This design comes from an exercise in tuning for small area and a short achievable clock period on the open sky130 flow, not from production work. RTL that was checked went through simulation tests only; none was proved equivalent to the original. The series may have gaps, and a smaller design here may also do less where the tests do not look. Function not checked in runs 2 and 5: the RTL went through the layout flow alone.

run_1/clock_wires.png
Bar = 200 um.
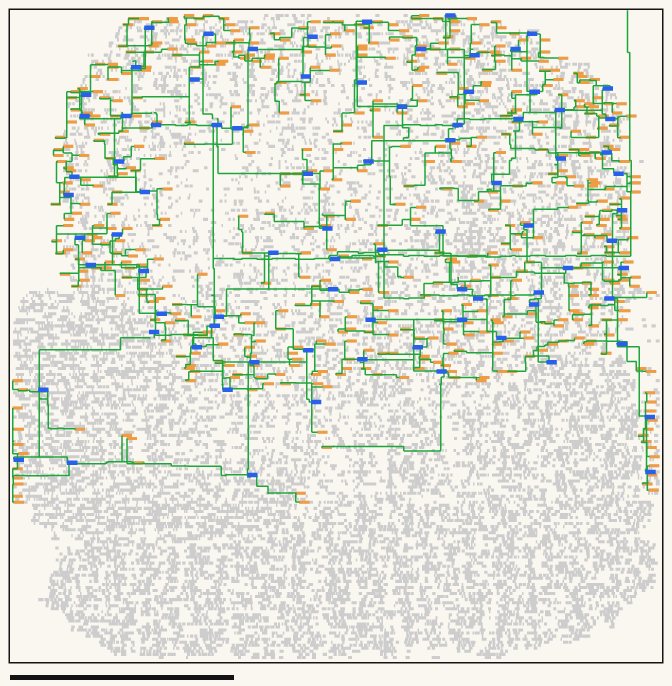
run_1/port_trees.png
Bar = 200 um.
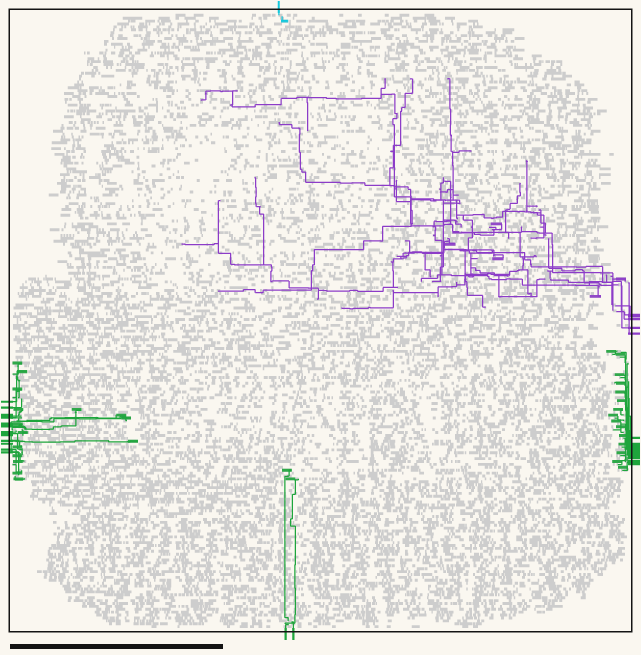
run_1/clock_nets.png
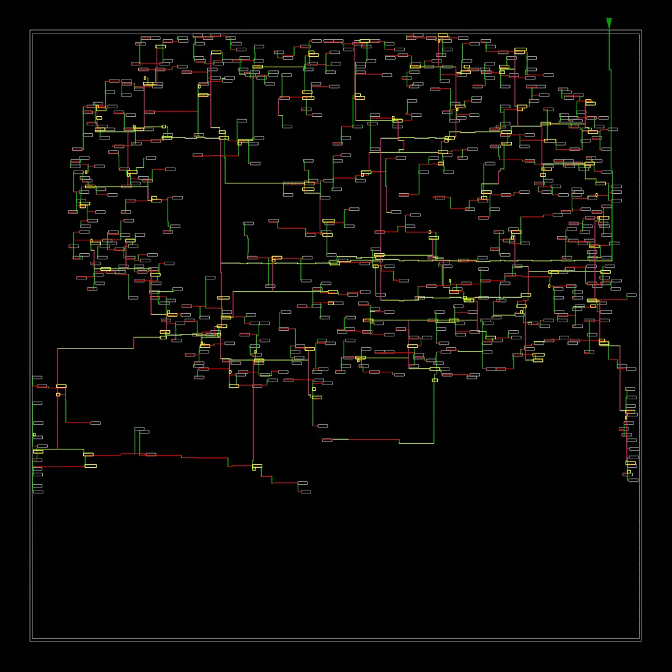
### design/flow/design.v
module cpu(i_clk, i_rst, i_en,
    i_opcode, i_data, i_ready,
    o_data, o_err,
    d_index
);
parameter  DATA       = 32;  
parameter  OPCODE     = 16;  
parameter  STACK      = 16;  
localparam STACK_BITS = $clog2(STACK);
input wire i_clk;
input wire i_rst;
input wire i_en;
input wire [OPCODE-1:0] i_opcode;
input wire [DATA-1:0] i_data;
input wire i_ready;  
output reg [DATA-1:0] o_data;
output reg [2:0] o_err;
output reg [STACK_BITS:0] d_index;  
localparam OPCODE_IDLE = 0;
localparam OPCODE_PUSH = 1;
localparam OPCODE_POP = 2;
localparam OPCODE_ADD = 3;
localparam OPCODE_SUBTRACT= 4;
localparam OPCODE_MULTIPLY = 5;
localparam OPCODE_DIVIDE = 6;
localparam OPCODE_DUP = 7;
localparam OPCODE_ROT = 8;
localparam OPCODE_SWAP = 9;
localparam ERROR_OK = 0;
localparam ERROR_INVALID_OPCODE = 1;
localparam ERROR_STACK_TOO_SMALL = 2;
localparam ERROR_STACK_TOO_BIG = 3;
localparam ERROR_DIVIDE_BY_ZERO = 4;
reg [STACK*DATA-1:0] d_stack;
reg [STACK*DATA-1:0] next_stack;
reg [STACK_BITS:0] next_index;
reg [DATA-1:0] next_data;
reg [2:0] next_err;
wire [STACK_BITS-1:0] i0 = d_index[STACK_BITS-1:0];
wire [STACK_BITS-1:0] i1 = d_index[STACK_BITS-1:0] - 1'd1;
wire [STACK_BITS-1:0] i2 = d_index[STACK_BITS-1:0] - 2'd2;
wire [STACK_BITS-1:0] i3 = d_index[STACK_BITS-1:0] - 2'd3;
reg [DATA-1:0] top, second, third;
integer k;
always @(*)
begin
    top = 0;
    second = 0;
    third = 0;
    for (k = 0; k < STACK; k = k + 1)
    begin
        if (i1 == k) top    = d_stack[k*DATA +: DATA];
        if (i2 == k) second = d_stack[k*DATA +: DATA];
        if (i3 == k) third  = d_stack[k*DATA +: DATA];
    end
end
reg we0, we1, we2, we3;
reg [DATA-1:0] wv0, wv1, wv2, wv3;
always @(*)
begin
    we0 = 0; we1 = 0; we2 = 0; we3 = 0;
    wv0 = i_data; wv1 = second; wv2 = top; wv3 = top;
    next_index = d_index;
    next_data = 0;
    next_err = ERROR_OK;
    case (i_opcode)
        OPCODE_IDLE: next_err = ERROR_OK;
        OPCODE_PUSH:
        begin
            if (d_index == STACK) next_err = ERROR_STACK_TOO_BIG;
            else
            begin
                we0 = 1; wv0 = i_data;
                next_index = d_index + 1'd1;
            end
        end
        OPCODE_POP:
        begin
            if (d_index == 0) next_err = ERROR_STACK_TOO_SMALL;
            else
            begin
                next_data = top;
                next_index = d_index - 1'd1;
            end
        end
        OPCODE_ADD:
        begin
            if (d_index < 2) next_err = ERROR_STACK_TOO_SMALL;
            else
            begin
                we2 = 1; wv2 = second + top;
                next_index = d_index - 1'd1;
            end
        end
        OPCODE_SUBTRACT:
        begin
            if (d_index < 2) next_err = ERROR_STACK_TOO_SMALL;
            else
            begin
                we2 = 1; wv2 = second - top;
                next_index = d_index - 1'd1;
            end
        end
        OPCODE_MULTIPLY:
        begin
            if (d_index < 2) next_err = ERROR_STACK_TOO_SMALL;
            else
            begin
                we2 = 1; wv2 = second * top;
                next_index = d_index - 1'd1;
            end
        end
        OPCODE_DIVIDE:
        begin
            if (d_index < 2) next_err = ERROR_STACK_TOO_SMALL;
            else if (top == 0) next_err = ERROR_DIVIDE_BY_ZERO;
            else
            begin
                we2 = 1; wv2 = second / top;
                next_index = d_index - 1'd1;
            end
        end
        OPCODE_DUP:
        begin
            if (d_index == 0) next_err = ERROR_STACK_TOO_SMALL;
            else if (d_index == STACK) next_err = ERROR_STACK_TOO_BIG;
            else
            begin
                we0 = 1; wv0 = top;
                next_index = d_index + 1'd1;
            end
        end
        OPCODE_ROT:
        begin
            if (d_index < 3) next_err = ERROR_STACK_TOO_SMALL;
            else
            begin
                we1 = 1; wv1 = second;
                we2 = 1; wv2 = third;
                we3 = 1; wv3 = top;
            end
        end
        OPCODE_SWAP:
        begin
            if (d_index < 2) next_err = ERROR_STACK_TOO_SMALL;
            else
            begin
                we2 = 1; wv2 = top;
                we1 = 1; wv1 = second;
            end
        end
        default: next_err = ERROR_INVALID_OPCODE;
    endcase
end
always @(*)
begin
    next_stack = d_stack;
    for (k = 0; k < STACK; k = k + 1)
    begin
        if (we0 && i0 == k) next_stack[k*DATA +: DATA] = wv0;
        if (we1 && i1 == k) next_stack[k*DATA +: DATA] = wv1;
        if (we2 && i2 == k) next_stack[k*DATA +: DATA] = wv2;
        if (we3 && i3 == k) next_stack[k*DATA +: DATA] = wv3;
    end
end
always @(posedge i_clk or posedge i_rst)
begin
    if (1 == i_rst)
    begin
        o_data <= 0;
        o_err <= 0;
        d_index <= 0;
        d_stack <= 0;
    end
    else if (1 == i_en)
    begin
        if (1 == i_ready)
        begin
            o_data <= next_data;
            o_err <= next_err;
            d_index <= next_index;
            d_stack <= next_stack;
        end
    end
end
endmodule
### design/flow/run.sh
#!/bin/bash
# synth_recipe.tcl (not shown) runs the flow's synth.tcl, then flattens the netlist and writes it again
# the make line also repeats each setting of config.mk as NAME=value (left out here)
make -C /OpenROAD-flow-scripts/flow DESIGN_CONFIG=/design/flow/config.mk WORK_HOME=/design/flow/orfs CLKGATE_MAP_FILE= SYNTH_SCRIPT=/design/flow/synth_recipe.tcl finish
### design/flow/config.mk
export PLATFORM = sky130hd
export DESIGN_NAME = cpu
export DESIGN_NICKNAME = cpu
export VERILOG_FILES = /design/flow/design.v
export SDC_FILE = /design/flow/constraint.sdc
export NUM_CORES = 4
export LEC_CHECK = 0
export CAP_MARGIN = 20
export CORE_MARGIN = 2
export CORE_UTILIZATION = 28
export PLACE_DENSITY = 0.45
export SLEW_MARGIN = 20
### design/flow/constraint.sdc
create_clock -name core_clock -period 80.0 [get_ports {i_clk}]
set_input_delay 16.0000 -clock core_clock [delete_from_list [all_inputs] [get_ports {i_clk}]]
set_output_delay 16.0000 -clock core_clock [all_outputs]
set_load 0.01 [all_outputs]
==> flow_summary.toml, run 1 <==
[clock_network]
ctsHtreeMaxLevel = 3
cts-hold-fix-buffers = 0
worst_setup_hold_path_clk_slew_ns = 0.07
number_of_cts_inserted_buffers = 82
cts_tree = "yes"
cts_setup_buffers = 19
cts_resized = 41
maximum_number_of_buffers_from_clock_root_to_sink = 3
cts.root.buffer_cell = "sky130_fd_sc_hd__clkbuf_16"

[layout]
mostFrequentLayoutCell = "sky130_fd_sc_hd__buf_4"
area_growth_pct = 28.2
fillCellCount = 35700
most_frequent_cells_in_the_layout = "2325 x sky130_fd_sc_hd__buf_4, 1947 x sky130_fd_sc_hd__nand2_1, 1252 x sky130_fd_sc_hd__o21ai_0, 1085 x sky130_fd_sc_hd__a21oi_1, 1050 x sky130_fd_sc_hd__nor2_1"
nets = 16000
drive_above_1_share_pct = 21.7
final-instance-count-excl-fill = 19300
finish.instance_area_um2 = 120000

[timing]
post-route-min-period_ns = 76.55
setup_viol = 0
max_slew_margin_pct = 17.1
max_clock_freq_ghz = 0.0131
post-route-period-util_pct = 95.7
slew_violations = 0
tightestPinTransition_ns = 1.24
final_number_of_hold_violating_endpoints = 0

[worst_setup_path]
worst_setup_path_endpoint = "d_stack[96]$_DFFE_PP0P_"
timing.setup.critical_path_class = "flip-flop to flip-flop"
critical_path.startpoint = "d_index[1]$_DFFE_PP0P_"
crit_top_cell = "sky130_fd_sc_hd__buf_4"
crit_path_top_delay_cell = "sky130_fd_sc_hd__or4b_2"
critical_path.top_delay_family = "compound AO/OA/AOI/OAI gates"
cpPeakStageDelay_ns = 0.67
path_max_fanout = 40
worst_setup_path_start_kind = "flip-flop"
r2r_start = "d_index[1]$_DFFE_PP0P_"
worst_setup_path_end_kind = "flip-flop"
worst_r2r_endpoint = "d_stack[96]$_DFFE_PP0P_"
timing.critical_path.depth = 385
required_ns = 80.63
cp_data_arrival_time_ns = 77.18
timing.critical_path.buf_inv = 52
reg2reg_depth = 385
timing.reg2reg.setup_slack_ns = 3.45

[global_route]
grt_start_max_net_pins = 112
grtUsageMet1_pct = 56.0
gr-max-usage-layer = "met2"
grt_pass1_wl_um = 985000
number_of_global_route_vias_before_repair = 113000
gr-usage-met2_pct = 58.6
met3_usage_pct = 12.7
gr-usage-all-layers_pct = 41.7
antenna_found_initial = 91
grt_overflow_total = 0

[yosys]
synth.avg_cell_area_um2 = 7.06
synthSimpleGateAreaFrac_pct = 20.7
synth_fa_ha_area_share_pct = 18.4
synth_top_family_by_area = "compound AO/OA/AOI/OAI gates"
synth.net_count = 14500
synth_edf_count = 0
netlist-cell-type-count = 107
synth.yosys.seq_area_share_pct = 14.7
postSynthCellCount = 13300
compound_gate_portion_of_the_synthesized_area_pct = 32.7
ys_async_sr_fraction_pct = 100
count_of_yosys_warnings_during_synthesis = 1
xor_xnor_portion_of_the_synthesized_cell_area_pct = 4.27
ys.flop_type = "sky130_fd_sc_hd__dfrtp_1"
ys_ff_latch = 552
syn_area_um2 = 93900
mux_contribution_to_synthesized_area_pct = 1.91

[placed_design]
detailed_place.area_um2 = 115000
port_buffers = 91
place_congestion = 1.08
dp.final_hpwl_um = 551000
placedCellCount = 19000

[route]
routed-via-count = 122000
drt_wl_total_um = 737000
detail-route-antenna-nets = 0
residual_drc_count = 0
drt_pass1_iterations = 10
via_to_cell_ratio = 6.32
drt-initial-drc-count = 18900
avgRoutedWirePerCell_um = 38.2

[min_path]
min_from = "o_data[8]$_DFFE_PP0P_"
worstHoldPathType = "flip-flop to flip-flop"
end_point_of_the_worst_hold_path = "o_data[8]$_DFFE_PP0P_"
holdPathStages = 2

[floorplan]
core_region_area_um2 = 334000
die_w_um = 583
placement_rows = 212
start_util_pct = 28.1
io_pins = 92
die-area_um2 = 340000
chipHeight_um = 583

[run_status]
outcome = "no timing/DRC/antenna violations"

[flow_run]
cap_violations = 0
## Picture notes: clock_wires.png
[clock-net drivers] blue | count: 82
[flip-flops] orange | count: 552
[clock wires] green | length: 14000 um
routed clock nets: 83

## Picture notes: port_trees.png
| port | colour | bits | direction | edge | end cells | buffers | wire |
|---|---|---|---|---|---|---|---|
| `i_ready` | cyan | 1 | input | north | 2 | 1 | 13.8 um |
| `d_index` | purple | 5 | output | east | 5 | 10 | 4360 um |
| `o_data` | green | 32 | output | 15 west, 15 east, 2 south | 32 | 32 | 1900 um |

## Picture notes: clock_nets.png
skew final: 0.0618 ns
clock insertion delay at the later pin of the skew report: 0.82 ns
number of clock sinks: 552

run 1: layout make-up:
type | count | area [um^2] | area share, %
inverters | 713 | 2690 | 2.23
well taps | 4387 | 5490 | 4.56
clock inverters | 31 | 414 | 0.344
repair buffers | 2482 | 19500 | 16.2
multi-input cells | 11000 | 75900 | 63.1
diodes | 57 | 143 | 0.119
clock buffers | 115 | 2380 | 1.98
flip-flops and latches | 552 | 13800 | 11.5
run 1: per-layer routing:
layer | up-vias | part of all wire, %
li1 | 51000 | -
met1 | 60100 | 42
met2 | 8755 | 39
met3 | 2160 | 12
met4 | 16 | 6.9
met5 | - | 0.014
run 1: tightest hold or removal path: cells and delay by family (launching register included):
family | cells | cell delay [ns]
DFF | 1 | 0.33
AOI/OAI and AO/OA | 1 | 0.06
and+or+nand+nor | 1 | 0.04
run 1: registers in the layout, summed over array words and instances, names as in the netlist:
| name | flops |
|---|---|
| d_index | 5 |
| o_err | 3 |
| d_stack | 512 |
| o_data | 32 |
run 1: cell usage after synthesis (all sizes together), types with 102 or more instances:
cell type / number / area (um^2)
dfrtp: 552 / 13800
a21o: 161 / 1210
nor2b: 102 / 646
ha: 722 / 9030
nand2: 1966 / 7380
nand3: 246 / 1240
xor2: 162 / 1440
nor3: 365 / 1840
o211ai: 472 / 3550
a211oi: 338 / 2540
clkbuf: 917 / 3440
a31oi: 112 / 701
a22oi: 188 / 1420
fa: 411 / 8230
nand2b: 103 / 644
a21oi: 1146 / 5750
buf: 160 / 780
inv: 698 / 2620
o21ai: 1376 / 6890
o21a: 144 / 1080
nor2: 1135 / 4270
xnor2: 281 / 2510
run 1: per-stage QoR:
step	hold WS [ns]	TNS, ns	utilization, %	setup slack (ns)
2_1_floorplan	0.450	0	-	0.00920
3_3_place_gp	0.464	-7.02	34.5	-0.462
3_5_place_dp	0.471	-26.49	34.5	-1.70
4_1_cts	0.482	0	35.5	0.00203
5_1_grt	0.500	-7.23	36.0	-0.462
6_report	0.473	0	36.1	3.45
## Run 2: files that changed since run 1, shown whole
==> design/flow/design.v <==
module cpu(i_clk, i_rst, i_en,
    i_opcode, i_data, i_ready,
    o_data, o_err,
    d_index
);
parameter  DATA       = 32;  
parameter  OPCODE     = 16;  
parameter  STACK      = 16;  
localparam STACK_BITS = $clog2(STACK);
input wire i_clk;
input wire i_rst;
input wire i_en;
input wire [OPCODE-1:0] i_opcode;
input wire [DATA-1:0] i_data;
input wire i_ready;  
output reg [DATA-1:0] o_data;
output reg [2:0] o_err;
output reg [STACK_BITS:0] d_index;  
localparam OPCODE_IDLE = 0;
localparam OPCODE_PUSH = 1;
localparam OPCODE_POP = 2;
localparam OPCODE_ADD = 3;
localparam OPCODE_SUBTRACT= 4;
localparam OPCODE_MULTIPLY = 5;
localparam OPCODE_DIVIDE = 6;
localparam OPCODE_DUP = 7;
localparam OPCODE_ROT = 8;
localparam OPCODE_SWAP = 9;
localparam ERROR_OK = 0;
localparam ERROR_INVALID_OPCODE = 1;
localparam ERROR_STACK_TOO_SMALL = 2;
localparam ERROR_STACK_TOO_BIG = 3;
localparam ERROR_DIVIDE_BY_ZERO = 4;
reg [STACK*DATA-1:0] stk;
wire [DATA-1:0] T = stk[0*DATA +: DATA];
wire [DATA-1:0] S = stk[1*DATA +: DATA];
wire [DATA-1:0] U = stk[2*DATA +: DATA];
wire op_idle = (i_opcode == OPCODE_IDLE);
wire op_push = (i_opcode == OPCODE_PUSH);
wire op_pop  = (i_opcode == OPCODE_POP);
wire op_add  = (i_opcode == OPCODE_ADD);
wire op_sub  = (i_opcode == OPCODE_SUBTRACT);
wire op_mul  = (i_opcode == OPCODE_MULTIPLY);
wire op_div  = (i_opcode == OPCODE_DIVIDE);
wire op_dup  = (i_opcode == OPCODE_DUP);
wire op_rot  = (i_opcode == OPCODE_ROT);
wire op_swap = (i_opcode == OPCODE_SWAP);
wire n_full = d_index[STACK_BITS];                   
wire n_ge1  = |d_index;                              
wire n_ge2  = n_full | (|d_index[STACK_BITS-1:1]);   
wire n_ge3  = n_full | (|d_index[STACK_BITS-1:2]) | (&d_index[1:0]);
wire t_zero = ~|T;
wire ok_push = op_push & ~n_full;
wire ok_pop  = op_pop & n_ge1;
wire ok_bin  = (op_add | op_sub | op_mul) & n_ge2 | op_div & n_ge2 & ~t_zero;
wire ok_dup  = op_dup & n_ge1 & ~n_full;
wire ok_rot  = op_rot & n_ge3;
wire ok_swap = op_swap & n_ge2;
reg [2:0] next_err;
always @(*)
begin
    next_err = ERROR_OK;
    if (op_push & n_full) next_err = ERROR_STACK_TOO_BIG;
    if (op_pop & ~n_ge1) next_err = ERROR_STACK_TOO_SMALL;
    if ((op_add | op_sub | op_mul | op_div | op_swap) & ~n_ge2) next_err = ERROR_STACK_TOO_SMALL;
    if (op_div & n_ge2 & t_zero) next_err = ERROR_DIVIDE_BY_ZERO;
    if (op_dup & ~n_ge1) next_err = ERROR_STACK_TOO_SMALL;
    if (op_dup & n_full) next_err = ERROR_STACK_TOO_BIG;
    if (op_rot & ~n_ge3) next_err = ERROR_STACK_TOO_SMALL;
    if (~(op_idle | op_push | op_pop | op_add | op_sub | op_mul | op_div |
          op_dup | op_rot | op_swap)) next_err = ERROR_INVALID_OPCODE;
end
localparam DIVR = 20;
wire m_sub = op_div | op_sub;           
wire [DATA-1:0] Bp = T ^ {DATA{m_sub}};
wire [DATA:0] tz;
assign tz[DATA] = 1'b1;
genvar gi;
generate
    for (gi = DATA-1; gi >= 0; gi = gi - 1)
    begin : tzc
        assign tz[gi] = tz[gi+1] & ~T[gi];
    end
endgenerate
wire [DATA*(DATA+1)-1:0] Xf;
wire [DATA-1:0] q;
assign Xf[DATA*DATA +: DATA] = S;
wire [DATA-DIVR-1:0] mh = S[DATA-1:DIVR] * T[DATA-DIVR-1:0];
generate
    for (gi = DATA-1; gi >= 0; gi = gi - 1)
    begin : row
        localparam W = DATA - gi;
        localparam SHARED = (gi < DIVR);
        wire [DATA-1:0] xr = Xf[(gi+1)*DATA +: DATA];
        wire [DATA-1:0] xin;
        if (gi == DIVR - 1)
        begin : init
            assign xin = op_div ? xr :
                         op_mul ? {mh, {DIVR{1'b0}}} :
                         (op_add | op_sub) ? S : {DATA{1'b0}};
        end
        else
        begin : pass
            assign xin = xr;
        end
        wire [W-1:0] a = xin[DATA-1:gi];
        wire [W-1:0] b = SHARED ? Bp[W-1:0] : ~T[W-1:0];
        wire cin = SHARED ? m_sub : 1'b1;
        reg  [W-1:0] G, P, Gn, Pn;
        reg  [W:0] c;
        integer j, l, kk;
        always @(*)
        begin
            G = a & b;
            P = a ^ b;
            G[0] = G[0] | (P[0] & cin);
            for (l = 0; (1 << l) < W; l = l + 1)
            begin
                Gn = G; Pn = P;
                for (j = 0; j < W; j = j + 1)
                    if ((j >> l) & 1)
                    begin
                        kk = ((j >> l) << l) - 1;
                        Gn[j] = G[j] | (P[j] & G[kk]);
                        Pn[j] = P[j] & P[kk];
                    end
                G = Gn; P = Pn;
            end
            c = {G, cin};
        end
        wire [W-1:0] s = a ^ b ^ c[W-1:0];
        assign q[gi] = c[W] & tz[W];
        wire sel;
        if (SHARED)
        begin : shr
            assign sel = op_div ? q[gi] : (op_mul ? S[gi] : (gi == 0));
        end
        else
        begin : dvr
            assign sel = q[gi];
        end
        if (gi > 0)
            assign Xf[gi*DATA +: DATA] = {sel ? s : a, xin[gi-1:0]};
        else
            assign Xf[gi*DATA +: DATA] = sel ? s : a;
    end
endgenerate
wire [DATA-1:0] alu = op_div ? q : Xf[DATA-1:0];
wire exec = i_en & i_ready;
wire sh_dn = ok_push | ok_dup;   
wire sh_up = ok_pop | ok_bin;    
wire c_dn   = exec & sh_dn;
wire c_up   = exec & sh_up;
wire c_hold = ~(c_dn | c_up);
wire t_push = exec & ok_push;
wire t_s    = exec & (ok_pop | ok_rot | ok_swap);
wire t_alu  = exec & ok_bin;
wire t_hold = ~(t_push | t_s | t_alu);
wire s_t    = exec & (sh_dn | ok_swap);
wire s_u    = exec & (sh_up | ok_rot);
wire s_hold = ~(s_t | s_u);
wire u_rot  = exec & ok_rot;
wire u_hold = ~(c_dn | c_up | u_rot);
reg [STACK*DATA-1:0] stk_d;
integer k;
always @(*)
begin
    stk_d[0*DATA +: DATA] = ({DATA{t_hold}} & T) | ({DATA{t_push}} & i_data) |
                            ({DATA{t_s}} & S) | ({DATA{t_alu}} & alu);
    stk_d[1*DATA +: DATA] = ({DATA{s_hold}} & S) | ({DATA{s_t}} & T) | ({DATA{s_u}} & U);
    stk_d[2*DATA +: DATA] = ({DATA{u_hold}} & U) | ({DATA{c_dn}} & S) |
                            ({DATA{c_up}} & stk[3*DATA +: DATA]) | ({DATA{u_rot}} & T);
    for (k = 3; k < STACK-1; k = k + 1)
        stk_d[k*DATA +: DATA] = ({DATA{c_hold}} & stk[k*DATA +: DATA]) |
                                ({DATA{c_dn}} & stk[(k-1)*DATA +: DATA]) |
                                ({DATA{c_up}} & stk[(k+1)*DATA +: DATA]);
    stk_d[(STACK-1)*DATA +: DATA] = ({DATA{~c_dn}} & stk[(STACK-1)*DATA +: DATA]) |
                                    ({DATA{c_dn}} & stk[(STACK-2)*DATA +: DATA]);
end
always @(posedge i_clk)
    stk <= stk_d;
always @(posedge i_clk or posedge i_rst)
begin
    if (1 == i_rst)
    begin
        o_data <= 0;
        o_err <= 0;
        d_index <= 0;
    end
    else if (exec)
    begin
        o_data <= ok_pop ? T : {DATA{1'b0}};
        o_err <= next_err;
        if (sh_dn) d_index <= d_index + 1'd1;
        else if (sh_up) d_index <= d_index - 1'd1;
    end
end
endmodule
run_2/clock_wires.png
Bar = 100 um.
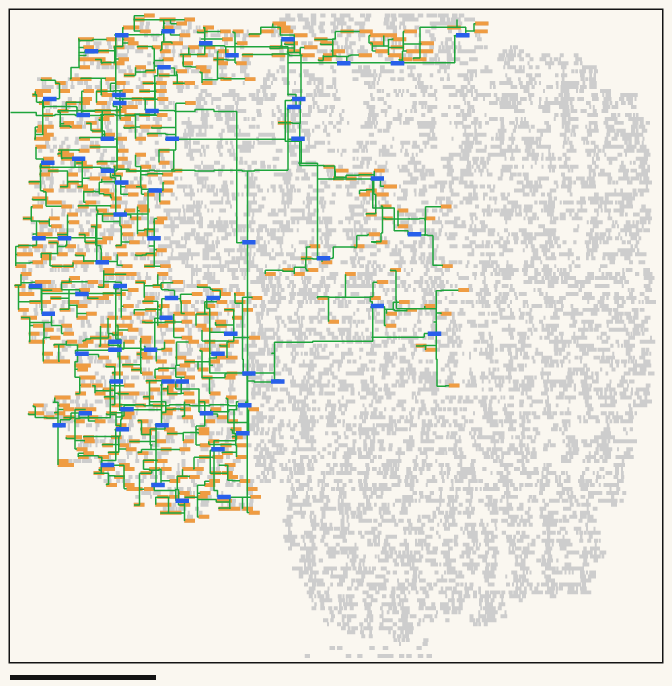
skew final: 0.0409 ns
clock insertion delay at the later pin of the skew report: 0.64 ns

run_2/clock_nets.png
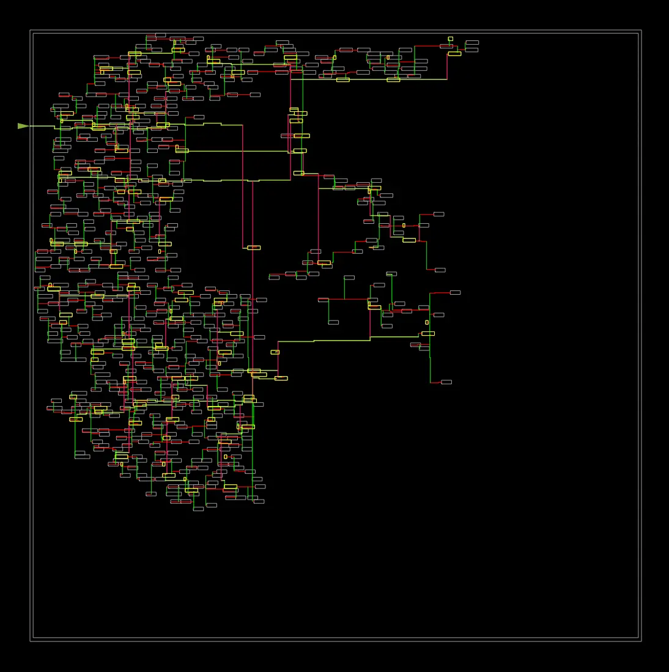
Clock buffer cells: 103
number of CTS-inserted buffers: 67
Seq Cell Count: 552

==> flow_summary.toml, run 2 <==
[run_status]
outcome = "no timing/DRC/antenna violations"

[worst_setup_path]
timing.setup.critical_path_class = "flip-flop to flip-flop"
path_max_fanout = 29
crit_top_cell = "sky130_fd_sc_hd__buf_4"
reg2reg_depth = 328
cpPeakStageDelay_ns = 0.60

[clock_network]
cts_tree = "yes"
ctsHtreeMaxLevel = 3
maximum_number_of_buffers_from_clock_root_to_sink = 3

[timing]
post-route-period-util_pct = 95.5
slew_violations = 0
worst_hold_slack_ns = 0.450
max_clock_freq_ghz = 0.0131
tightestPinTransition_ns = 1.14
post-route-min-period_ns = 76.39

[layout]
area_growth_pct = 23.9
max_flop_register = "stk"
utilization_pct = 34.8
drive_above_1_share_pct = 17.0
most_frequent_cells_in_the_layout = "1465 x sky130_fd_sc_hd__nand2_1, 957 x sky130_fd_sc_hd__buf_4, 517 x sky130_fd_sc_hd__ha_1, 476 x sky130_fd_sc_hd__dfxtp_1, 462 x sky130_fd_sc_hd__nor2_1"
final-instance-count-excl-fill = 10500
largest_register_ffs = 480
finish.instance_area_um2 = 67700
nets = 8618

[yosys]
synth.yosys.seq_area_share_pct = 21.2
ys_async_sr_fraction_pct = 7.25
syn_area_um2 = 54600
xor_xnor_portion_of_the_synthesized_cell_area_pct = 6.07
synth_top_area_share_pct = 17.6
synthTopCellsByArea = "sky130_fd_sc_hd__dfxtp_1 18%, sky130_fd_sc_hd__ha_1 12%, sky130_fd_sc_hd__nand2_1 10%"
synth.avg_cell_area_um2 = 7.67
count_of_yosys_warnings_during_synthesis = 1
netlist-cell-type-count = 115
compound_gate_portion_of_the_synthesized_area_pct = 27.7
synth_edf_count = 32
commonest_cells_in_the_netlist = "1470 x sky130_fd_sc_hd__nand2_1, 517 x sky130_fd_sc_hd__ha_1, 480 x sky130_fd_sc_hd__dfxtp_1"
synth.net_count = 7864

[global_route]
number_of_global_route_vias_before_repair = 55300
antenna_found_initial = 9

[route]
drt_pass1_iterations = 8
residual_drc_count = 0
detail-route-antenna-nets = 0

[min_path]
worstHoldPathType = "flip-flop to flip-flop"
end_point_of_the_worst_hold_path = "stk[455]$_DFF_P_"
min_from = "stk[455]$_DFF_P_"
holdPathStages = 2

[floorplan]
core_region_area_um2 = 194000
die_w_um = 446
io_pins = 92
placement_rows = 162
die-area_um2 = 199000

[placed_design]
detailed_place.area_um2 = 64800
place_congestion = 1.02

[flow_run]
cap_violations = 0
## run 2: changes by cell type in the layout (fill, tap and decap cells not counted), sizes merged, moves of 205 or more
cell    previous run  this run
a22oi            188       438
dfrtp            552        40
o211ai           472        47
fa               411       169
o21ai           1376       335
dfxtp              0       480
a21oi           1146       399
nor2            1135       475
nand2           1966      1472
inv              706       304
nor3             365       124
ha               722       517
buf             2385       967
a211oi           338        64
## run 2: critical path, delay by kind of cell, from the launching register on
kind / cells / cell delay, ns
compound gates: 155 / 34.39
simple gates: 81 / 17.59
fa+ha+maj: 38 / 13.21
buf+inv: 48 / 8.53
mux: 4 / 1.36
flops: 1 / 0.54
xor+xnor: 2 / 0.46
## run 2: what timing repair did
item / 4_1_cts / 5_1_grt
hold buffers: 0 / 0
resized for setup: 16 / 93
pin swaps: 0 / 7
buffers inserted: 0 / 19
gates cloned: 0 / 0
endpoints found under the setup margin: 31 / 32
## run 2: final cells by class
cell class / instances / area, um^2
Timing Repair Buffer: 1058 / 8290
Sequential cell: 552 / 11600
Inverter: 304 / 1140
Multi-Input combinational cell: 5897 / 41300
Tap cell: 2542 / 3180
Clock buffer: 103 / 1980
Clock inverter: 17 / 218
Antenna cell: 3 / 7.51
Fill cell: 20500 / 127000
## run 2: worst max-delay path by stage
stage / startpoint / endpoint / cells past startpoint / slack, ns
3_5_place_dp: stk[12]$_DFF_P_ / stk[26]$_DFF_P_ / 314 / -1.15
6_report: stk[20]$_DFF_P_ / stk[26]$_DFF_P_ / 328 / 3.61
2_1_floorplan: stk[8]$_DFF_P_ / stk[31]$_DFF_P_ / 331 / 5.14
3_3_place_gp: stk[12]$_DFF_P_ / stk[26]$_DFF_P_ / 314 / -0.78
4_1_cts: stk[12]$_DFF_P_ / stk[26]$_DFF_P_ / 318 / 0.07
5_1_grt: stk[5]$_DFF_P_ / stk[26]$_DFF_P_ / 337 / -0.09
## run 2: per-layer routing
metal	wire length [um]	track usage (%)
met1	116000	34.2
met2	118000	41.6
met3	15600	2.92
met4	14600	11.5
met5	53	0
run_2/port_trees.png
Bar = 100 um.
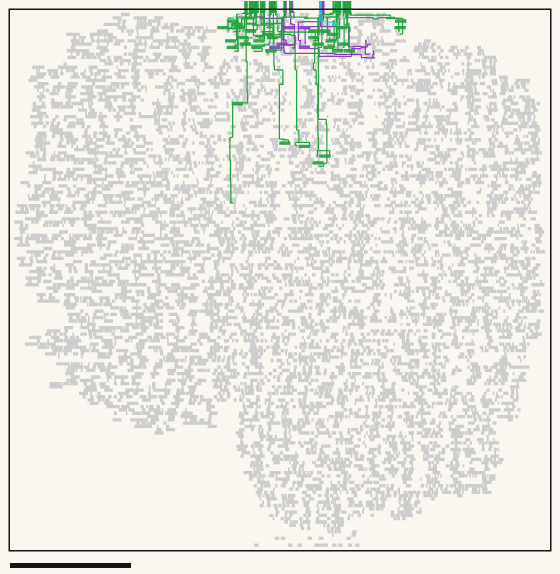

==> inputs of run 3 (changes only) <==
--- a/design/flow/design.v
+++ b/design/flow/design.v
@@ -70,82 +70,101 @@
     if (~(op_idle | op_push | op_pop | op_add | op_sub | op_mul | op_div |
           op_dup | op_rot | op_swap)) next_err = ERROR_INVALID_OPCODE;
 end
-localparam DIVR = 20;
-wire m_sub = op_div | op_sub;           
-wire [DATA-1:0] Bp = T ^ {DATA{m_sub}};
-wire [DATA:0] tz;
-assign tz[DATA] = 1'b1;
-genvar gi;
-generate
-    for (gi = DATA-1; gi >= 0; gi = gi - 1)
-    begin : tzc
-        assign tz[gi] = tz[gi+1] & ~T[gi];
-    end
-endgenerate
+localparam DIVR = 14;
+parameter BLK = 4;
+wire [DATA+1:0] T1 = {2'b00, T};
+wire [DATA+1:0] T2 = {1'b0, T, 1'b0};
+wire [DATA+1:0] T3 = T1 + T2;
 wire [DATA*(DATA+1)-1:0] Xf;
 wire [DATA-1:0] q;
 assign Xf[DATA*DATA +: DATA] = S;
 wire [DATA-DIVR-1:0] mh = S[DATA-1:DIVR] * T[DATA-DIVR-1:0];
+genvar gi, gk;
 generate
-    for (gi = DATA-1; gi >= 0; gi = gi - 1)
+    for (gi = DATA-2; gi >= 0; gi = gi - 2)
     begin : row
         localparam W = DATA - gi;
         localparam SHARED = (gi < DIVR);
-        wire [DATA-1:0] xr = Xf[(gi+1)*DATA +: DATA];
+        wire [DATA-1:0] xr = Xf[(gi+2)*DATA +: DATA];
         wire [DATA-1:0] xin;
-        if (gi == DIVR - 1)
+        if (gi == DIVR - 2)
         begin : init
             assign xin = op_div ? xr :
-                         op_mul ? {mh, {DIVR{1'b0}}} :
-                         (op_add | op_sub) ? S : {DATA{1'b0}};
+                         op_mul ? ~{mh, {DIVR{1'b0}}} :
+                         S ^ {DATA{op_add}};
         end
         else
         begin : pass
             assign xin = xr;
         end
         wire [W-1:0] a = xin[DATA-1:gi];
-        wire [W-1:0] b = SHARED ? Bp[W-1:0] : ~T[W-1:0];
-        wire cin = SHARED ? m_sub : 1'b1;
-        reg  [W-1:0] G, P, Gn, Pn;
-        reg  [W:0] c;
-        integer j, l, kk;
-        always @(*)
-        begin
-            G = a & b;
-            P = a ^ b;
-            G[0] = G[0] | (P[0] & cin);
-            for (l = 0; (1 << l) < W; l = l + 1)
+        wire z1 = ((T >> W) == 0);
+        wire z2 = ((T >> (W-1)) == 0);
+        wire z3 = (T <= ((64'd1 << W) - 1) / 3);
+        wire [3:1] fit;
+        wire [W-1:0] d [1:3];
+        for (gk = 1; gk <= 3; gk = gk + 1)
+        begin : add
+            wire [DATA+1:0] bfull = ~((gk == 1) ? T1 : (gk == 2) ? T2 : T3);
+            wire [W-1:0] b = bfull[W-1:0];
+            wire cin = 1'b1;
+            reg  [W-1:0] G, P, Gn, Pn, g0, p0;
+            reg  [W:0] c;
+            integer j, l, kk;
+            always @(*)
             begin
-                Gn = G; Pn = P;
-                for (j = 0; j < W; j = j + 1)
-                    if ((j >> l) & 1)
-                    begin
-                        kk = ((j >> l) << l) - 1;
-                        Gn[j] = G[j] | (P[j] & G[kk]);
-                        Pn[j] = P[j] & P[kk];
-                    end
-                G = Gn; P = Pn;
+                g0 = a & b;
+                p0 = a ^ b;
+                g0[0] = g0[0] | (p0[0] & cin);
+                G = g0; P = p0;
+                for (l = 0; (1 << l) < W; l = l + 1)
+                begin
+                    Gn = G; Pn = P;
+                    for (j = 0; j < W; j = j + 1)
+                        if ((j >> l) & 1)
+                        begin
+                            kk = ((j >> l) << l) - 1;
+                            Gn[j] = G[j] | (P[j] & G[kk]);
+                            Pn[j] = P[j] & P[kk];
+                        end
+                    G = Gn; P = Pn;
+                end
+                c = {G, cin};
             end
-            c = {G, cin};
-        end
-        wire [W-1:0] s = a ^ b ^ c[W-1:0];
-        assign q[gi] = c[W] & tz[W];
-        wire sel;
+            assign d[gk] = p0 ^ c[W-1:0];
+            assign fit[gk] = c[W];
+        end
+        wire f1 = fit[1] & z1;
+        wire f2 = fit[2] & z2;
+        wire f3 = fit[3] & z3;
+        wire v0, v1, v2, v3;
         if (SHARED)
         begin : shr
-            assign sel = op_div ? q[gi] : (op_mul ? S[gi] : (gi == 0));
+            wire [1:0] md = S[gi+1:gi];
+            wire as0 = (op_add | op_sub) & (gi == 0);
+            assign v3 = op_div ? f3 : op_mul & (md == 2'd3);
+            assign v2 = op_div ? f2 & ~f3 : op_mul & (md == 2'd2);
+            assign v1 = op_div ? f1 & ~f2 : op_mul & (md == 2'd1) | as0;
+            assign v0 = ~(v1 | v2 | v3);
         end
         else
         begin : dvr
-            assign sel = q[gi];
-        end
+            assign v3 = f3;
+            assign v2 = f2 & ~f3;
+            assign v1 = f1 & ~f2;
+            assign v0 = ~f1;
+        end
+        assign q[gi+1] = f2;
+        assign q[gi] = f3 | (f1 & ~f2);
+        wire [W-1:0] nx = ({W{v0}} & a) | ({W{v1}} & d[1]) |
+                          ({W{v2}} & d[2]) | ({W{v3}} & d[3]);
         if (gi > 0)
-            assign Xf[gi*DATA +: DATA] = {sel ? s : a, xin[gi-1:0]};
+            assign Xf[gi*DATA +: DATA] = {nx, xin[gi-1:0]};
         else
-            assign Xf[gi*DATA +: DATA] = sel ? s : a;
+            assign Xf[gi*DATA +: DATA] = nx;
     end
 endgenerate
-wire [DATA-1:0] alu = op_div ? q : Xf[DATA-1:0];
+wire [DATA-1:0] alu = op_div ? q : Xf[DATA-1:0] ^ {DATA{~op_sub}};
 wire exec = i_en & i_ready;
 wire sh_dn = ok_push | ok_dup;   
 wire sh_up = ok_pop | ok_bin;    
--- a/design/flow/config.mk
+++ b/design/flow/config.mk
@@ -5,6 +5,7 @@
 export SDC_FILE = /design/flow/constraint.sdc
 export NUM_CORES = 4
 export LEC_CHECK = 0
+export ABC_AREA = 1
 export CAP_MARGIN = 20
 export CORE_MARGIN = 2
 export CORE_UTILIZATION = 28
run_3/port_trees.png
Bar = 100 um.
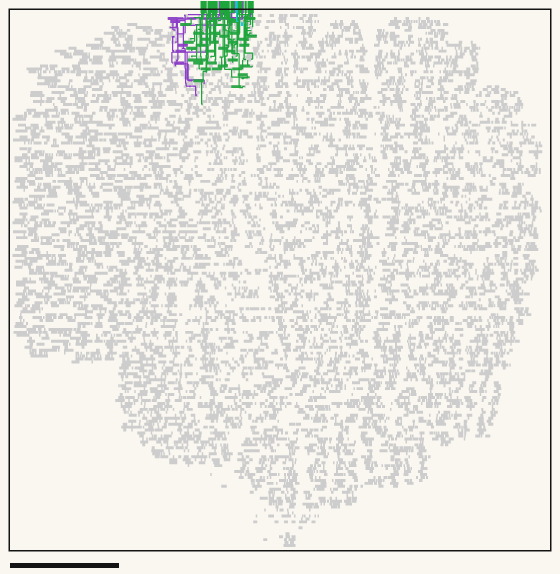
| port | colour | bits | direction | edge | end cells | buffers | wire |
|---|---|---|---|---|---|---|---|
| `d_index` | purple | 5 | output | north | 5 | 5 | 617 um |
| `i_ready` | cyan | 1 | input | north | 1 | 1 | 14.0 um |
| `o_data` | green | 32 | output | north | 32 | 32 | 1590 um |
number of top-level design ports: 92
IO buf count: 91

run_3/clock_wires.png
Bar = 100 um.
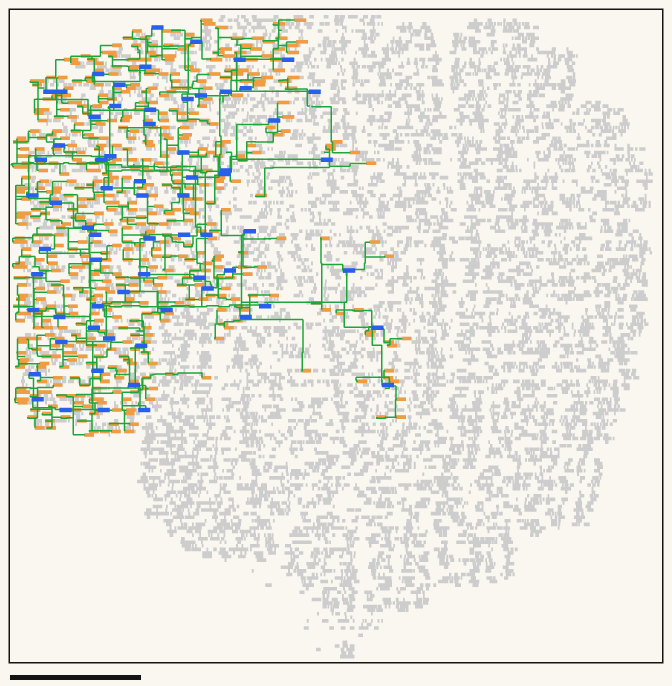
skew final: 0.0360 ns
clock insertion delay at the later pin of the skew report: 0.62 ns

==> flow_summary.toml, run 3 <==
[global_route]
grt_overflow_total = 0
grt_pass1_wl_um = 455000
met3_usage_pct = 3.90
grt_start_max_net_pins = 161
antenna_found_initial = 15
number_of_global_route_vias_before_repair = 64700
gr-max-usage-layer = "met2"
grtUsageMet1_pct = 33.1

[layout]
area_growth_pct = 10.7
drive_above_1_share_pct = 7.74
mostFrequentLayoutCell = "sky130_fd_sc_hd__nand2_1"
fillCellCount = 25900
most_frequent_cells_in_the_layout = "2107 x sky130_fd_sc_hd__nand2_1, 1462 x sky130_fd_sc_hd__inv_1, 920 x sky130_fd_sc_hd__ha_1, 605 x sky130_fd_sc_hd__nor2_1, 527 x sky130_fd_sc_hd__a21oi_1"
max_flop_register = "stk"
layout_top_registers = "stk (480), o_data (32), d_index (5)"
utilization_pct = 31.2
nets = 10800

[timing]
slew_violations = 0
tightestPinTransition_ns = 1.22
final_number_of_hold_violating_endpoints = 0
post-route-min-period_ns = 49.32
max_clock_freq_ghz = 0.0203
setup_viol = 0
setup_tns_ns = 0
max_slew_margin_pct = 17.8

[flow_run]
cap_violations = 0

[clock_network]
worst_setup_hold_path_clk_slew_ns = 0.06
cts.root.buffer_cell = "sky130_fd_sc_hd__clkbuf_16"
cts_tree = "yes"
cts-hold-fix-buffers = 0
cts_resized = 0
ctsHtreeMaxLevel = 3
maximum_number_of_buffers_from_clock_root_to_sink = 3
cts_setup_buffers = 0
cts.sinks = 552
number_of_cts_inserted_buffers = 68

[route]
drt_pass1_iterations = 6
drt-initial-drc-count = 6139
routed-wl-met2_um = 139000
wl_met1_um = 138000
detail-route-antenna-nets = 0
residual_drc_count = 0
routed-wl-met3_um = 21400
drt_wl_total_um = 316000
via_to_cell_ratio = 5.27
avgRoutedWirePerCell_um = 24.7
routed-via-count = 67300

[yosys]
synth_top_area_share_pct = 17.0
synth_most_common_cell = "sky130_fd_sc_hd__nand2_1"
ys_ff_latch = 552
synth.net_count = 10700
syn_area_um2 = 67800
synth.yosys.seq_area_share_pct = 17.1
commonest_cells_in_the_netlist = "2109 x sky130_fd_sc_hd__nand2_1, 1478 x sky130_fd_sc_hd__inv_1, 920 x sky130_fd_sc_hd__ha_1"
netlist-cell-type-count = 87
synthTopCellsByArea = "sky130_fd_sc_hd__ha_1 17%, sky130_fd_sc_hd__dfxtp_1 14%, sky130_fd_sc_hd__nand2_1 12%"
ys_async_sr_fraction_pct = 7.25
count_of_yosys_warnings_during_synthesis = 1
synth_edf_count = 32
synth_top_area_cell = "sky130_fd_sc_hd__ha_1"
ys.flop_type = "sky130_fd_sc_hd__dfxtp_1"
postSynthCellCount = 9479

[worst_setup_path]
crit_path_top_delay_cell = "sky130_fd_sc_hd__nor2_4"
timing.setup.critical_path_class = "flip-flop to flip-flop"
worst_setup_path_start_kind = "flip-flop"
cpPeakStageDelay_ns = 0.90
timing.critical_path.buf_inv = 20
crit_top_cell = "sky130_fd_sc_hd__nand2_1"
path_max_fanout = 31
worst_setup_path_end_kind = "flip-flop"
cp_data_arrival_time_ns = 49.81
critical_path.top_delay_family = "simple AND/OR/NAND/NOR gates"

[min_path]
worstHoldPathType = "flip-flop to flip-flop"

[floorplan]
core_region_area_um2 = 241000
chipHeight_um = 496
start_util_pct = 28.2
die_w_um = 496
placement_rows = 180

[placed_design]
place_congestion = 0.988
dp.final_hpwl_um = 237000

[run_status]
outcome = "no timing/DRC/antenna violations"
run 3: cell type report:
cell class / count / area, um^2 / area share, %
Inverter: 1521 / 5730 / 7.63
Clock buffer: 90 / 1920 / 2.56
Sequential cell: 552 / 11600 / 15.4
Tap cell: 3185 / 3990 / 5.31
Multi-Input combinational cell: 7116 / 49300 / 65.7
Antenna cell: 6 / 15.0 / 0.0200
Clock inverter: 32 / 265 / 0.353
Timing Repair Buffer: 266 / 2240 / 2.98
run 3: final timing paths:
kind | startpoint | slack, ns | to | cells past startpoint
max in group asynchronous | i_rst | 63.78 | d_index[1]$_DFFE_PP0P_ | 3
min reg2reg | stk[464]$_DFF_P_ | 0.42 | flip-flop | 0
max | stk[10]$_DFF_P_ | 30.68 | stk[5]$_DFF_P_ | 292
min | stk[464]$_DFF_P_ | 0.42 | flip-flop | 0
max reg2reg | stk[10]$_DFF_P_ | 30.68 | stk[5]$_DFF_P_ | 292
min in group asynchronous | i_rst | 15.85 | d_index[2]$_DFFE_PP0P_ | 3
run 3: logic make-up (layout without fill, tap and decap cells):
kind of cell | count (synthesis) | in the layout | synth area share (%)
AOI/OAI and AO/OA | 1842 | 1842 | 17.9
xor gates and xnor gates | 459 | 459 | 5.93
adders and majority gates | 1210 | 1210 | 25.5
buffers and inverters | 1811 | 1909 | 10.5
DFF | 552 | 552 | 17.1
other | 0 | 6 | 0
and+or+nand+nor | 3605 | 3605 | 23.1
run 3: per-stage QoR:
stage / cells / setup slack [ns] / instance area, um^2 / hold slack (ns)
4_1_cts: 12800 / 31.10 / 75100 / 0.423
3_5_place_dp: 12600 / 31.24 / 72900 / 0.413
5_1_grt: 12800 / 25.82 / 75100 / 0.436
6_report: 12800 / 30.68 / 75100 / 0.425
2_1_floorplan: 9479 / 43.63 / 67800 / 0.408
3_3_place_gp: 12600 / 31.92 / 72900 / 0.414
run_3/clock_nets.png
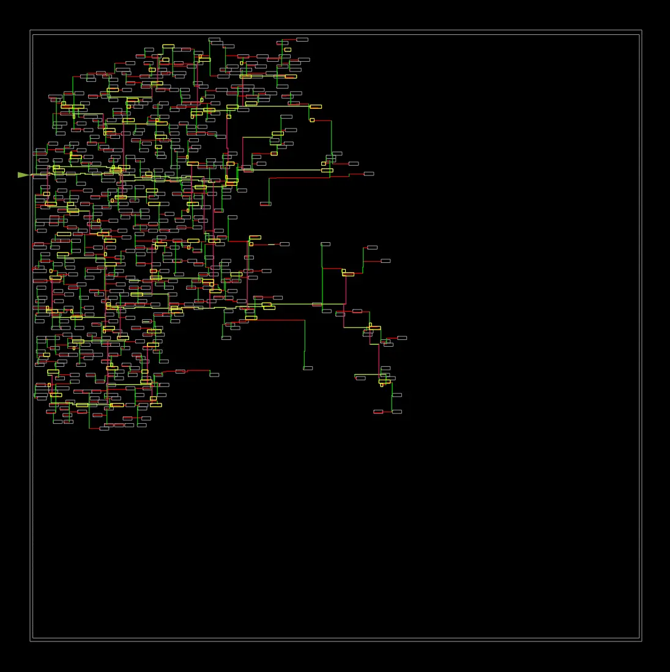

==> inputs of run 4 (changes only) <==
--- a/design/flow/config.mk
+++ b/design/flow/config.mk
@@ -6,8 +6,8 @@
 export NUM_CORES = 4
 export LEC_CHECK = 0
 export ABC_AREA = 1
-export CAP_MARGIN = 20
+export CAP_MARGIN = 30
 export CORE_MARGIN = 2
-export CORE_UTILIZATION = 28
-export PLACE_DENSITY = 0.45
+export CORE_UTILIZATION = 55
+export PLACE_DENSITY = 0.65
 export SLEW_MARGIN = 20
run_4/clock_nets.png
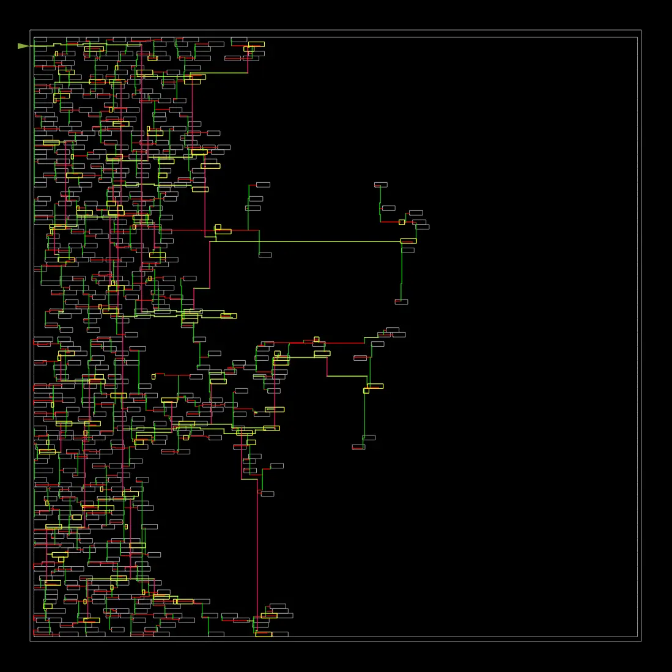
Clock buffer cells: 81
number of CTS-inserted buffers: 54
clock insertion delay at the later pin of the skew report: 0.66 ns

run_4/port_trees.png
Bar = 100 um.
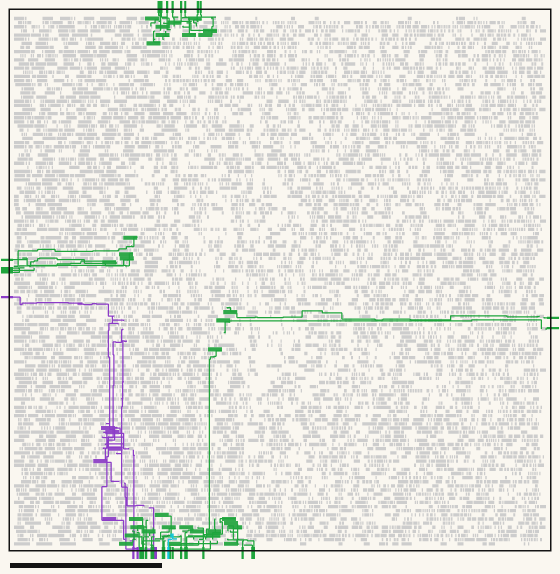
| port | colour | bits | direction | edge | end cells | buffers | wire |
|---|---|---|---|---|---|---|---|
| `i_ready` | cyan | 1 | input | south | 1 | 1 | 13.7 um |
| `o_data` | green | 32 | output | 17 south, 9 north, 4 west, 2 east | 32 | 32 | 1730 um |
| `d_index` | purple | 5 | output | 4 south, 1 west | 5 | 5 | 783 um |

==> flow_summary.toml, run 4 <==
[timing]
postLayoutSetupSlackWorst_ns = 32.22
max_clock_freq_ghz = 0.0209
tightestPinTransition_ns = 1.13
max_slew_margin_pct = 24.5
final_number_of_hold_violating_endpoints = 0
rsz0062_at_grt = "false"
post-route-min-period_ns = 47.78
setup_tns_ns = 0
slew_violations = 0
fin_skew_ns = 0.0283
worst_hold_slack_ns = 0.432
post-route-period-util_pct = 59.7
setup_viol = 0

[yosys]
netlist-cell-type-count = 87
synth.yosys.seq_area_share_pct = 17.1
synth.net_count = 10700
synth.avg_cell_area_um2 = 7.15
synthTopCellsByArea = "sky130_fd_sc_hd__ha_1 17%, sky130_fd_sc_hd__dfxtp_1 14%, sky130_fd_sc_hd__nand2_1 12%"
synth_top_area_cell = "sky130_fd_sc_hd__ha_1"
commonest_cells_in_the_netlist = "2109 x sky130_fd_sc_hd__nand2_1, 1478 x sky130_fd_sc_hd__inv_1, 920 x sky130_fd_sc_hd__ha_1"
ys_async_sr_fraction_pct = 7.25
synth_top_area_share_pct = 17.0
postSynthCellCount = 9479
syn_area_um2 = 67800
synth_edf_count = 32
synth_most_common_cell = "sky130_fd_sc_hd__nand2_1"
count_of_yosys_warnings_during_synthesis = 1
ys_ff_latch = 552
ys.flop_type = "sky130_fd_sc_hd__dfxtp_1"

[clock_network]
cts.root.buffer_cell = "sky130_fd_sc_hd__clkbuf_16"
cts_resized = 0
cts_setup_buffers = 0
cts_tree = "yes"
cts.sinks = 552
ctsHtreeMaxLevel = 2
maximum_number_of_buffers_from_clock_root_to_sink = 3
cts-hold-fix-buffers = 0
worst_setup_hold_path_clk_slew_ns = 0.07

[floorplan]
die-area_um2 = 126000
start_util_pct = 55.6
chipHeight_um = 355
io_pins = 92
die_w_um = 355
core_region_area_um2 = 122000
placement_rows = 128

[worst_setup_path]
required_ns = 80.55
reg2reg_depth = 293
timing.reg2reg.setup_slack_ns = 32.22
cpPeakStageDelay_ns = 0.77
r2r_start = "stk[11]$_DFF_P_"
cp_data_arrival_time_ns = 48.33
worst_setup_path_end_kind = "flip-flop"
path_max_fanout = 31
crit_top_cell = "sky130_fd_sc_hd__nand2_1"
crit_path_top_delay_cell = "sky130_fd_sc_hd__nor2_4"
worst_setup_path_start_kind = "flip-flop"
worst_r2r_endpoint = "stk[5]$_DFF_P_"
timing.setup.critical_path_class = "flip-flop to flip-flop"

[route]
detail-route-antenna-nets = 0
via_to_cell_ratio = 6.17
drt-initial-drc-count = 7880
drt_wl_total_um = 275000
residual_drc_count = 0
drt_pass1_iterations = 7
routed-via-count = 68900
avgRoutedWirePerCell_um = 24.7

[layout]
area_growth_pct = 7.22
layout_top_registers = "stk (480), o_data (32), d_index (5)"
mostFrequentLayoutCell = "sky130_fd_sc_hd__nand2_1"
max_flop_register = "stk"
largest_register_ffs = 480
regArea_um2 = 11600
multiInputGateArea_um2 = 49300
drive_above_1_share_pct = 7.15
fillCellCount = 11500
utilization_pct = 59.6
most_frequent_cells_in_the_layout = "2105 x sky130_fd_sc_hd__nand2_1, 1465 x sky130_fd_sc_hd__inv_1, 920 x sky130_fd_sc_hd__ha_1, 605 x sky130_fd_sc_hd__nor2_1, 527 x sky130_fd_sc_hd__a21oi_1"
nets = 10800

[flow_run]
cap_violations = 0

[global_route]
grt_overflow_total = 0
gr-usage-all-layers_pct = 42.5
number_of_global_route_vias_before_repair = 64200
antenna_found_initial = 9
grt_start_max_net_pins = 252
grt_pass1_wl_um = 405000

[placed_design]
post-place-ws_ns = 33.90
dp.final_hpwl_um = 204000
port_buffers = 91
place_congestion = 1.07

[run_status]
outcome = "no timing/DRC/antenna violations"

[min_path]
worstHoldPathType = "flip-flop to flip-flop"
min_from = "stk[461]$_DFF_P_"
holdPathStages = 0
## run 4: how the worst max path moves through the flow
| stage | to | slack (ns) | cells past startpoint | from |
|---|---|---|---|---|
| floorplan | stk[3]$_DFF_P_ | 43.63 | 181 | i_opcode[5] |
| global placement | stk[5]$_DFF_P_ | 34.08 | 285 | stk[11]$_DFF_P_ |
| detailed placement | stk[5]$_DFF_P_ | 33.90 | 293 | stk[11]$_DFF_P_ |
| CTS | stk[12]$_DFF_P_ | 33.78 | 290 | stk[11]$_DFF_P_ |
| global route | stk[5]$_DFF_P_ | 28.41 | 291 | stk[11]$_DFF_P_ |
| finish | stk[5]$_DFF_P_ | 32.22 | 293 | stk[11]$_DFF_P_ |
## run 4: critical path: cells and delay by family, from the launching register on
kind                     cells  cell delay, ns
adder cells (fa/ha/maj)     16            5.49
buffers and inverters       24            4.67
AO/OA/AOI/OAI               69           13.61
flip-flops                   1            0.31
AND/OR/NAND/NOR            184           23.30
## run 4: area by class of cell
type                       count  share of cell area, %
multi-input combinational   7116                   67.8
sequential                   552                   15.9
inverter                    1521                   7.88
timing repair buffer         248                   3.05
tap                         1625                   2.80
clock buffer                  81                   2.20
clock inverter                20                  0.291
antenna                        3                 0.0103
## run 4: metrics by stage
step	std cells	instance area, um^2
after CTS	11200	72600
after detailed placement	11100	70800
after floorplan	9479	67800
final	11200	72700
after global placement	11000	70700
after global routing	11200	72700
## run 4: cell families after synthesis
family,count (synthesis),share of synthesized area [%]
DFF,552,17.1
adders and majority gates,1210,25.5
AOI/OAI and AO/OA,1842,17.9
and+or+nand+nor,3605,23.1
xor gates and xnor gates,459,5.93
buffers and inverters,1811,10.5
## run 4: layer usage
metal | track usage (%) | wire length (um) | part of all wire, % | vias up
met1 | 55.5 | 109000 | 40 | 32400
li1 | - | - | - | 31700
met4 | 26.3 | 20400 | 7.4 | 10
met2 | 62.8 | 113000 | 41 | 3873
met5 | 0 | 57 | 0.021 | -
met3 | 10.5 | 32900 | 12 | 905
run_4/gates.png
Bar = 100 um.
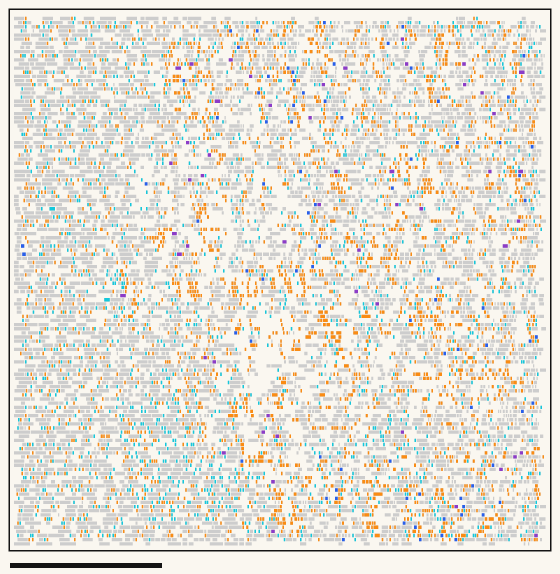

==> inputs of run 5 (changes only) <==
--- a/design/flow/design.v
+++ b/design/flow/design.v
@@ -70,7 +70,7 @@
     if (~(op_idle | op_push | op_pop | op_add | op_sub | op_mul | op_div |
           op_dup | op_rot | op_swap)) next_err = ERROR_INVALID_OPCODE;
 end
-localparam DIVR = 14;
+localparam DIVR = 20;
 parameter BLK = 4;
 wire [DATA+1:0] T1 = {2'b00, T};
 wire [DATA+1:0] T2 = {1'b0, T, 1'b0};
--- a/design/flow/config.mk
+++ b/design/flow/config.mk
@@ -10,4 +10,4 @@
 export CORE_MARGIN = 2
 export CORE_UTILIZATION = 55
 export PLACE_DENSITY = 0.65
-export SLEW_MARGIN = 20
+export SLEW_MARGIN = 30
run_5/gates.png
Bar = 100 um.
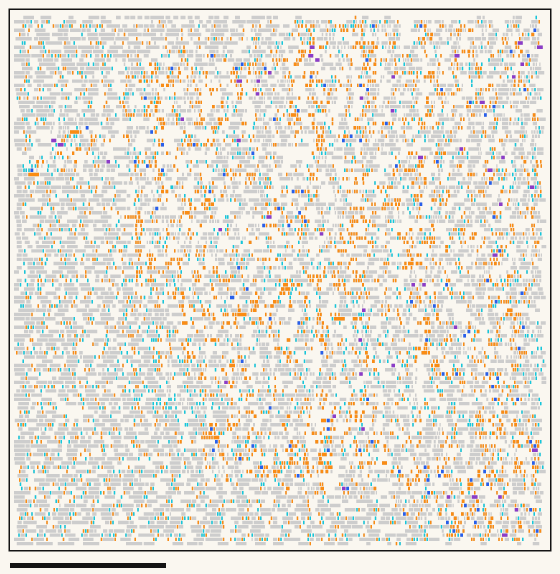
| family | colour | cells |
|---|---|---|
| and/or cells | blue | 114 |
| non-inverting ao/oa cells | purple | 48 |
| nand cells | orange | 2771 |
| inv cells | cyan | 1410 |
Non-Filler Instances: 10800
commonest non-fill, non-tap cell in the layout: sky130_fd_sc_hd__nand2_1
multi-input gate share of total cell area: 67.1%

run_5/clock_nets.png
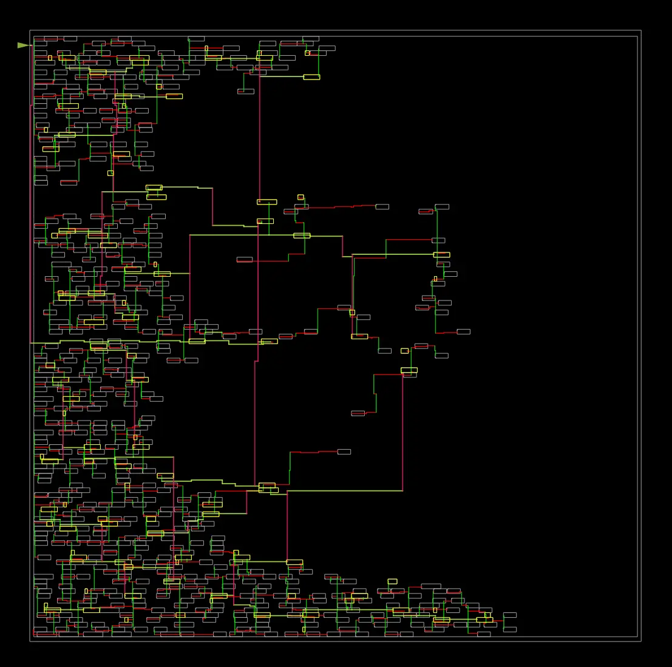
number of CTS-inserted buffers: 57
skew final: 0.0417 ns
Clock buffer cells: 75

==> flow_summary.toml, run 5 <==
[min_path]
min_from = "stk[473]$_DFF_P_"
holdPathStages = 0
worstHoldPathType = "flip-flop to flip-flop"

[flow_run]
cap_violations = 0

[timing]
slew_violations = 0
max_clock_freq_ghz = 0.0183
worst_hold_slack_ns = 0.426
postLayoutSetupSlackWorst_ns = 25.38
setup_tns_ns = 0
max_slew_margin_pct = 26.7
post-route-period-util_pct = 68.3
post-route-min-period_ns = 54.62
setup_viol = 0

[layout]
most_frequent_cells_in_the_layout = "2117 x sky130_fd_sc_hd__nand2_1, 1368 x sky130_fd_sc_hd__inv_1, 887 x sky130_fd_sc_hd__ha_1, 688 x sky130_fd_sc_hd__nor2_1, 484 x sky130_fd_sc_hd__a21oi_1"
finish.instance_area_um2 = 69300
layout_top_registers = "stk (480), o_data (32), d_index (5)"
multiInputGateArea_um2 = 46500
area_growth_pct = 7.61
fillCellCount = 11100
nets = 10300
utilization_pct = 59.6
max_flop_register = "stk"
drive_above_1_share_pct = 7.21
regArea_um2 = 11600
largest_register_ffs = 480

[placed_design]
post-place-ws_ns = 25.95
dp.final_hpwl_um = 187000
place_congestion = 1.04
port_buffers = 91
placedCellCount = 10600
detailed_place.area_um2 = 67200

[global_route]
antenna_found_initial = 9
number_of_global_route_vias_before_repair = 61300
grt_pass1_wl_um = 377000
met3_usage_pct = 10.1
gr-max-usage-layer = "met2"
gr-usage-met2_pct = 61.4
gr-usage-all-layers_pct = 41.0

[route]
via_to_cell_ratio = 6.06
residual_drc_count = 0
routed-via-count = 65200
detail-route-antenna-nets = 0
drt_pass1_iterations = 8
drt-initial-drc-count = 7425
avgRoutedWirePerCell_um = 23.5

[worst_setup_path]
path_max_fanout = 33
r2r_start = "stk[10]$_DFF_P_"
crit_top_cell = "sky130_fd_sc_hd__nand2_1"
timing.reg2reg.setup_slack_ns = 29.72
timing.setup.critical_path_class = "primary input to flip-flop"
reg2reg_depth = 293
cpPeakStageDelay_ns = 0.75
worst_setup_path_end_kind = "flip-flop"
critical_path.top_delay_family = "simple AND/OR/NAND/NOR gates"
worst_setup_path_start_kind = "primary input"
required_ns = 80.55
cp_data_arrival_time_ns = 55.17

[yosys]
commonest_cells_in_the_netlist = "2118 x sky130_fd_sc_hd__nand2_1, 1380 x sky130_fd_sc_hd__inv_1, 887 x sky130_fd_sc_hd__ha_1"
ys.flop_type = "sky130_fd_sc_hd__dfxtp_1"
postSynthCellCount = 9169
synth.yosys.seq_area_share_pct = 18.0
syn_area_um2 = 64400
synth_most_common_cell = "sky130_fd_sc_hd__nand2_1"
ys_ff_latch = 552
synth_edf_count = 32
synth_top_area_share_pct = 17.2
netlist-cell-type-count = 84
synthTopCellsByArea = "sky130_fd_sc_hd__ha_1 17%, sky130_fd_sc_hd__dfxtp_1 15%, sky130_fd_sc_hd__nand2_1 12%"

[floorplan]
core_region_area_um2 = 116000
placement_rows = 125
start_util_pct = 55.4
die-area_um2 = 120000
io_pins = 92
chipHeight_um = 346

[run_status]
outcome = "no timing/DRC/antenna violations"

[clock_network]
cts_setup_buffers = 0
worst_setup_hold_path_clk_slew_ns = 0.07
clock_insertion_delay_at_the_later_pin_of_the_skew_report_ns = 0.68
cts_tree = "yes"
cts_resized = 0
maximum_number_of_buffers_from_clock_root_to_sink = 3
==> run 5: cell types whose count changed after synthesis, sizes merged, moves of 27 or more <==
cell and change:
inv -107, ha -33, a21oi -50, xor2 -44
a31oi -27, o22ai -66, nor2 +77, or2 +33
fa -70
==> run 5: worst register-to-register path, delay by kind of cell, from the launching register on <==
| family | cells | cell delay (ns) |
|---|---|---|
| flip-flops | 1 | 0.30 |
| buffers and inverters | 21 | 5.45 |
| AO/OA/AOI/OAI | 67 | 13.54 |
| AND/OR/NAND/NOR | 189 | 25.17 |
| adder cells (fa/ha/maj) | 16 | 5.71 |
==> run 5: metal layers <==
layer | vias to the layer above | routed length, um
met3 | 832 | 29200
met5 | - | 73
met1 | 30600 | 101000
met2 | 3221 | 105000
met4 | 12 | 18000
li1 | 30600 | -
==> run 5: cell type report <==
| class | count | area share (%) |
|---|---|---|
| Clock inverter | 32 | 0.587 |
| Tap cell | 1524 | 2.75 |
| Sequential cell | 552 | 16.7 |
| Clock buffer | 75 | 2.29 |
| Inverter | 1410 | 7.65 |
| Antenna cell | 4 | 0.0144 |
| Multi-Input combinational cell | 6935 | 67.1 |
| Timing Repair Buffer | 224 | 2.85 |
==> run 5: cells by family after synthesis <==
family          after synthesis  synth area share [%]
simple gates               3750                  25.1
flops                       552                  18.0
mux                           2                0.0311
fa+ha+maj                  1107                  24.1
xor+xnor                    404                  5.50
buf+inv                    1682                  10.2
compound gates             1672                  17.2
==> run 5: worst max path at each step <==
stage,end,start,depth (start not counted)
2_1_floorplan,stk[3]$_DFF_P_,i_opcode[5],252
6_report,stk[5]$_DFF_P_,i_opcode[5],234
4_1_cts,stk[5]$_DFF_P_,i_opcode[5],234
3_5_place_dp,stk[5]$_DFF_P_,i_opcode[5],234
3_3_place_gp,stk[5]$_DFF_P_,i_opcode[13],227
5_1_grt,stk[5]$_DFF_P_,i_opcode[5],235
run_5/port_trees.png
Bar = 100 um.
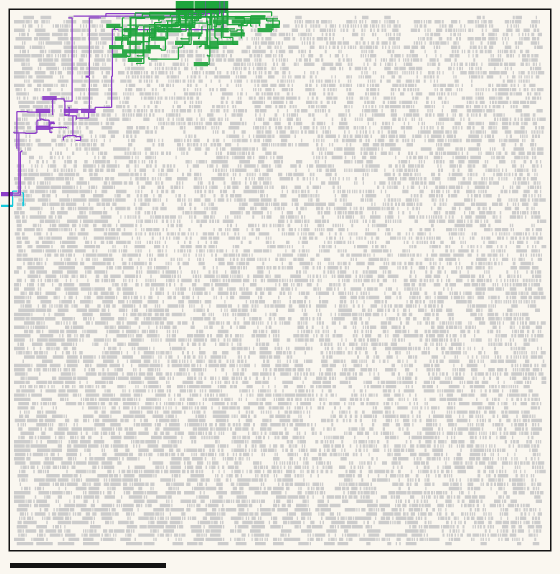

==> inputs of run 6 (changes only) <==
--- a/design/flow/design.v
+++ b/design/flow/design.v
@@ -70,15 +70,42 @@
     if (~(op_idle | op_push | op_pop | op_add | op_sub | op_mul | op_div |
           op_dup | op_rot | op_swap)) next_err = ERROR_INVALID_OPCODE;
 end
-localparam DIVR = 20;
+localparam DIVR = 14;
 parameter BLK = 4;
 wire [DATA+1:0] T1 = {2'b00, T};
 wire [DATA+1:0] T2 = {1'b0, T, 1'b0};
-wire [DATA+1:0] T3 = T1 + T2;
+reg  [DATA+1:0] T3;
+reg  t3c;
+integer m;
+always @(*)
+begin
+    t3c = 1'b0;
+    for (m = 0; m < DATA + 2; m = m + 1)
+    begin
+        T3[m] = T1[m] ^ T2[m] ^ t3c;
+        t3c = (T1[m] & T2[m]) | (t3c & (T1[m] ^ T2[m]));
+    end
+end
 wire [DATA*(DATA+1)-1:0] Xf;
 wire [DATA-1:0] q;
 assign Xf[DATA*DATA +: DATA] = S;
-wire [DATA-DIVR-1:0] mh = S[DATA-1:DIVR] * T[DATA-DIVR-1:0];
+localparam NB = DATA - DIVR;
+reg  [NB-1:0] mh;
+reg  mc, mp;
+integer mr, mj;
+always @(*)
+begin
+    mh = {NB{1'b0}};
+    for (mr = 0; mr < NB; mr = mr + 1)
+    begin
+        mc = 1'b0;
+        for (mj = mr; mj < NB; mj = mj + 1)
+        begin
+            mp = S[DIVR + mr] & T[mj - mr];
+            {mc, mh[mj]} = {(mh[mj] & mp) | (mc & (mh[mj] ^ mp)), mh[mj] ^ mp ^ mc};
+        end
+    end
+end
 genvar gi, gk;
 generate
     for (gi = DATA-2; gi >= 0; gi = gi - 2)
--- a/design/flow/config.mk
+++ b/design/flow/config.mk
@@ -8,6 +8,6 @@
 export ABC_AREA = 1
 export CAP_MARGIN = 30
 export CORE_MARGIN = 2
-export CORE_UTILIZATION = 55
-export PLACE_DENSITY = 0.65
+export CORE_UTILIZATION = 70
+export PLACE_DENSITY = 0.8
 export SLEW_MARGIN = 30
run_6/port_trees.png
Bar = 100 um.
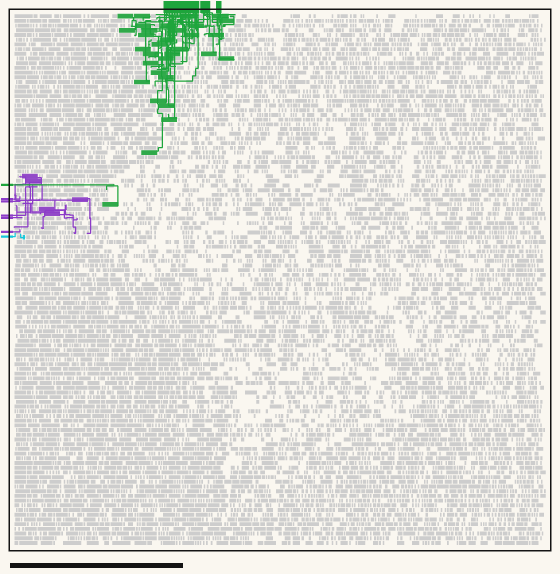
| port | colour | bits | direction | edge | end cells | buffers | wire |
|---|---|---|---|---|---|---|---|
| `d_index` | purple | 5 | output | west | 5 | 5 | 376 um |
| `i_ready` | cyan | 1 | input | west | 1 | 1 | 9.40 um |
| `o_data` | green | 32 | output | 31 north, 1 west | 32 | 32 | 1480 um |

==> flow_summary.toml, run 6 <==
[placed_design]
detailed_place.area_um2 = 68600
post-place-ws_ns = 33.25
port_buffers = 91
dp.final_hpwl_um = 185000
place_congestion = 1.11

[route]
drt_wl_total_um = 255000
avgRoutedWirePerCell_um = 24.2
detail-route-antenna-nets = 0
via_to_cell_ratio = 6.58
drt-initial-drc-count = 9301
residual_drc_count = 0
routed-via-count = 69400

[global_route]
gr-usage-all-layers_pct = 50.9
number_of_global_route_vias_before_repair = 66100
grt_start_max_net_pins = 161
antenna_found_initial = 12
grt_overflow_total = 0
grt_pass1_wl_um = 384000

[timing]
worst_hold_slack_ns = 0.461
fin_skew_ns = 0.0419
post-route-min-period_ns = 48.95
post-route-period-util_pct = 61.2
postLayoutSetupSlackWorst_ns = 31.05
rsz0062_at_grt = "false"
final_number_of_hold_violating_endpoints = 0
max_clock_freq_ghz = 0.0204
setup_viol = 0
slew_violations = 0
tightestPinTransition_ns = 1.15
setup_tns_ns = 0

[yosys]
commonest_cells_in_the_netlist = "2259 x sky130_fd_sc_hd__nand2_1, 1383 x sky130_fd_sc_hd__inv_1, 854 x sky130_fd_sc_hd__ha_1"
synth.net_count = 10500
synth.yosys.seq_area_share_pct = 17.4
synth_top_area_cell = "sky130_fd_sc_hd__ha_1"
synth_most_common_cell = "sky130_fd_sc_hd__nand2_1"
synth_top_area_share_pct = 16.1
count_of_yosys_warnings_during_synthesis = 1
syn_area_um2 = 66500
netlist-cell-type-count = 83
synth.avg_cell_area_um2 = 7.18
ys.flop_type = "sky130_fd_sc_hd__dfxtp_1"
ys_ff_latch = 552
postSynthCellCount = 9267
synthTopCellsByArea = "sky130_fd_sc_hd__ha_1 16%, sky130_fd_sc_hd__dfxtp_1 14%, sky130_fd_sc_hd__nand2_1 13%"
synth_edf_count = 32

[layout]
drive_above_1_share_pct = 6.56
finish.instance_area_um2 = 70400
nets = 10500
fillCellCount = 7319
layout_top_registers = "stk (480), o_data (32), d_index (5)"
largest_register_ffs = 480
max_flop_register = "stk"
most_frequent_cells_in_the_layout = "2258 x sky130_fd_sc_hd__nand2_1, 1365 x sky130_fd_sc_hd__inv_1, 854 x sky130_fd_sc_hd__ha_1, 588 x sky130_fd_sc_hd__nor2_1, 473 x sky130_fd_sc_hd__dfxtp_1"
utilization_pct = 74.4
mostFrequentLayoutCell = "sky130_fd_sc_hd__nand2_1"

[worst_setup_path]
crit_path_top_delay_cell = "sky130_fd_sc_hd__o21ai_0"
required_ns = 80.54
path_max_fanout = 24
worst_setup_path_start_kind = "flip-flop"
critical_path.top_delay_family = "simple AND/OR/NAND/NOR gates"
crit_top_cell = "sky130_fd_sc_hd__nand2_1"
timing.critical_path.buf_inv = 24
worst_setup_path_end_kind = "flip-flop"
timing.setup.critical_path_class = "flip-flop to flip-flop"

[floorplan]
chipHeight_um = 312
die-area_um2 = 97500
die_w_um = 312
io_pins = 92
placement_rows = 113
core_region_area_um2 = 94600
start_util_pct = 70.3

[clock_network]
cts.root.buffer_cell = "sky130_fd_sc_hd__clkbuf_16"
worst_setup_hold_path_clk_slew_ns = 0.07
ctsHtreeMaxLevel = 2
cts_resized = 0
cts-hold-fix-buffers = 0
clock_insertion_delay_at_the_later_pin_of_the_skew_report_ns = 0.64
maximum_number_of_buffers_from_clock_root_to_sink = 3
cts_setup_buffers = 0
cts_tree = "yes"
cts.sinks = 552
number_of_cts_inserted_buffers = 49

[flow_run]
cap_violations = 0

[min_path]
worstHoldPathType = "flip-flop to flip-flop"

[run_status]
outcome = "no timing/DRC/antenna violations"
run_6/gates.png
Bar = 100 um.
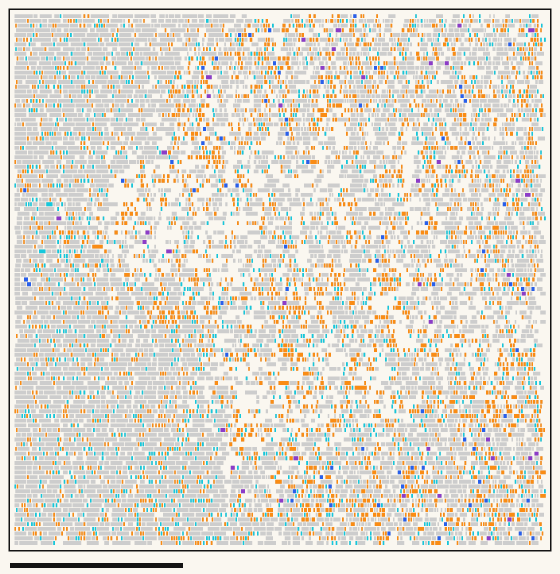
| family | colour | cells |
|---|---|---|
| non-inverting ao/oa cells | purple | 40 |
| inv cells | cyan | 1417 |
| and/or cells | blue | 76 |
| nand cells | orange | 2990 |
Non-Filler Instances: 10500
multi-input gate share of total cell area: 68.5%

## run 6: layout make-up
| class | instances | area (um^2) | area share (%) |
|---|---|---|---|
| inverter | 1417 | 5340 | 7.58 |
| timing repair buffer | 218 | 1890 | 2.68 |
| tap | 1265 | 1580 | 2.25 |
| clock inverter | 24 | 355 | 0.505 |
| antenna | 8 | 20.0 | 0.0284 |
| sequential | 552 | 11600 | 16.4 |
| clock buffer | 68 | 1430 | 2.03 |
| multi-input combinational | 6996 | 48200 | 68.5 |
## run 6: final timing paths
check                                 startpoint                endpoint  slack [ns]  cells past startpoint
worst max-delay path             stk[13]$_DFF_P_          stk[7]$_DFF_P_       31.05                    290
worst min register to register  stk[471]$_DFF_P_               flip-flop        0.46                      0
worst max register to register   stk[13]$_DFF_P_          stk[7]$_DFF_P_       31.05                    290
max in group asynchronous                  i_rst  d_index[3]$_DFFE_PP0P_       63.71                      2
min in group asynchronous                  i_rst  o_data[22]$_DFFE_PP0P_       15.80                      2
worst min-delay path            stk[471]$_DFF_P_               flip-flop        0.46                      0
## run 6: cells by family (layout without fill, tap and decap cells)
| kind of cell | Yosys count | count (layout) | share of synthesized area (%) |
|---|---|---|---|
| simple gates | 3811 | 3811 | 24.9 |
| buf+inv | 1719 | 1727 | 10.3 |
| mux | 1 | 1 | 0.0150 |
| compound gates | 1584 | 1584 | 16.0 |
| xor+xnor | 417 | 417 | 5.49 |
| flops | 552 | 552 | 17.4 |
| fa+ha+maj | 1183 | 1183 | 26.0 |
| other cells | 0 | 8 | 0 |
## run 6: routing by layer
layer / global-route usage (%) / wire [um] / share of wire, %
met3: 17.6 / 37300 / 15
met4: 38.4 / 24200 / 9.5
met2: 75.3 / 104000 / 41
met5: 0.387 / 175 / 0.069
met1: 61.0 / 89400 / 35
## run 6: metrics by stage
stage                     std cells
final                         10500
after global placement        10400
after global routing          10500
after CTS                     10500
after floorplan                9267
after detailed placement      10400
run_6/clock_nets.png
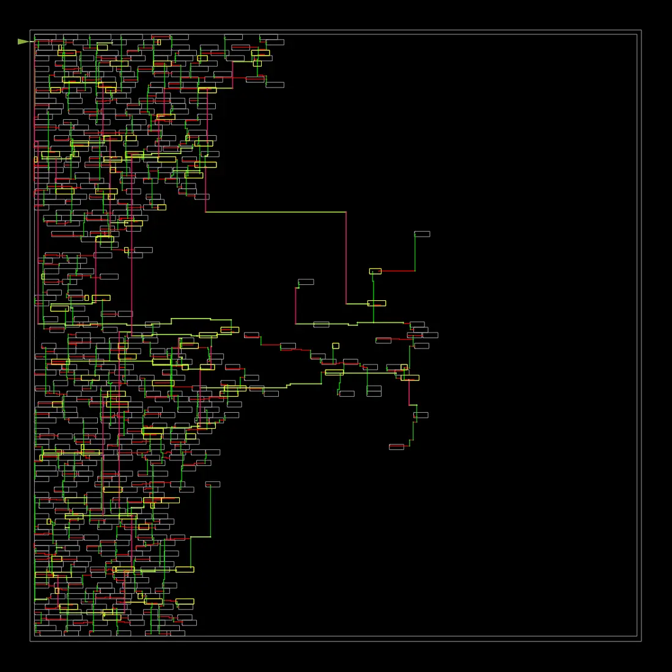

==> inputs of run 7 (changes only) <==
--- a/design/flow/design.v
+++ b/design/flow/design.v
@@ -89,6 +89,7 @@
 wire [DATA*(DATA+1)-1:0] Xf;
 wire [DATA-1:0] q;
 assign Xf[DATA*DATA +: DATA] = S;
+assign Xf[(DATA-2)*DATA +: DATA] = S;
 localparam NB = DATA - DIVR;
 reg  [NB-1:0] mh;
 reg  mc, mp;
@@ -106,9 +107,15 @@
         end
     end
 end
+wire [3:0] td4 = (T[3:0] == 4'd0) ? 4'd1 : T[3:0];
+wire t_small = ~|T[DATA-1:4];
+wire [3:0] q4 = t_small ? S[DATA-1:DATA-4] / td4 : 4'd0;
+wire [3:0] r4 = t_small ? S[DATA-1:DATA-4] % td4 : S[DATA-1:DATA-4];
+assign q[DATA-1:DATA-4] = q4;
+assign Xf[(DATA-4)*DATA +: DATA] = {r4, S[DATA-5:0]};
 genvar gi, gk;
 generate
-    for (gi = DATA-2; gi >= 0; gi = gi - 2)
+    for (gi = DATA-6; gi >= 0; gi = gi - 2)
     begin : row
         localparam W = DATA - gi;
         localparam SHARED = (gi < DIVR);
--- a/design/flow/config.mk
+++ b/design/flow/config.mk
@@ -8,6 +8,6 @@
 export ABC_AREA = 1
 export CAP_MARGIN = 30
 export CORE_MARGIN = 2
-export CORE_UTILIZATION = 70
-export PLACE_DENSITY = 0.8
+export CORE_UTILIZATION = 55
+export PLACE_DENSITY = 0.65
 export SLEW_MARGIN = 30
run_7/clock_nets.png
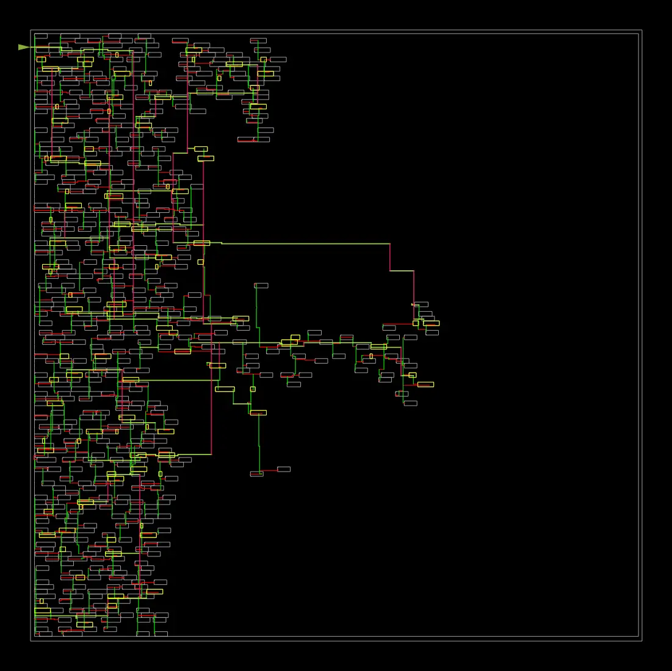
clock insertion delay at the later pin of the skew report: 0.67 ns
Clock buffer cells: 84
skew final: 0.0513 ns
number of CTS-inserted buffers: 55

==> flow_summary.toml, run 7 <==
[run_status]
outcome = "no timing/DRC/antenna violations"

[yosys]
ys.flop_type = "sky130_fd_sc_hd__dfxtp_1"
ys_ff_latch = 552
postSynthCellCount = 9274
synth.yosys.seq_area_share_pct = 17.3
synthTopCellsByArea = "sky130_fd_sc_hd__ha_1 16%, sky130_fd_sc_hd__dfxtp_1 14%, sky130_fd_sc_hd__nand2_1 12%"
netlist-cell-type-count = 96
synth.avg_cell_area_um2 = 7.22
synth_top_area_cell = "sky130_fd_sc_hd__ha_1"
syn_area_um2 = 67000
commonest_cells_in_the_netlist = "2074 x sky130_fd_sc_hd__nand2_1, 1370 x sky130_fd_sc_hd__inv_1, 839 x sky130_fd_sc_hd__ha_1"
synth_most_common_cell = "sky130_fd_sc_hd__nand2_1"
synth_edf_count = 32

[floorplan]
die-area_um2 = 125000
core_region_area_um2 = 121000
io_pins = 92
start_util_pct = 55.2
die_w_um = 353

[clock_network]
maximum_number_of_buffers_from_clock_root_to_sink = 3
cts.root.buffer_cell = "sky130_fd_sc_hd__clkbuf_16"
ctsHtreeMaxLevel = 2
cts_resized = 0
worst_setup_hold_path_clk_slew_ns = 0.07

[layout]
mostFrequentLayoutCell = "sky130_fd_sc_hd__nand2_1"
most_frequent_cells_in_the_layout = "2071 x sky130_fd_sc_hd__nand2_1, 1354 x sky130_fd_sc_hd__inv_1, 839 x sky130_fd_sc_hd__ha_1, 535 x sky130_fd_sc_hd__nor2_1, 473 x sky130_fd_sc_hd__dfxtp_1"
nets = 10500
largest_register_ffs = 480
area_growth_pct = 6.52
max_flop_register = "stk"
layout_top_registers = "stk (480), o_data (32), d_index (5)"

[timing]
setup_tns_ns = 0
max_clock_freq_ghz = 0.0209
post-route-min-period_ns = 47.78
max_slew_margin_pct = 28.2
post-route-period-util_pct = 59.7
rsz0062_at_grt = "false"
tightestPinTransition_ns = 1.07

[route]
drt_pass1_iterations = 6
avgRoutedWirePerCell_um = 24.1
drt_wl_total_um = 264000
detail-route-antenna-nets = 0
drt-initial-drc-count = 7646
routed-via-count = 66500
via_to_cell_ratio = 6.08

[global_route]
gr-usage-all-layers_pct = 41.0
number_of_global_route_vias_before_repair = 62900
grt_overflow_total = 0
antenna_found_initial = 10
grt_start_max_net_pins = 220

[placed_design]
place_congestion = 1.06
port_buffers = 91

[flow_run]
cap_violations = 0

[worst_setup_path]
path_max_fanout = 31
required_ns = 80.52
worst_setup_path_start_kind = "flip-flop"

[min_path]
worstHoldPathType = "flip-flop to flip-flop"
run_7/gates.png
Bar = 100 um.
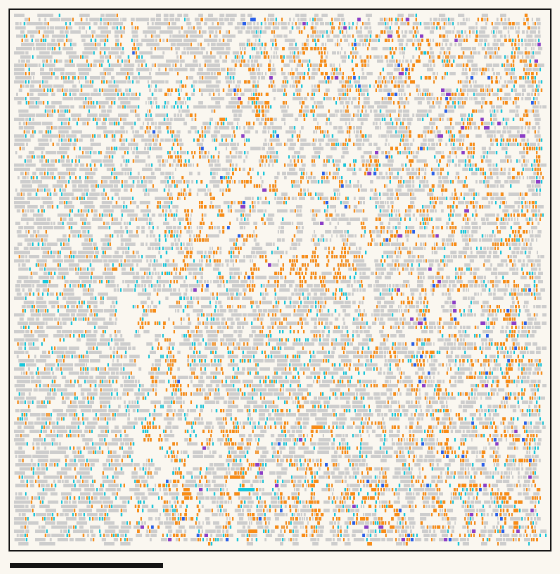
| family | colour | cells |
|---|---|---|
| inv cells | cyan | 1415 |
| nand cells | orange | 2877 |
| and/or cells | blue | 85 |
| non-inverting ao/oa cells | purple | 67 |
Non-Filler Instances: 10900
multi-input gate share of total cell area: 68.0%

-- run 7: path summary, 6_finish.rpt --
path | startpoint | to | slack, ns | cells past startpoint
max | stk[2]$_DFF_P_ | stk[1]$_DFF_P_ | 32.22 | 296
min reg2reg | stk[449]$_DFF_P_ | flip-flop | 0.43 | 0
min in group asynchronous | i_rst | o_data[25]$_DFFE_PP0P_ | 15.76 | 3
max in group asynchronous | i_rst | o_data[12]$_DFFE_PP0P_ | 63.87 | 3
max reg2reg | stk[2]$_DFF_P_ | stk[1]$_DFF_P_ | 32.22 | 296
min | stk[449]$_DFF_P_ | flip-flop | 0.43 | 0
-- run 7: kinds of logic after synthesis --
family                   share of synthesized area [%]
AND/OR/NAND/NOR                                   24.0
AO/OA/AOI/OAI                                     17.4
buffers and inverters                             10.5
adder cells (fa/ha/maj)                           25.3
flip-flops                                        17.3
XOR/XNOR                                          5.58
-- run 7: final cells by class --
type | instances | area (um^2) | area share, %
clock buffer | 84 | 1650 | 2.31
antenna | 9 | 22.5 | 0.0316
clock inverter | 18 | 179 | 0.251
tap | 1625 | 2030 | 2.85
sequential | 552 | 11600 | 16.2
inverter | 1415 | 5360 | 7.52
multi-input combinational | 7003 | 48500 | 68.0
timing repair buffer | 234 | 2040 | 2.85
-- run 7: worst max-delay path: cells and delay by family (launching register included) --
kind / cells / cell delay [ns]
simple gates: 190 / 22.91
compound gates: 59 / 12.04
fa+ha+maj: 20 / 6.98
buf+inv: 26 / 4.84
flops: 1 / 0.59
xor+xnor: 1 / 0.15
-- run 7: metrics by stage --
step,hold slack [ns],instance area [um^2],setup slack [ns],utilization [%]
after floorplan,0.408,67000,43.83,-
after global placement,0.417,69500,34.80,57.2
after detailed placement,0.417,69500,33.77,57.3
after CTS,0.432,71300,33.64,58.8
after global routing,0.451,71400,27.95,58.8
final,0.432,71400,32.22,58.8
-- run 7: per-layer routing --
layer | GRT usage (%) | up-vias | part of all wire [%]
li1 | - | 31000 | -
met1 | 52.7 | 31300 | 39
met2 | 63.2 | 3317 | 43
met3 | 9.07 | 850 | 11
met4 | 24.5 | 10 | 7.3
met5 | 0 | - | 0.042
run_7/port_trees.png
Bar = 100 um.
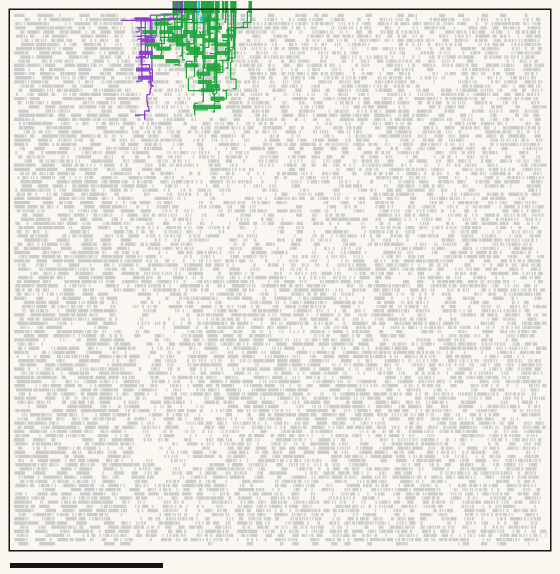

==> inputs of run 8 (changes only) <==
--- a/design/flow/design.v
+++ b/design/flow/design.v
@@ -70,7 +70,7 @@
     if (~(op_idle | op_push | op_pop | op_add | op_sub | op_mul | op_div |
           op_dup | op_rot | op_swap)) next_err = ERROR_INVALID_OPCODE;
 end
-localparam DIVR = 14;
+localparam DIVR = 12;
 parameter BLK = 4;
 wire [DATA+1:0] T1 = {2'b00, T};
 wire [DATA+1:0] T2 = {1'b0, T, 1'b0};
run_8/port_trees.png
Bar = 100 um.
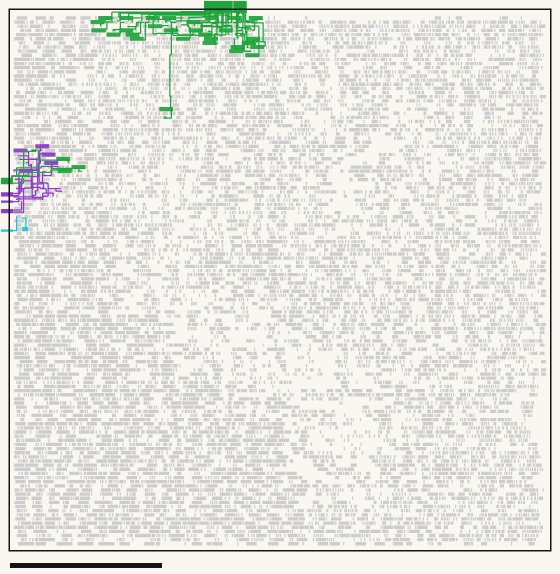

==> flow_summary.toml, run 8 <==
[run_status]
outcome = "no timing/DRC/antenna violations"

[min_path]
worstHoldPathType = "flip-flop to flip-flop"

[yosys]
ys.flop_type = "sky130_fd_sc_hd__dfxtp_1"
synth.yosys.seq_area_share_pct = 17.1
synth_top_area_share_pct = 15.6
postSynthCellCount = 9507
commonest_cells_in_the_netlist = "2394 x sky130_fd_sc_hd__nand2_1, 1402 x sky130_fd_sc_hd__inv_1, 845 x sky130_fd_sc_hd__ha_1"
synth_top_family_by_area = "adder cells"
synth.net_count = 10800
netlist-cell-type-count = 91
synth_edf_count = 32
xor_xnor_portion_of_the_synthesized_cell_area_pct = 5.44
ys_ff_latch = 552
compound_gate_portion_of_the_synthesized_area_pct = 16.2
count_of_yosys_warnings_during_synthesis = 1
synthSimpleGateAreaFrac_pct = 25.1
mux_contribution_to_synthesized_area_pct = 0.0166
synthTopCellsByArea = "sky130_fd_sc_hd__ha_1 16%, sky130_fd_sc_hd__dfxtp_1 14%, sky130_fd_sc_hd__nand2_1 13%"
synth_most_common_cell = "sky130_fd_sc_hd__nand2_1"
ys_async_sr_fraction_pct = 7.25
synth_fa_ha_area_share_pct = 26.2
synth_top_area_cell = "sky130_fd_sc_hd__ha_1"

[timing]
max_clock_freq_ghz = 0.0208
post-route-period-util_pct = 60.0
rsz0062_at_grt = "false"
setup_viol = 0
setup_tns_ns = 0
worst_hold_slack_ns = 0.455
tightestPinTransition_ns = 1.06
slew_violations = 0
max_slew_margin_pct = 29.1
fin_skew_ns = 0.0516
post-route-min-period_ns = 48.03
final_number_of_hold_violating_endpoints = 0

[placed_design]
place_congestion = 1.05
port_buffers = 91
placedCellCount = 11100
dp.final_hpwl_um = 205000
detailed_place.area_um2 = 70500

[flow_run]
cap_violations = 0

[clock_network]
worst_setup_hold_path_clk_slew_ns = 0.07
ctsHtreeMaxLevel = 2
cts_tree = "yes"
maximum_number_of_buffers_from_clock_root_to_sink = 3
cts_setup_buffers = 0
cts_resized = 0
clock_insertion_delay_at_the_later_pin_of_the_skew_report_ns = 0.68
cts.sinks = 552
number_of_cts_inserted_buffers = 57

[layout]
area_growth_pct = 7.37
finish.instance_area_um2 = 72700
largest_register_ffs = 480
layout_top_registers = "stk (480), o_data (32), d_index (5)"
max_flop_register = "stk"
nets = 10800
drive_above_1_share_pct = 6.83
mostFrequentLayoutCell = "sky130_fd_sc_hd__nand2_1"
fillCellCount = 11400

[route]
routed-via-count = 68500
residual_drc_count = 0
detail-route-antenna-nets = 0
drt_wl_total_um = 274000
avgRoutedWirePerCell_um = 24.4
drt-initial-drc-count = 8262
drt_pass1_iterations = 7

[global_route]
gr-usage-all-layers_pct = 42.4
grt_pass1_wl_um = 405000
number_of_global_route_vias_before_repair = 64800
grt_overflow_total = 0
grt_start_max_net_pins = 247
antenna_found_initial = 8

[floorplan]
io_pins = 92
die_w_um = 355
chipHeight_um = 355
core_region_area_um2 = 122000
start_util_pct = 55.5
die-area_um2 = 126000

[worst_setup_path]
path_max_fanout = 19
crit_path_top_delay_cell = "sky130_fd_sc_hd__dfxtp_2"
crit_top_cell = "sky130_fd_sc_hd__nand2_1"
required_ns = 80.55
worst_setup_path_end_kind = "flip-flop"
timing.setup.critical_path_class = "flip-flop to flip-flop"
worst_setup_path_start_kind = "flip-flop"
run_8/gates.png
Bar = 100 um.
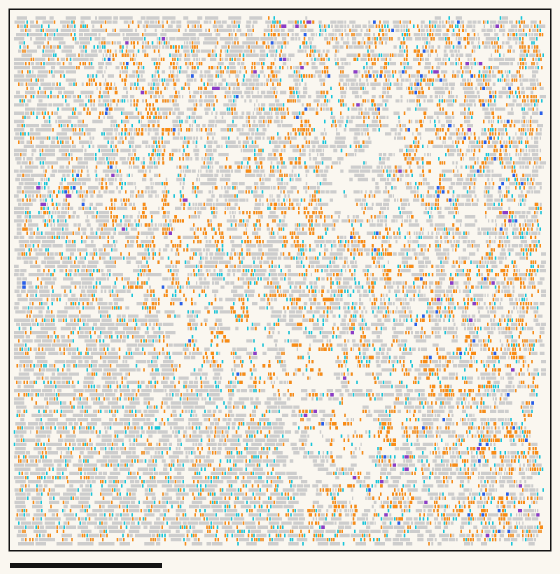
Non-Filler Instances: 11200
multi-input gate share of total cell area: 68.0%

[run 8: cell count changes after synthesis, sizes merged, moves of 28 or more]
cell    change
nand2     +243
o21ai      -77
o211ai     +68
a22oi      -35
fa         +33
nand3      +31
inv        +28
[run 8: per-layer routing]
metal	GRT usage, %	wire length, um
met1	55.0	108000
met2	64.1	115000
met3	10.5	31800
met4	24.1	19100
met5	0	27
[run 8: area by class of cell]
cell class,count,area (um^2),share of cell area [%]
multi-input cells,7214,49400,68.0
flip-flops and latches,552,11600,15.9
inverters,1448,5440,7.49
repair buffers,239,2100,2.89
well taps,1625,2030,2.80
clock buffers,82,1740,2.39
clock inverters,26,327,0.449
diodes,9,22.5,0.0310
[run 8: cells by family after synthesis]
logic type,Yosys count
buf+inv,1741
simple gates,3935
flops,552
fa+ha+maj,1201
compound gates,1657
xor+xnor,420
mux,1
[run 8: per-stage QoR]
stage / utilization, % / setup WS, ns
2_1_floorplan: - / 44.11
3_3_place_gp: 57.8 / 34.57
3_5_place_dp: 57.9 / 33.62
4_1_cts: 59.6 / 33.57
5_1_grt: 59.6 / 28.08
6_report: 59.6 / 31.97
[run 8: final timing paths]
kind	startpoint	endpoint	slack (ns)	depth (start not counted)
setup / recovery	stk[1]$_DFF_P_	stk[17]$_DFF_P_	31.97	287
hold / removal	stk[457]$_DFF_P_	flip-flop	0.45	0
setup reg to reg	stk[1]$_DFF_P_	stk[17]$_DFF_P_	31.97	287
hold reg to reg	stk[457]$_DFF_P_	flip-flop	0.45	0
max in group asynchronous	i_rst	o_err[0]$_DFFE_PP0P_	63.70	2
min in group asynchronous	i_rst	o_data[15]$_DFFE_PP0P_	15.79	2
[run 8: critical path: cells and delay by family, from the launching register on]
family	cells	cell delay (ns)
buffers and inverters	31	6.03
adders and majority gates	19	6.48
and+or+nand+nor	179	22.54
DFF	1	0.73
AOI/OAI and AO/OA	58	12.05
run_8/clock_nets.png
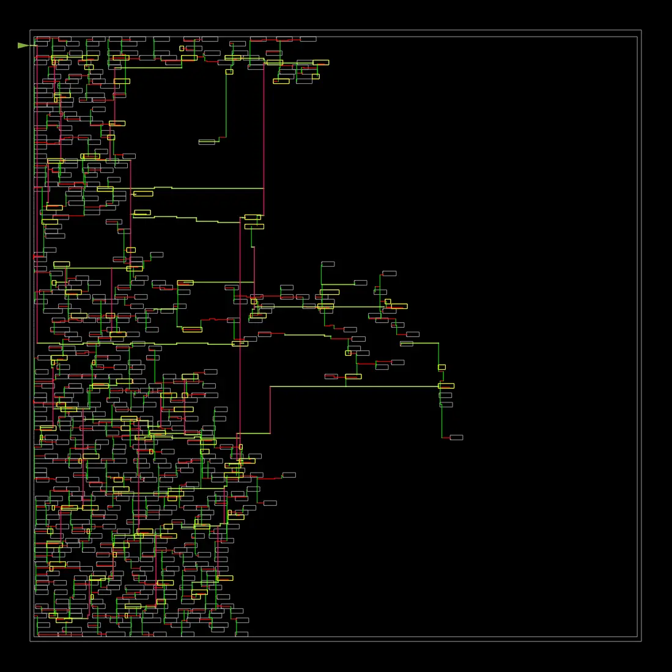

==> inputs of run 9 (changes only) <==
--- a/design/flow/design.v
+++ b/design/flow/design.v
@@ -70,7 +70,7 @@
     if (~(op_idle | op_push | op_pop | op_add | op_sub | op_mul | op_div |
           op_dup | op_rot | op_swap)) next_err = ERROR_INVALID_OPCODE;
 end
-localparam DIVR = 12;
+localparam DIVR = 16;
 parameter BLK = 4;
 wire [DATA+1:0] T1 = {2'b00, T};
 wire [DATA+1:0] T2 = {1'b0, T, 1'b0};
run_9/clock_nets.png
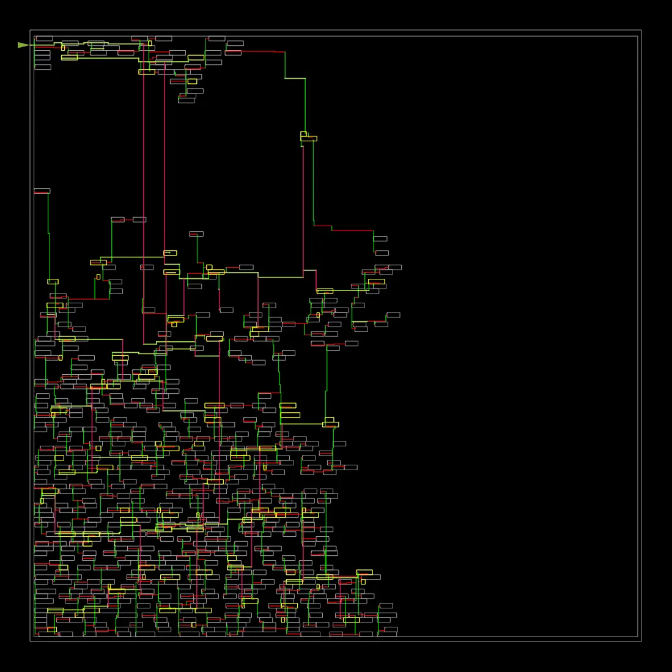
number of CTS-inserted buffers: 53
Clock buffer cells: 75

run_9/clock_wires.png
Bar = 100 um.
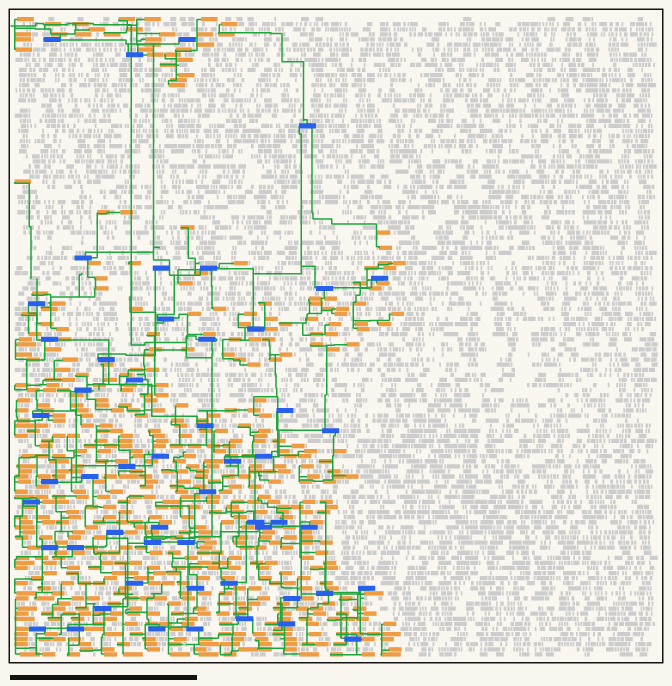
skew final: 0.0751 ns

==> flow_summary.toml, run 9 <==
[floorplan]
start_util_pct = 55.4
core_region_area_um2 = 118000
die_w_um = 349
die-area_um2 = 122000
chipHeight_um = 349
io_pins = 92
placement_rows = 126

[worst_setup_path]
crit_top_cell = "sky130_fd_sc_hd__nand2_1"
worst_r2r_endpoint = "stk[17]$_DFF_P_"
crit_path_top_delay_cell = "sky130_fd_sc_hd__nor3_4"
r2r_start = "stk[2]$_DFF_P_"
required_ns = 80.56
timing.setup.critical_path_class = "flip-flop to flip-flop"
cp_data_arrival_time_ns = 48.96
timing.reg2reg.setup_slack_ns = 31.60
reg2reg_depth = 284
worst_setup_path_start_kind = "flip-flop"
cpPeakStageDelay_ns = 0.81
path_max_fanout = 19
worst_setup_path_end_kind = "flip-flop"

[route]
residual_drc_count = 0
via_to_cell_ratio = 6.17
detail-route-antenna-nets = 0
routed-via-count = 66200
drt_wl_total_um = 262000
avgRoutedWirePerCell_um = 24.4
drt-initial-drc-count = 7773
drt_pass1_iterations = 6

[yosys]
commonest_cells_in_the_netlist = "2048 x sky130_fd_sc_hd__nand2_1, 1324 x sky130_fd_sc_hd__inv_1, 835 x sky130_fd_sc_hd__ha_1"
synth_top_area_share_pct = 16.0
synth.avg_cell_area_um2 = 7.16
netlist-cell-type-count = 89
synth_most_common_cell = "sky130_fd_sc_hd__nand2_1"
count_of_yosys_warnings_during_synthesis = 1
ys_ff_latch = 552
postSynthCellCount = 9144
ys.flop_type = "sky130_fd_sc_hd__dfxtp_1"
ys_async_sr_fraction_pct = 7.25
syn_area_um2 = 65500
synth_edf_count = 32
synthTopCellsByArea = "sky130_fd_sc_hd__ha_1 16%, sky130_fd_sc_hd__dfxtp_1 15%, sky130_fd_sc_hd__nand2_1 12%"
synth.yosys.seq_area_share_pct = 17.7
synth.net_count = 10300

[min_path]
worstHoldPathType = "flip-flop to flip-flop"
min_from = "stk[462]$_DFF_P_"
holdPathStages = 0

[global_route]
gr-usage-met2_pct = 62.1
grt_start_max_net_pins = 238
gr-max-usage-layer = "met2"
number_of_global_route_vias_before_repair = 61200
met3_usage_pct = 11.2
gr-usage-all-layers_pct = 41.8
grtUsageMet1_pct = 55.1
grt_overflow_total = 0
antenna_found_initial = 7
grt_pass1_wl_um = 386000

[clock_network]
clock_insertion_delay_at_the_later_pin_of_the_skew_report_ns = 0.67
cts.root.buffer_cell = "sky130_fd_sc_hd__clkbuf_16"
cts.sinks = 552
cts_setup_buffers = 0
cts_resized = 0
cts-hold-fix-buffers = 0
cts_tree = "yes"
maximum_number_of_buffers_from_clock_root_to_sink = 3
ctsHtreeMaxLevel = 2
worst_setup_hold_path_clk_slew_ns = 0.07

[layout]
finish.instance_area_um2 = 70100
fillCellCount = 11100
multiInputGateArea_um2 = 47600
regArea_um2 = 11600
layout_top_registers = "stk (480), o_data (32), d_index (5)"
area_growth_pct = 7.03
drive_above_1_share_pct = 7.31
largest_register_ffs = 480
mostFrequentLayoutCell = "sky130_fd_sc_hd__nand2_1"
most_frequent_cells_in_the_layout = "2046 x sky130_fd_sc_hd__nand2_1, 1305 x sky130_fd_sc_hd__inv_1, 835 x sky130_fd_sc_hd__ha_1, 567 x sky130_fd_sc_hd__nor2_1, 473 x sky130_fd_sc_hd__dfxtp_1"
max_flop_register = "stk"
nets = 10300

[placed_design]
port_buffers = 91
dp.final_hpwl_um = 196000
place_congestion = 1.06
post-place-ws_ns = 32.69
detailed_place.area_um2 = 68100

[run_status]
outcome = "no timing/DRC/antenna violations"

[timing]
slew_violations = 0
max_slew_margin_pct = 28.2
max_clock_freq_ghz = 0.0207
worst_hold_slack_ns = 0.459
post-route-min-period_ns = 48.40
rsz0062_at_grt = "false"
final_number_of_hold_violating_endpoints = 0
setup_tns_ns = 0
setup_viol = 0
post-route-period-util_pct = 60.5
tightestPinTransition_ns = 1.07
postLayoutSetupSlackWorst_ns = 31.60

[flow_run]
cap_violations = 0
==> run 9: final cells by class <==
cell class | count | area share, %
Sequential cell | 552 | 16.5
Multi-Input combinational cell | 6946 | 67.9
Timing Repair Buffer | 224 | 2.83
Antenna cell | 11 | 0.0393
Clock buffer | 75 | 2.23
Tap cell | 1536 | 2.74
Inverter | 1361 | 7.30
Clock inverter | 24 | 0.400
==> run 9: cells by family (layout without fill, tap and decap cells) <==
| family | count (synthesis) | count (layout) | share of synthesized area (%) |
|---|---|---|---|
| other | 0 | 11 | 0 |
| AOI/OAI and AO/OA | 1738 | 1738 | 17.4 |
| muxes | 1 | 1 | 0.0153 |
| and+or+nand+nor | 3666 | 3666 | 24.6 |
| xor gates and xnor gates | 412 | 412 | 5.51 |
| buffers and inverters | 1646 | 1684 | 9.82 |
| DFF | 552 | 552 | 17.7 |
| adders and majority gates | 1129 | 1129 | 25.0 |
==> run 9: how the worst max path moves through the flow <==
stage	start	end	slack, ns	cells past startpoint
floorplan	i_opcode[5]	stk[2]$_DFF_P_	41.04	193
global placement	i_opcode[5]	stk[17]$_DFF_P_	33.20	192
detailed placement	i_opcode[5]	stk[17]$_DFF_P_	32.69	192
CTS	stk[2]$_DFF_P_	stk[17]$_DFF_P_	33.27	284
global route	stk[2]$_DFF_P_	stk[17]$_DFF_P_	27.92	289
finish	stk[2]$_DFF_P_	stk[17]$_DFF_P_	31.60	284
==> run 9: critical path, delay by kind of cell, from the launching register on <==
kind | cells | cell delay [ns]
AOI/OAI and AO/OA | 61 | 14.90
xor gates and xnor gates | 1 | 0.17
adders and majority gates | 20 | 6.46
buffers and inverters | 16 | 3.22
DFF | 1 | 0.31
and+or+nand+nor | 186 | 23.00
==> run 9: metrics by stage <==
step	instances	util, %
2_1_floorplan	9144	-
3_3_place_gp	10600	57.7
3_5_place_dp	10600	57.7
4_1_cts	10700	59.2
5_1_grt	10700	59.3
6_report	10700	59.3
==> run 9: metal layers <==
| layer | up-vias | wire [um] |
|---|---|---|
| met5 | - | 151 |
| met1 | 31200 | 106000 |
| met4 | 8 | 17100 |
| li1 | 30700 | - |
| met3 | 760 | 31200 |
| met2 | 3507 | 108000 |
run_9/gates.png
Bar = 100 um.
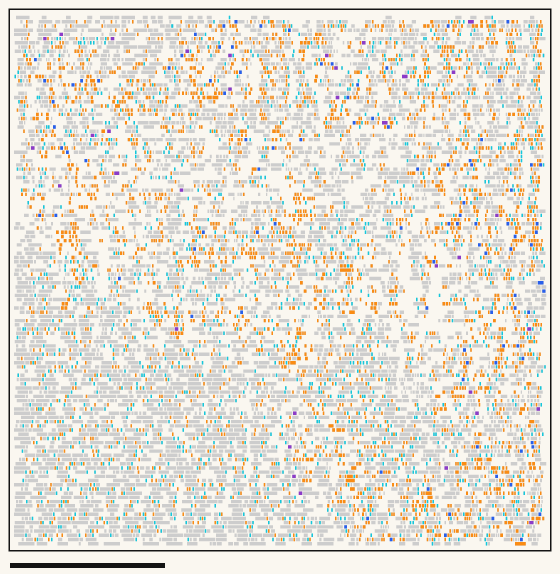

==> inputs of run 10 (changes only) <==
--- a/design/flow/design.v
+++ b/design/flow/design.v
@@ -70,7 +70,7 @@
     if (~(op_idle | op_push | op_pop | op_add | op_sub | op_mul | op_div |
           op_dup | op_rot | op_swap)) next_err = ERROR_INVALID_OPCODE;
 end
-localparam DIVR = 16;
+localparam DIVR = 14;
 parameter BLK = 4;
 wire [DATA+1:0] T1 = {2'b00, T};
 wire [DATA+1:0] T2 = {1'b0, T, 1'b0};
--- a/design/flow/config.mk
+++ b/design/flow/config.mk
@@ -8,6 +8,6 @@
 export ABC_AREA = 1
 export CAP_MARGIN = 30
 export CORE_MARGIN = 2
-export CORE_UTILIZATION = 55
-export PLACE_DENSITY = 0.65
+export CORE_UTILIZATION = 62
+export PLACE_DENSITY = 0.72
 export SLEW_MARGIN = 30
run_10/gates.png
Bar = 100 um.
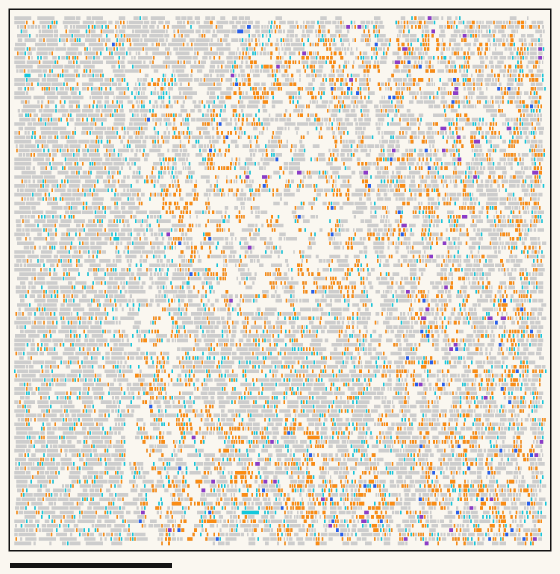
| family | colour | cells |
|---|---|---|
| inv cells | cyan | 1415 |
| nand cells | orange | 2877 |
| and/or cells | blue | 85 |
| non-inverting ao/oa cells | purple | 67 |

run_10/clock_nets.png
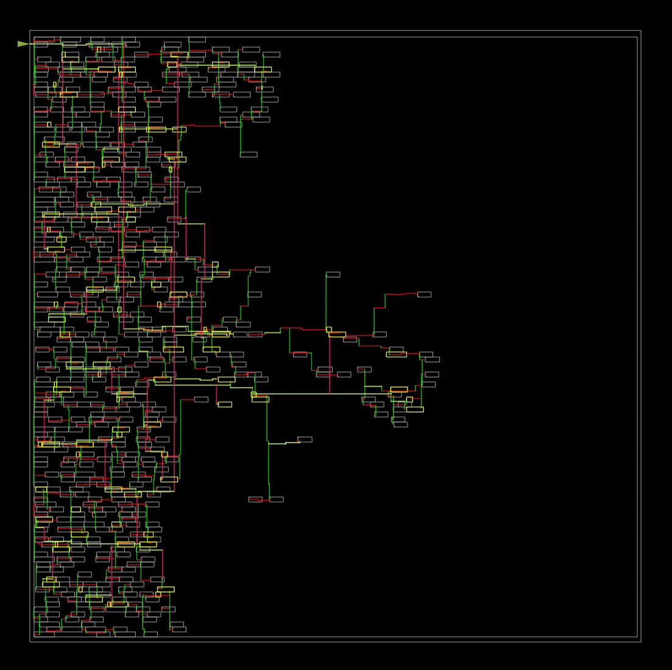
skew final: 0.0412 ns
Clock buffer cells: 72
clock insertion delay at the later pin of the skew report: 0.64 ns

==> flow_summary.toml, run 10 <==
[worst_setup_path]
path_max_fanout = 31
worst_setup_path_end_kind = "flip-flop"
worst_setup_path_start_kind = "flip-flop"
timing.critical_path.buf_inv = 21
cpPeakStageDelay_ns = 0.74
r2r_start = "stk[3]$_DFF_P_"

[global_route]
gr-max-usage-layer = "met2"
gr-usage-met2_pct = 68.1
grt_pass1_wl_um = 382000
grt_overflow_total = 0
antenna_found_initial = 10
number_of_global_route_vias_before_repair = 63600
gr-usage-all-layers_pct = 45.0
met3_usage_pct = 11.5

[floorplan]
die-area_um2 = 111000
core_region_area_um2 = 107000
io_pins = 92

[layout]
layout_top_registers = "stk (480), o_data (32), d_index (5)"
largest_register_ffs = 480
nets = 10500
area_growth_pct = 5.84
most_frequent_cells_in_the_layout = "2072 x sky130_fd_sc_hd__nand2_1, 1357 x sky130_fd_sc_hd__inv_1, 839 x sky130_fd_sc_hd__ha_1, 535 x sky130_fd_sc_hd__nor2_1, 471 x sky130_fd_sc_hd__dfxtp_1"

[min_path]
worstHoldPathType = "flip-flop to flip-flop"

[placed_design]
detailed_place.area_um2 = 69100
placedCellCount = 10600
place_congestion = 1.06

[yosys]
postSynthCellCount = 9274
ys.flop_type = "sky130_fd_sc_hd__dfxtp_1"
synthTopCellsByArea = "sky130_fd_sc_hd__ha_1 16%, sky130_fd_sc_hd__dfxtp_1 14%, sky130_fd_sc_hd__nand2_1 12%"
synth_top_area_cell = "sky130_fd_sc_hd__ha_1"
synth.yosys.seq_area_share_pct = 17.3
syn_area_um2 = 67000
synth.net_count = 10500

[clock_network]
cts_resized = 0
worst_setup_hold_path_clk_slew_ns = 0.07
maximum_number_of_buffers_from_clock_root_to_sink = 3
cts_setup_buffers = 0
number_of_cts_inserted_buffers = 53

[route]
drt_wl_total_um = 256000
detail-route-antenna-nets = 0

[run_status]
outcome = "no timing/DRC/antenna violations"

[flow_run]
cap_violations = 0

[timing]
rsz0062_at_grt = "false"
post-route-min-period_ns = 48.72
-- run 10: changes by cell type in the layout (fill, tap and decap cells not counted), moves of 31 or more --
| cell | before | now |
|---|---|---|
| sky130_fd_sc_hd__nor2_1 | 567 | 535 |
| sky130_fd_sc_hd__a22oi_1 | 70 | 36 |
| sky130_fd_sc_hd__inv_1 | 1305 | 1357 |
| sky130_fd_sc_hd__nand4_1 | 91 | 50 |
| sky130_fd_sc_hd__nand2_2 | 181 | 212 |
| sky130_fd_sc_hd__fa_1 | 288 | 322 |
-- run 10: final timing paths --
| check | end | slack (ns) | depth (start not counted) |
|---|---|---|---|
| worst max-delay path | stk[15]$_DFF_P_ | 31.28 | 276 |
| worst min-delay path | flip-flop | 0.44 | 0 |
| worst max register to register | stk[15]$_DFF_P_ | 31.28 | 276 |
| worst min register to register | flip-flop | 0.44 | 0 |
| max in group asynchronous | o_data[6]$_DFFE_PP0P_ | 63.82 | 3 |
| min in group asynchronous | o_data[25]$_DFFE_PP0P_ | 15.83 | 3 |
-- run 10: final cells by class --
class,instances,area [um^2],area share (%)
Antenna cell,6,15.0,0.0212
Clock buffer,72,1500,2.11
Clock inverter,26,263,0.371
Inverter,1415,5360,7.56
Multi-Input combinational cell,7003,48500,68.4
Sequential cell,552,11600,16.3
Tap cell,1403,1760,2.48
Timing Repair Buffer,221,1950,2.75
-- run 10: layer usage --
layer / vias up / routed length (um)
met5: - / 57
met1: 31400 / 96800
met2: 3871 / 107000
met3: 1005 / 31400
li1: 31000 / -
met4: 10 / 21200
-- run 10: cells by family after synthesis --
kind of cell,after synthesis,share of synthesized area (%)
buf+inv,1719,10.5
fa+ha+maj,1162,25.3
flops,552,17.3
compound gates,1773,17.4
xor+xnor,427,5.58
simple gates,3641,24.0
-- run 10: through the flow --
step           util (%)  setup WS, ns
5_1_grt            66.1         27.86
3_5_place_dp       64.4         33.26
2_1_floorplan         -         43.83
6_report           66.1         31.28
3_3_place_gp       64.4         34.20
4_1_cts            66.1         33.08
run_10/port_trees.png
Bar = 100 um.
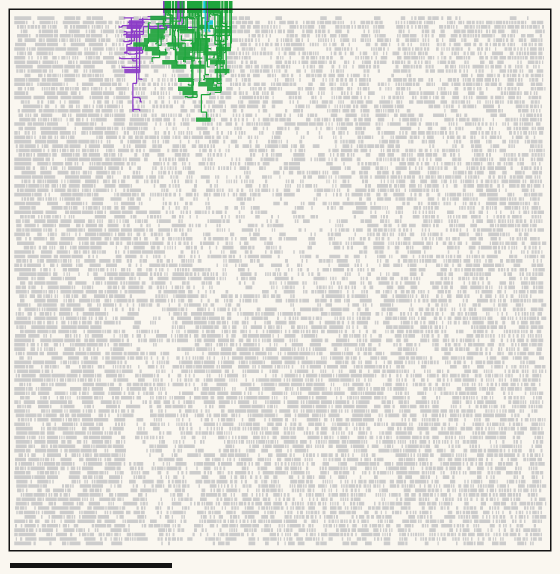

==> inputs of run 11 (changes only) <==
--- a/design/flow/design.v
+++ b/design/flow/design.v
@@ -70,7 +70,7 @@
     if (~(op_idle | op_push | op_pop | op_add | op_sub | op_mul | op_div |
           op_dup | op_rot | op_swap)) next_err = ERROR_INVALID_OPCODE;
 end
-localparam DIVR = 14;
+localparam DIVR = 16;
 parameter BLK = 4;
 wire [DATA+1:0] T1 = {2'b00, T};
 wire [DATA+1:0] T2 = {1'b0, T, 1'b0};
--- a/design/flow/config.mk
+++ b/design/flow/config.mk
@@ -8,6 +8,6 @@
 export ABC_AREA = 1
 export CAP_MARGIN = 30
 export CORE_MARGIN = 2
-export CORE_UTILIZATION = 62
-export PLACE_DENSITY = 0.72
+export CORE_UTILIZATION = 50
+export PLACE_DENSITY = 0.6
 export SLEW_MARGIN = 30
run_11/port_trees.png
Bar = 100 um.
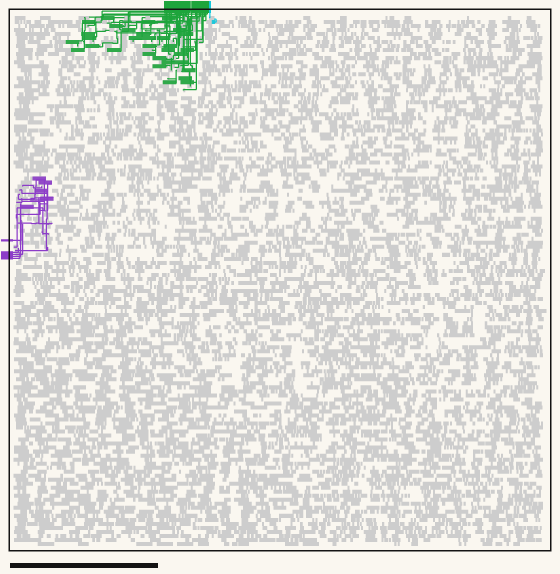

run_11/clock_nets.png
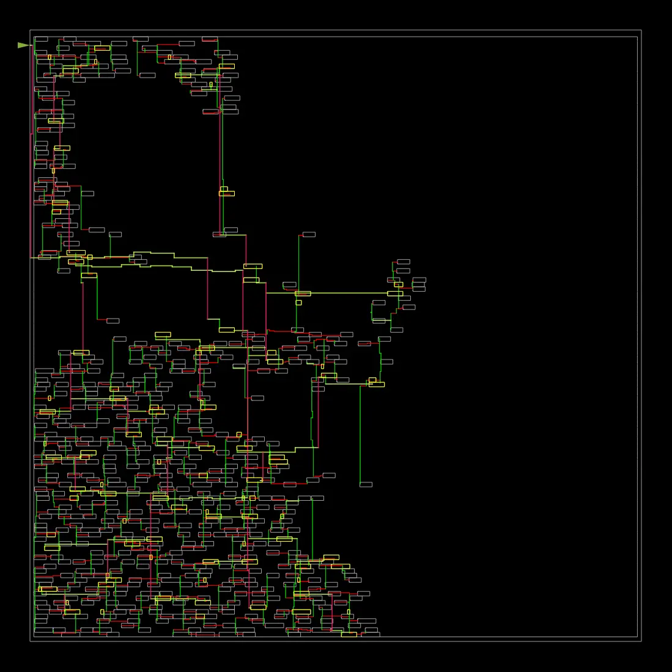
skew final: 0.0248 ns

==> flow_summary.toml, run 11 <==
[timing]
postLayoutSetupSlackWorst_ns = 31.89
setup_tns_ns = 0
setup_viol = 0
slew_violations = 0
rsz0062_at_grt = "false"
max_slew_margin_pct = 26.2
final_number_of_hold_violating_endpoints = 0
post-route-min-period_ns = 48.11
max_clock_freq_ghz = 0.0208
post-route-period-util_pct = 60.1
worst_hold_slack_ns = 0.462
tightestPinTransition_ns = 1.10

[route]
avgRoutedWirePerCell_um = 24.6
wl_met1_um = 111000
detail-route-antenna-nets = 0
drt_pass1_iterations = 7
routed-wl-met3_um = 28300
drt-initial-drc-count = 7079
routed-via-count = 65900
drt_wl_total_um = 269000
routed-wl-met2_um = 113000
top_layer_used_by_detailed_routing = "met5"
via_to_cell_ratio = 6.03
residual_drc_count = 0

[yosys]
commonest_cells_in_the_netlist = "2048 x sky130_fd_sc_hd__nand2_1, 1324 x sky130_fd_sc_hd__inv_1, 835 x sky130_fd_sc_hd__ha_1"
synthTopCellsByArea = "sky130_fd_sc_hd__ha_1 16%, sky130_fd_sc_hd__dfxtp_1 15%, sky130_fd_sc_hd__nand2_1 12%"
ys_ff_latch = 552
count_of_yosys_warnings_during_synthesis = 1
postSynthCellCount = 9144
synth_top_area_cell = "sky130_fd_sc_hd__ha_1"
synth_top_area_share_pct = 16.0
synth_edf_count = 32
synth.yosys.seq_area_share_pct = 17.7
ys_async_sr_fraction_pct = 7.25
syn_area_um2 = 65500
synth_most_common_cell = "sky130_fd_sc_hd__nand2_1"
synth.avg_cell_area_um2 = 7.16
synth.net_count = 10300
netlist-cell-type-count = 89
ys.flop_type = "sky130_fd_sc_hd__dfxtp_1"

[worst_setup_path]
required_ns = 80.53
timing.reg2reg.setup_slack_ns = 32.26
worst_setup_path_start_kind = "primary input"
cp_data_arrival_time_ns = 48.64
path_max_fanout = 23
timing.setup.critical_path_class = "primary input to flip-flop"
worst_setup_path_end_kind = "flip-flop"
crit_path_top_delay_cell = "sky130_fd_sc_hd__clkdlybuf4s50_1"
cpPeakStageDelay_ns = 0.82
crit_top_cell = "sky130_fd_sc_hd__nand2_1"

[global_route]
gr-usage-all-layers_pct = 38.7
grt_pass1_wl_um = 395000
grt_start_max_net_pins = 228
grt_overflow_total = 0
number_of_global_route_vias_before_repair = 61000
antenna_found_initial = 8

[placed_design]
placedCellCount = 10800
place_congestion = 1.04
port_buffers = 91
dp.final_hpwl_um = 202000
post-place-ws_ns = 32.12

[layout]
area_growth_pct = 7.45
nets = 10300
drive_above_1_share_pct = 7.33
most_frequent_cells_in_the_layout = "2043 x sky130_fd_sc_hd__nand2_1, 1304 x sky130_fd_sc_hd__inv_1, 835 x sky130_fd_sc_hd__ha_1, 567 x sky130_fd_sc_hd__nor2_1, 473 x sky130_fd_sc_hd__dfxtp_1"
mostFrequentLayoutCell = "sky130_fd_sc_hd__nand2_1"
final-instance-count-excl-fill = 10900
largest_register_ffs = 480
utilization_pct = 54.2
layout_top_registers = "stk (480), o_data (32), d_index (5)"
max_flop_register = "stk"

[floorplan]
die-area_um2 = 134000
die_w_um = 366
placement_rows = 132
core_region_area_um2 = 130000
io_pins = 92
start_util_pct = 50.5
chipHeight_um = 366

[clock_network]
cts.root.buffer_cell = "sky130_fd_sc_hd__clkbuf_16"
cts.sinks = 552
cts_setup_buffers = 0
clock_insertion_delay_at_the_later_pin_of_the_skew_report_ns = 0.65
cts_resized = 0
ctsHtreeMaxLevel = 2
number_of_cts_inserted_buffers = 55
worst_setup_hold_path_clk_slew_ns = 0.06
cts_tree = "yes"
cts-hold-fix-buffers = 0
maximum_number_of_buffers_from_clock_root_to_sink = 3

[flow_run]
cap_violations = 0

[run_status]
outcome = "no timing/DRC/antenna violations"

[min_path]
worstHoldPathType = "flip-flop to flip-flop"
-- run 11: kinds of logic after synthesis --
family / Yosys count / synth area share, %
AOI/OAI and AO/OA: 1738 / 17.4
xor gates and xnor gates: 412 / 5.51
adders and majority gates: 1129 / 25.0
buffers and inverters: 1646 / 9.82
DFF: 552 / 17.7
muxes: 1 / 0.0153
and+or+nand+nor: 3666 / 24.6
-- run 11: area by class of cell --
class	instances	area, um^2
tap	1742	2180
timing repair buffer	230	2020
inverter	1361	5110
antenna	1	2.50
fill	12800	59300
multi-input combinational	6946	47600
clock buffer	80	1570
clock inverter	22	259
sequential	552	11600
-- run 11: critical path, delay by kind of cell --
| kind | cells | cell delay (ns) |
|---|---|---|
| AOI/OAI and AO/OA | 44 | 10.45 |
| adders and majority gates | 8 | 2.78 |
| buffers and inverters | 14 | 4.86 |
| and+or+nand+nor | 125 | 14.41 |
-- run 11: stage by stage --
stage / cell area (um^2)
2_1_floorplan: 65500
3_3_place_gp: 68400
3_5_place_dp: 68500
4_1_cts: 70300
5_1_grt: 70300
6_report: 70300
-- run 11: worst paths after layout --
kind	from	end	depth (start not counted)
setup / recovery	i_opcode[8]	stk[20]$_DFF_P_	191
hold / removal	stk[471]$_DFF_P_	flip-flop	0
setup reg to reg	stk[2]$_DFF_P_	stk[20]$_DFF_P_	283
hold reg to reg	stk[471]$_DFF_P_	flip-flop	0
max in group asynchronous	i_rst	d_index[3]$_DFFE_PP0P_	2
min in group asynchronous	i_rst	o_data[14]$_DFFE_PP0P_	2
-- run 11: per-layer routing --
| layer | vias up | track usage, % |
|---|---|---|
| met3 | 754 | 8.94 |
| met1 | 31100 | 51.3 |
| li1 | 30800 | - |
| met2 | 3220 | 58.8 |
| met5 | - | 0 |
| met4 | 8 | 19.7 |

==> separate check: timing with driven ports <==
The results above use ideal ports. As a check the final layouts listed here were re-extracted and re-timed, cells and wires unchanged.
Step 1 (the two cells are an assumption about what drives the block):
set clk [get_ports {i_clk}]
set_driving_cell -lib_cell sky130_fd_sc_hd__clkbuf_16 $clk
set_driving_cell -lib_cell sky130_fd_sc_hd__buf_2 [delete_from_list [all_inputs] $clk]
Step 2 adds t to the input delays and takes it off the output delays; t is the mean of the earliest and latest rising clock arrival at the registers after step 1. Input paths then give back, and output paths get back, about the clock's delay inside the block.
Three values: ideal ports, drivers, drivers and shift; two values: the first two.
run	shift t [ns]	setup slack, ns	clock arrival spread, ns	worst slew at a driven data input, ns	cell pins on the clock port's net
run 1	0.886	3.447 / 3.447 / 3.447	0.067 / 0.068	0.14	1
run 2	0.684	3.609 / 3.609 / 3.609	0.040 / 0.041	0.28	1
run 3	0.663	30.676 / 30.676 / 30.676	0.036 / 0.036	0.09	1
run 4	0.720	32.217 / 32.217 / 32.217	0.029 / 0.029	0.09	1
run 5	0.730	25.383 / 25.433 / 24.703	0.046 / 0.046	0.07	1
run 6	0.696	31.048 / 31.047 / 31.047	0.042 / 0.042	0.10	1
run 7	0.720	32.223 / 32.223 / 32.223	0.051 / 0.051	0.10	1
run 8	0.721	31.966 / 31.966 / 31.966	0.058 / 0.058	0.05	1
run 9	0.713	31.603 / 31.603 / 31.294	0.075 / 0.076	0.05	1
run 10	0.691	31.281 / 31.281 / 31.281	0.042 / 0.041	0.12	1
run 11	0.706	31.885 / 31.921 / 31.216	0.027 / 0.027	0.04	1
After both steps every run listed still meets setup and hold. The setup slack of run 5, which loses most, moves by +0.050 ns with the drivers and by -0.680 ns with both steps.
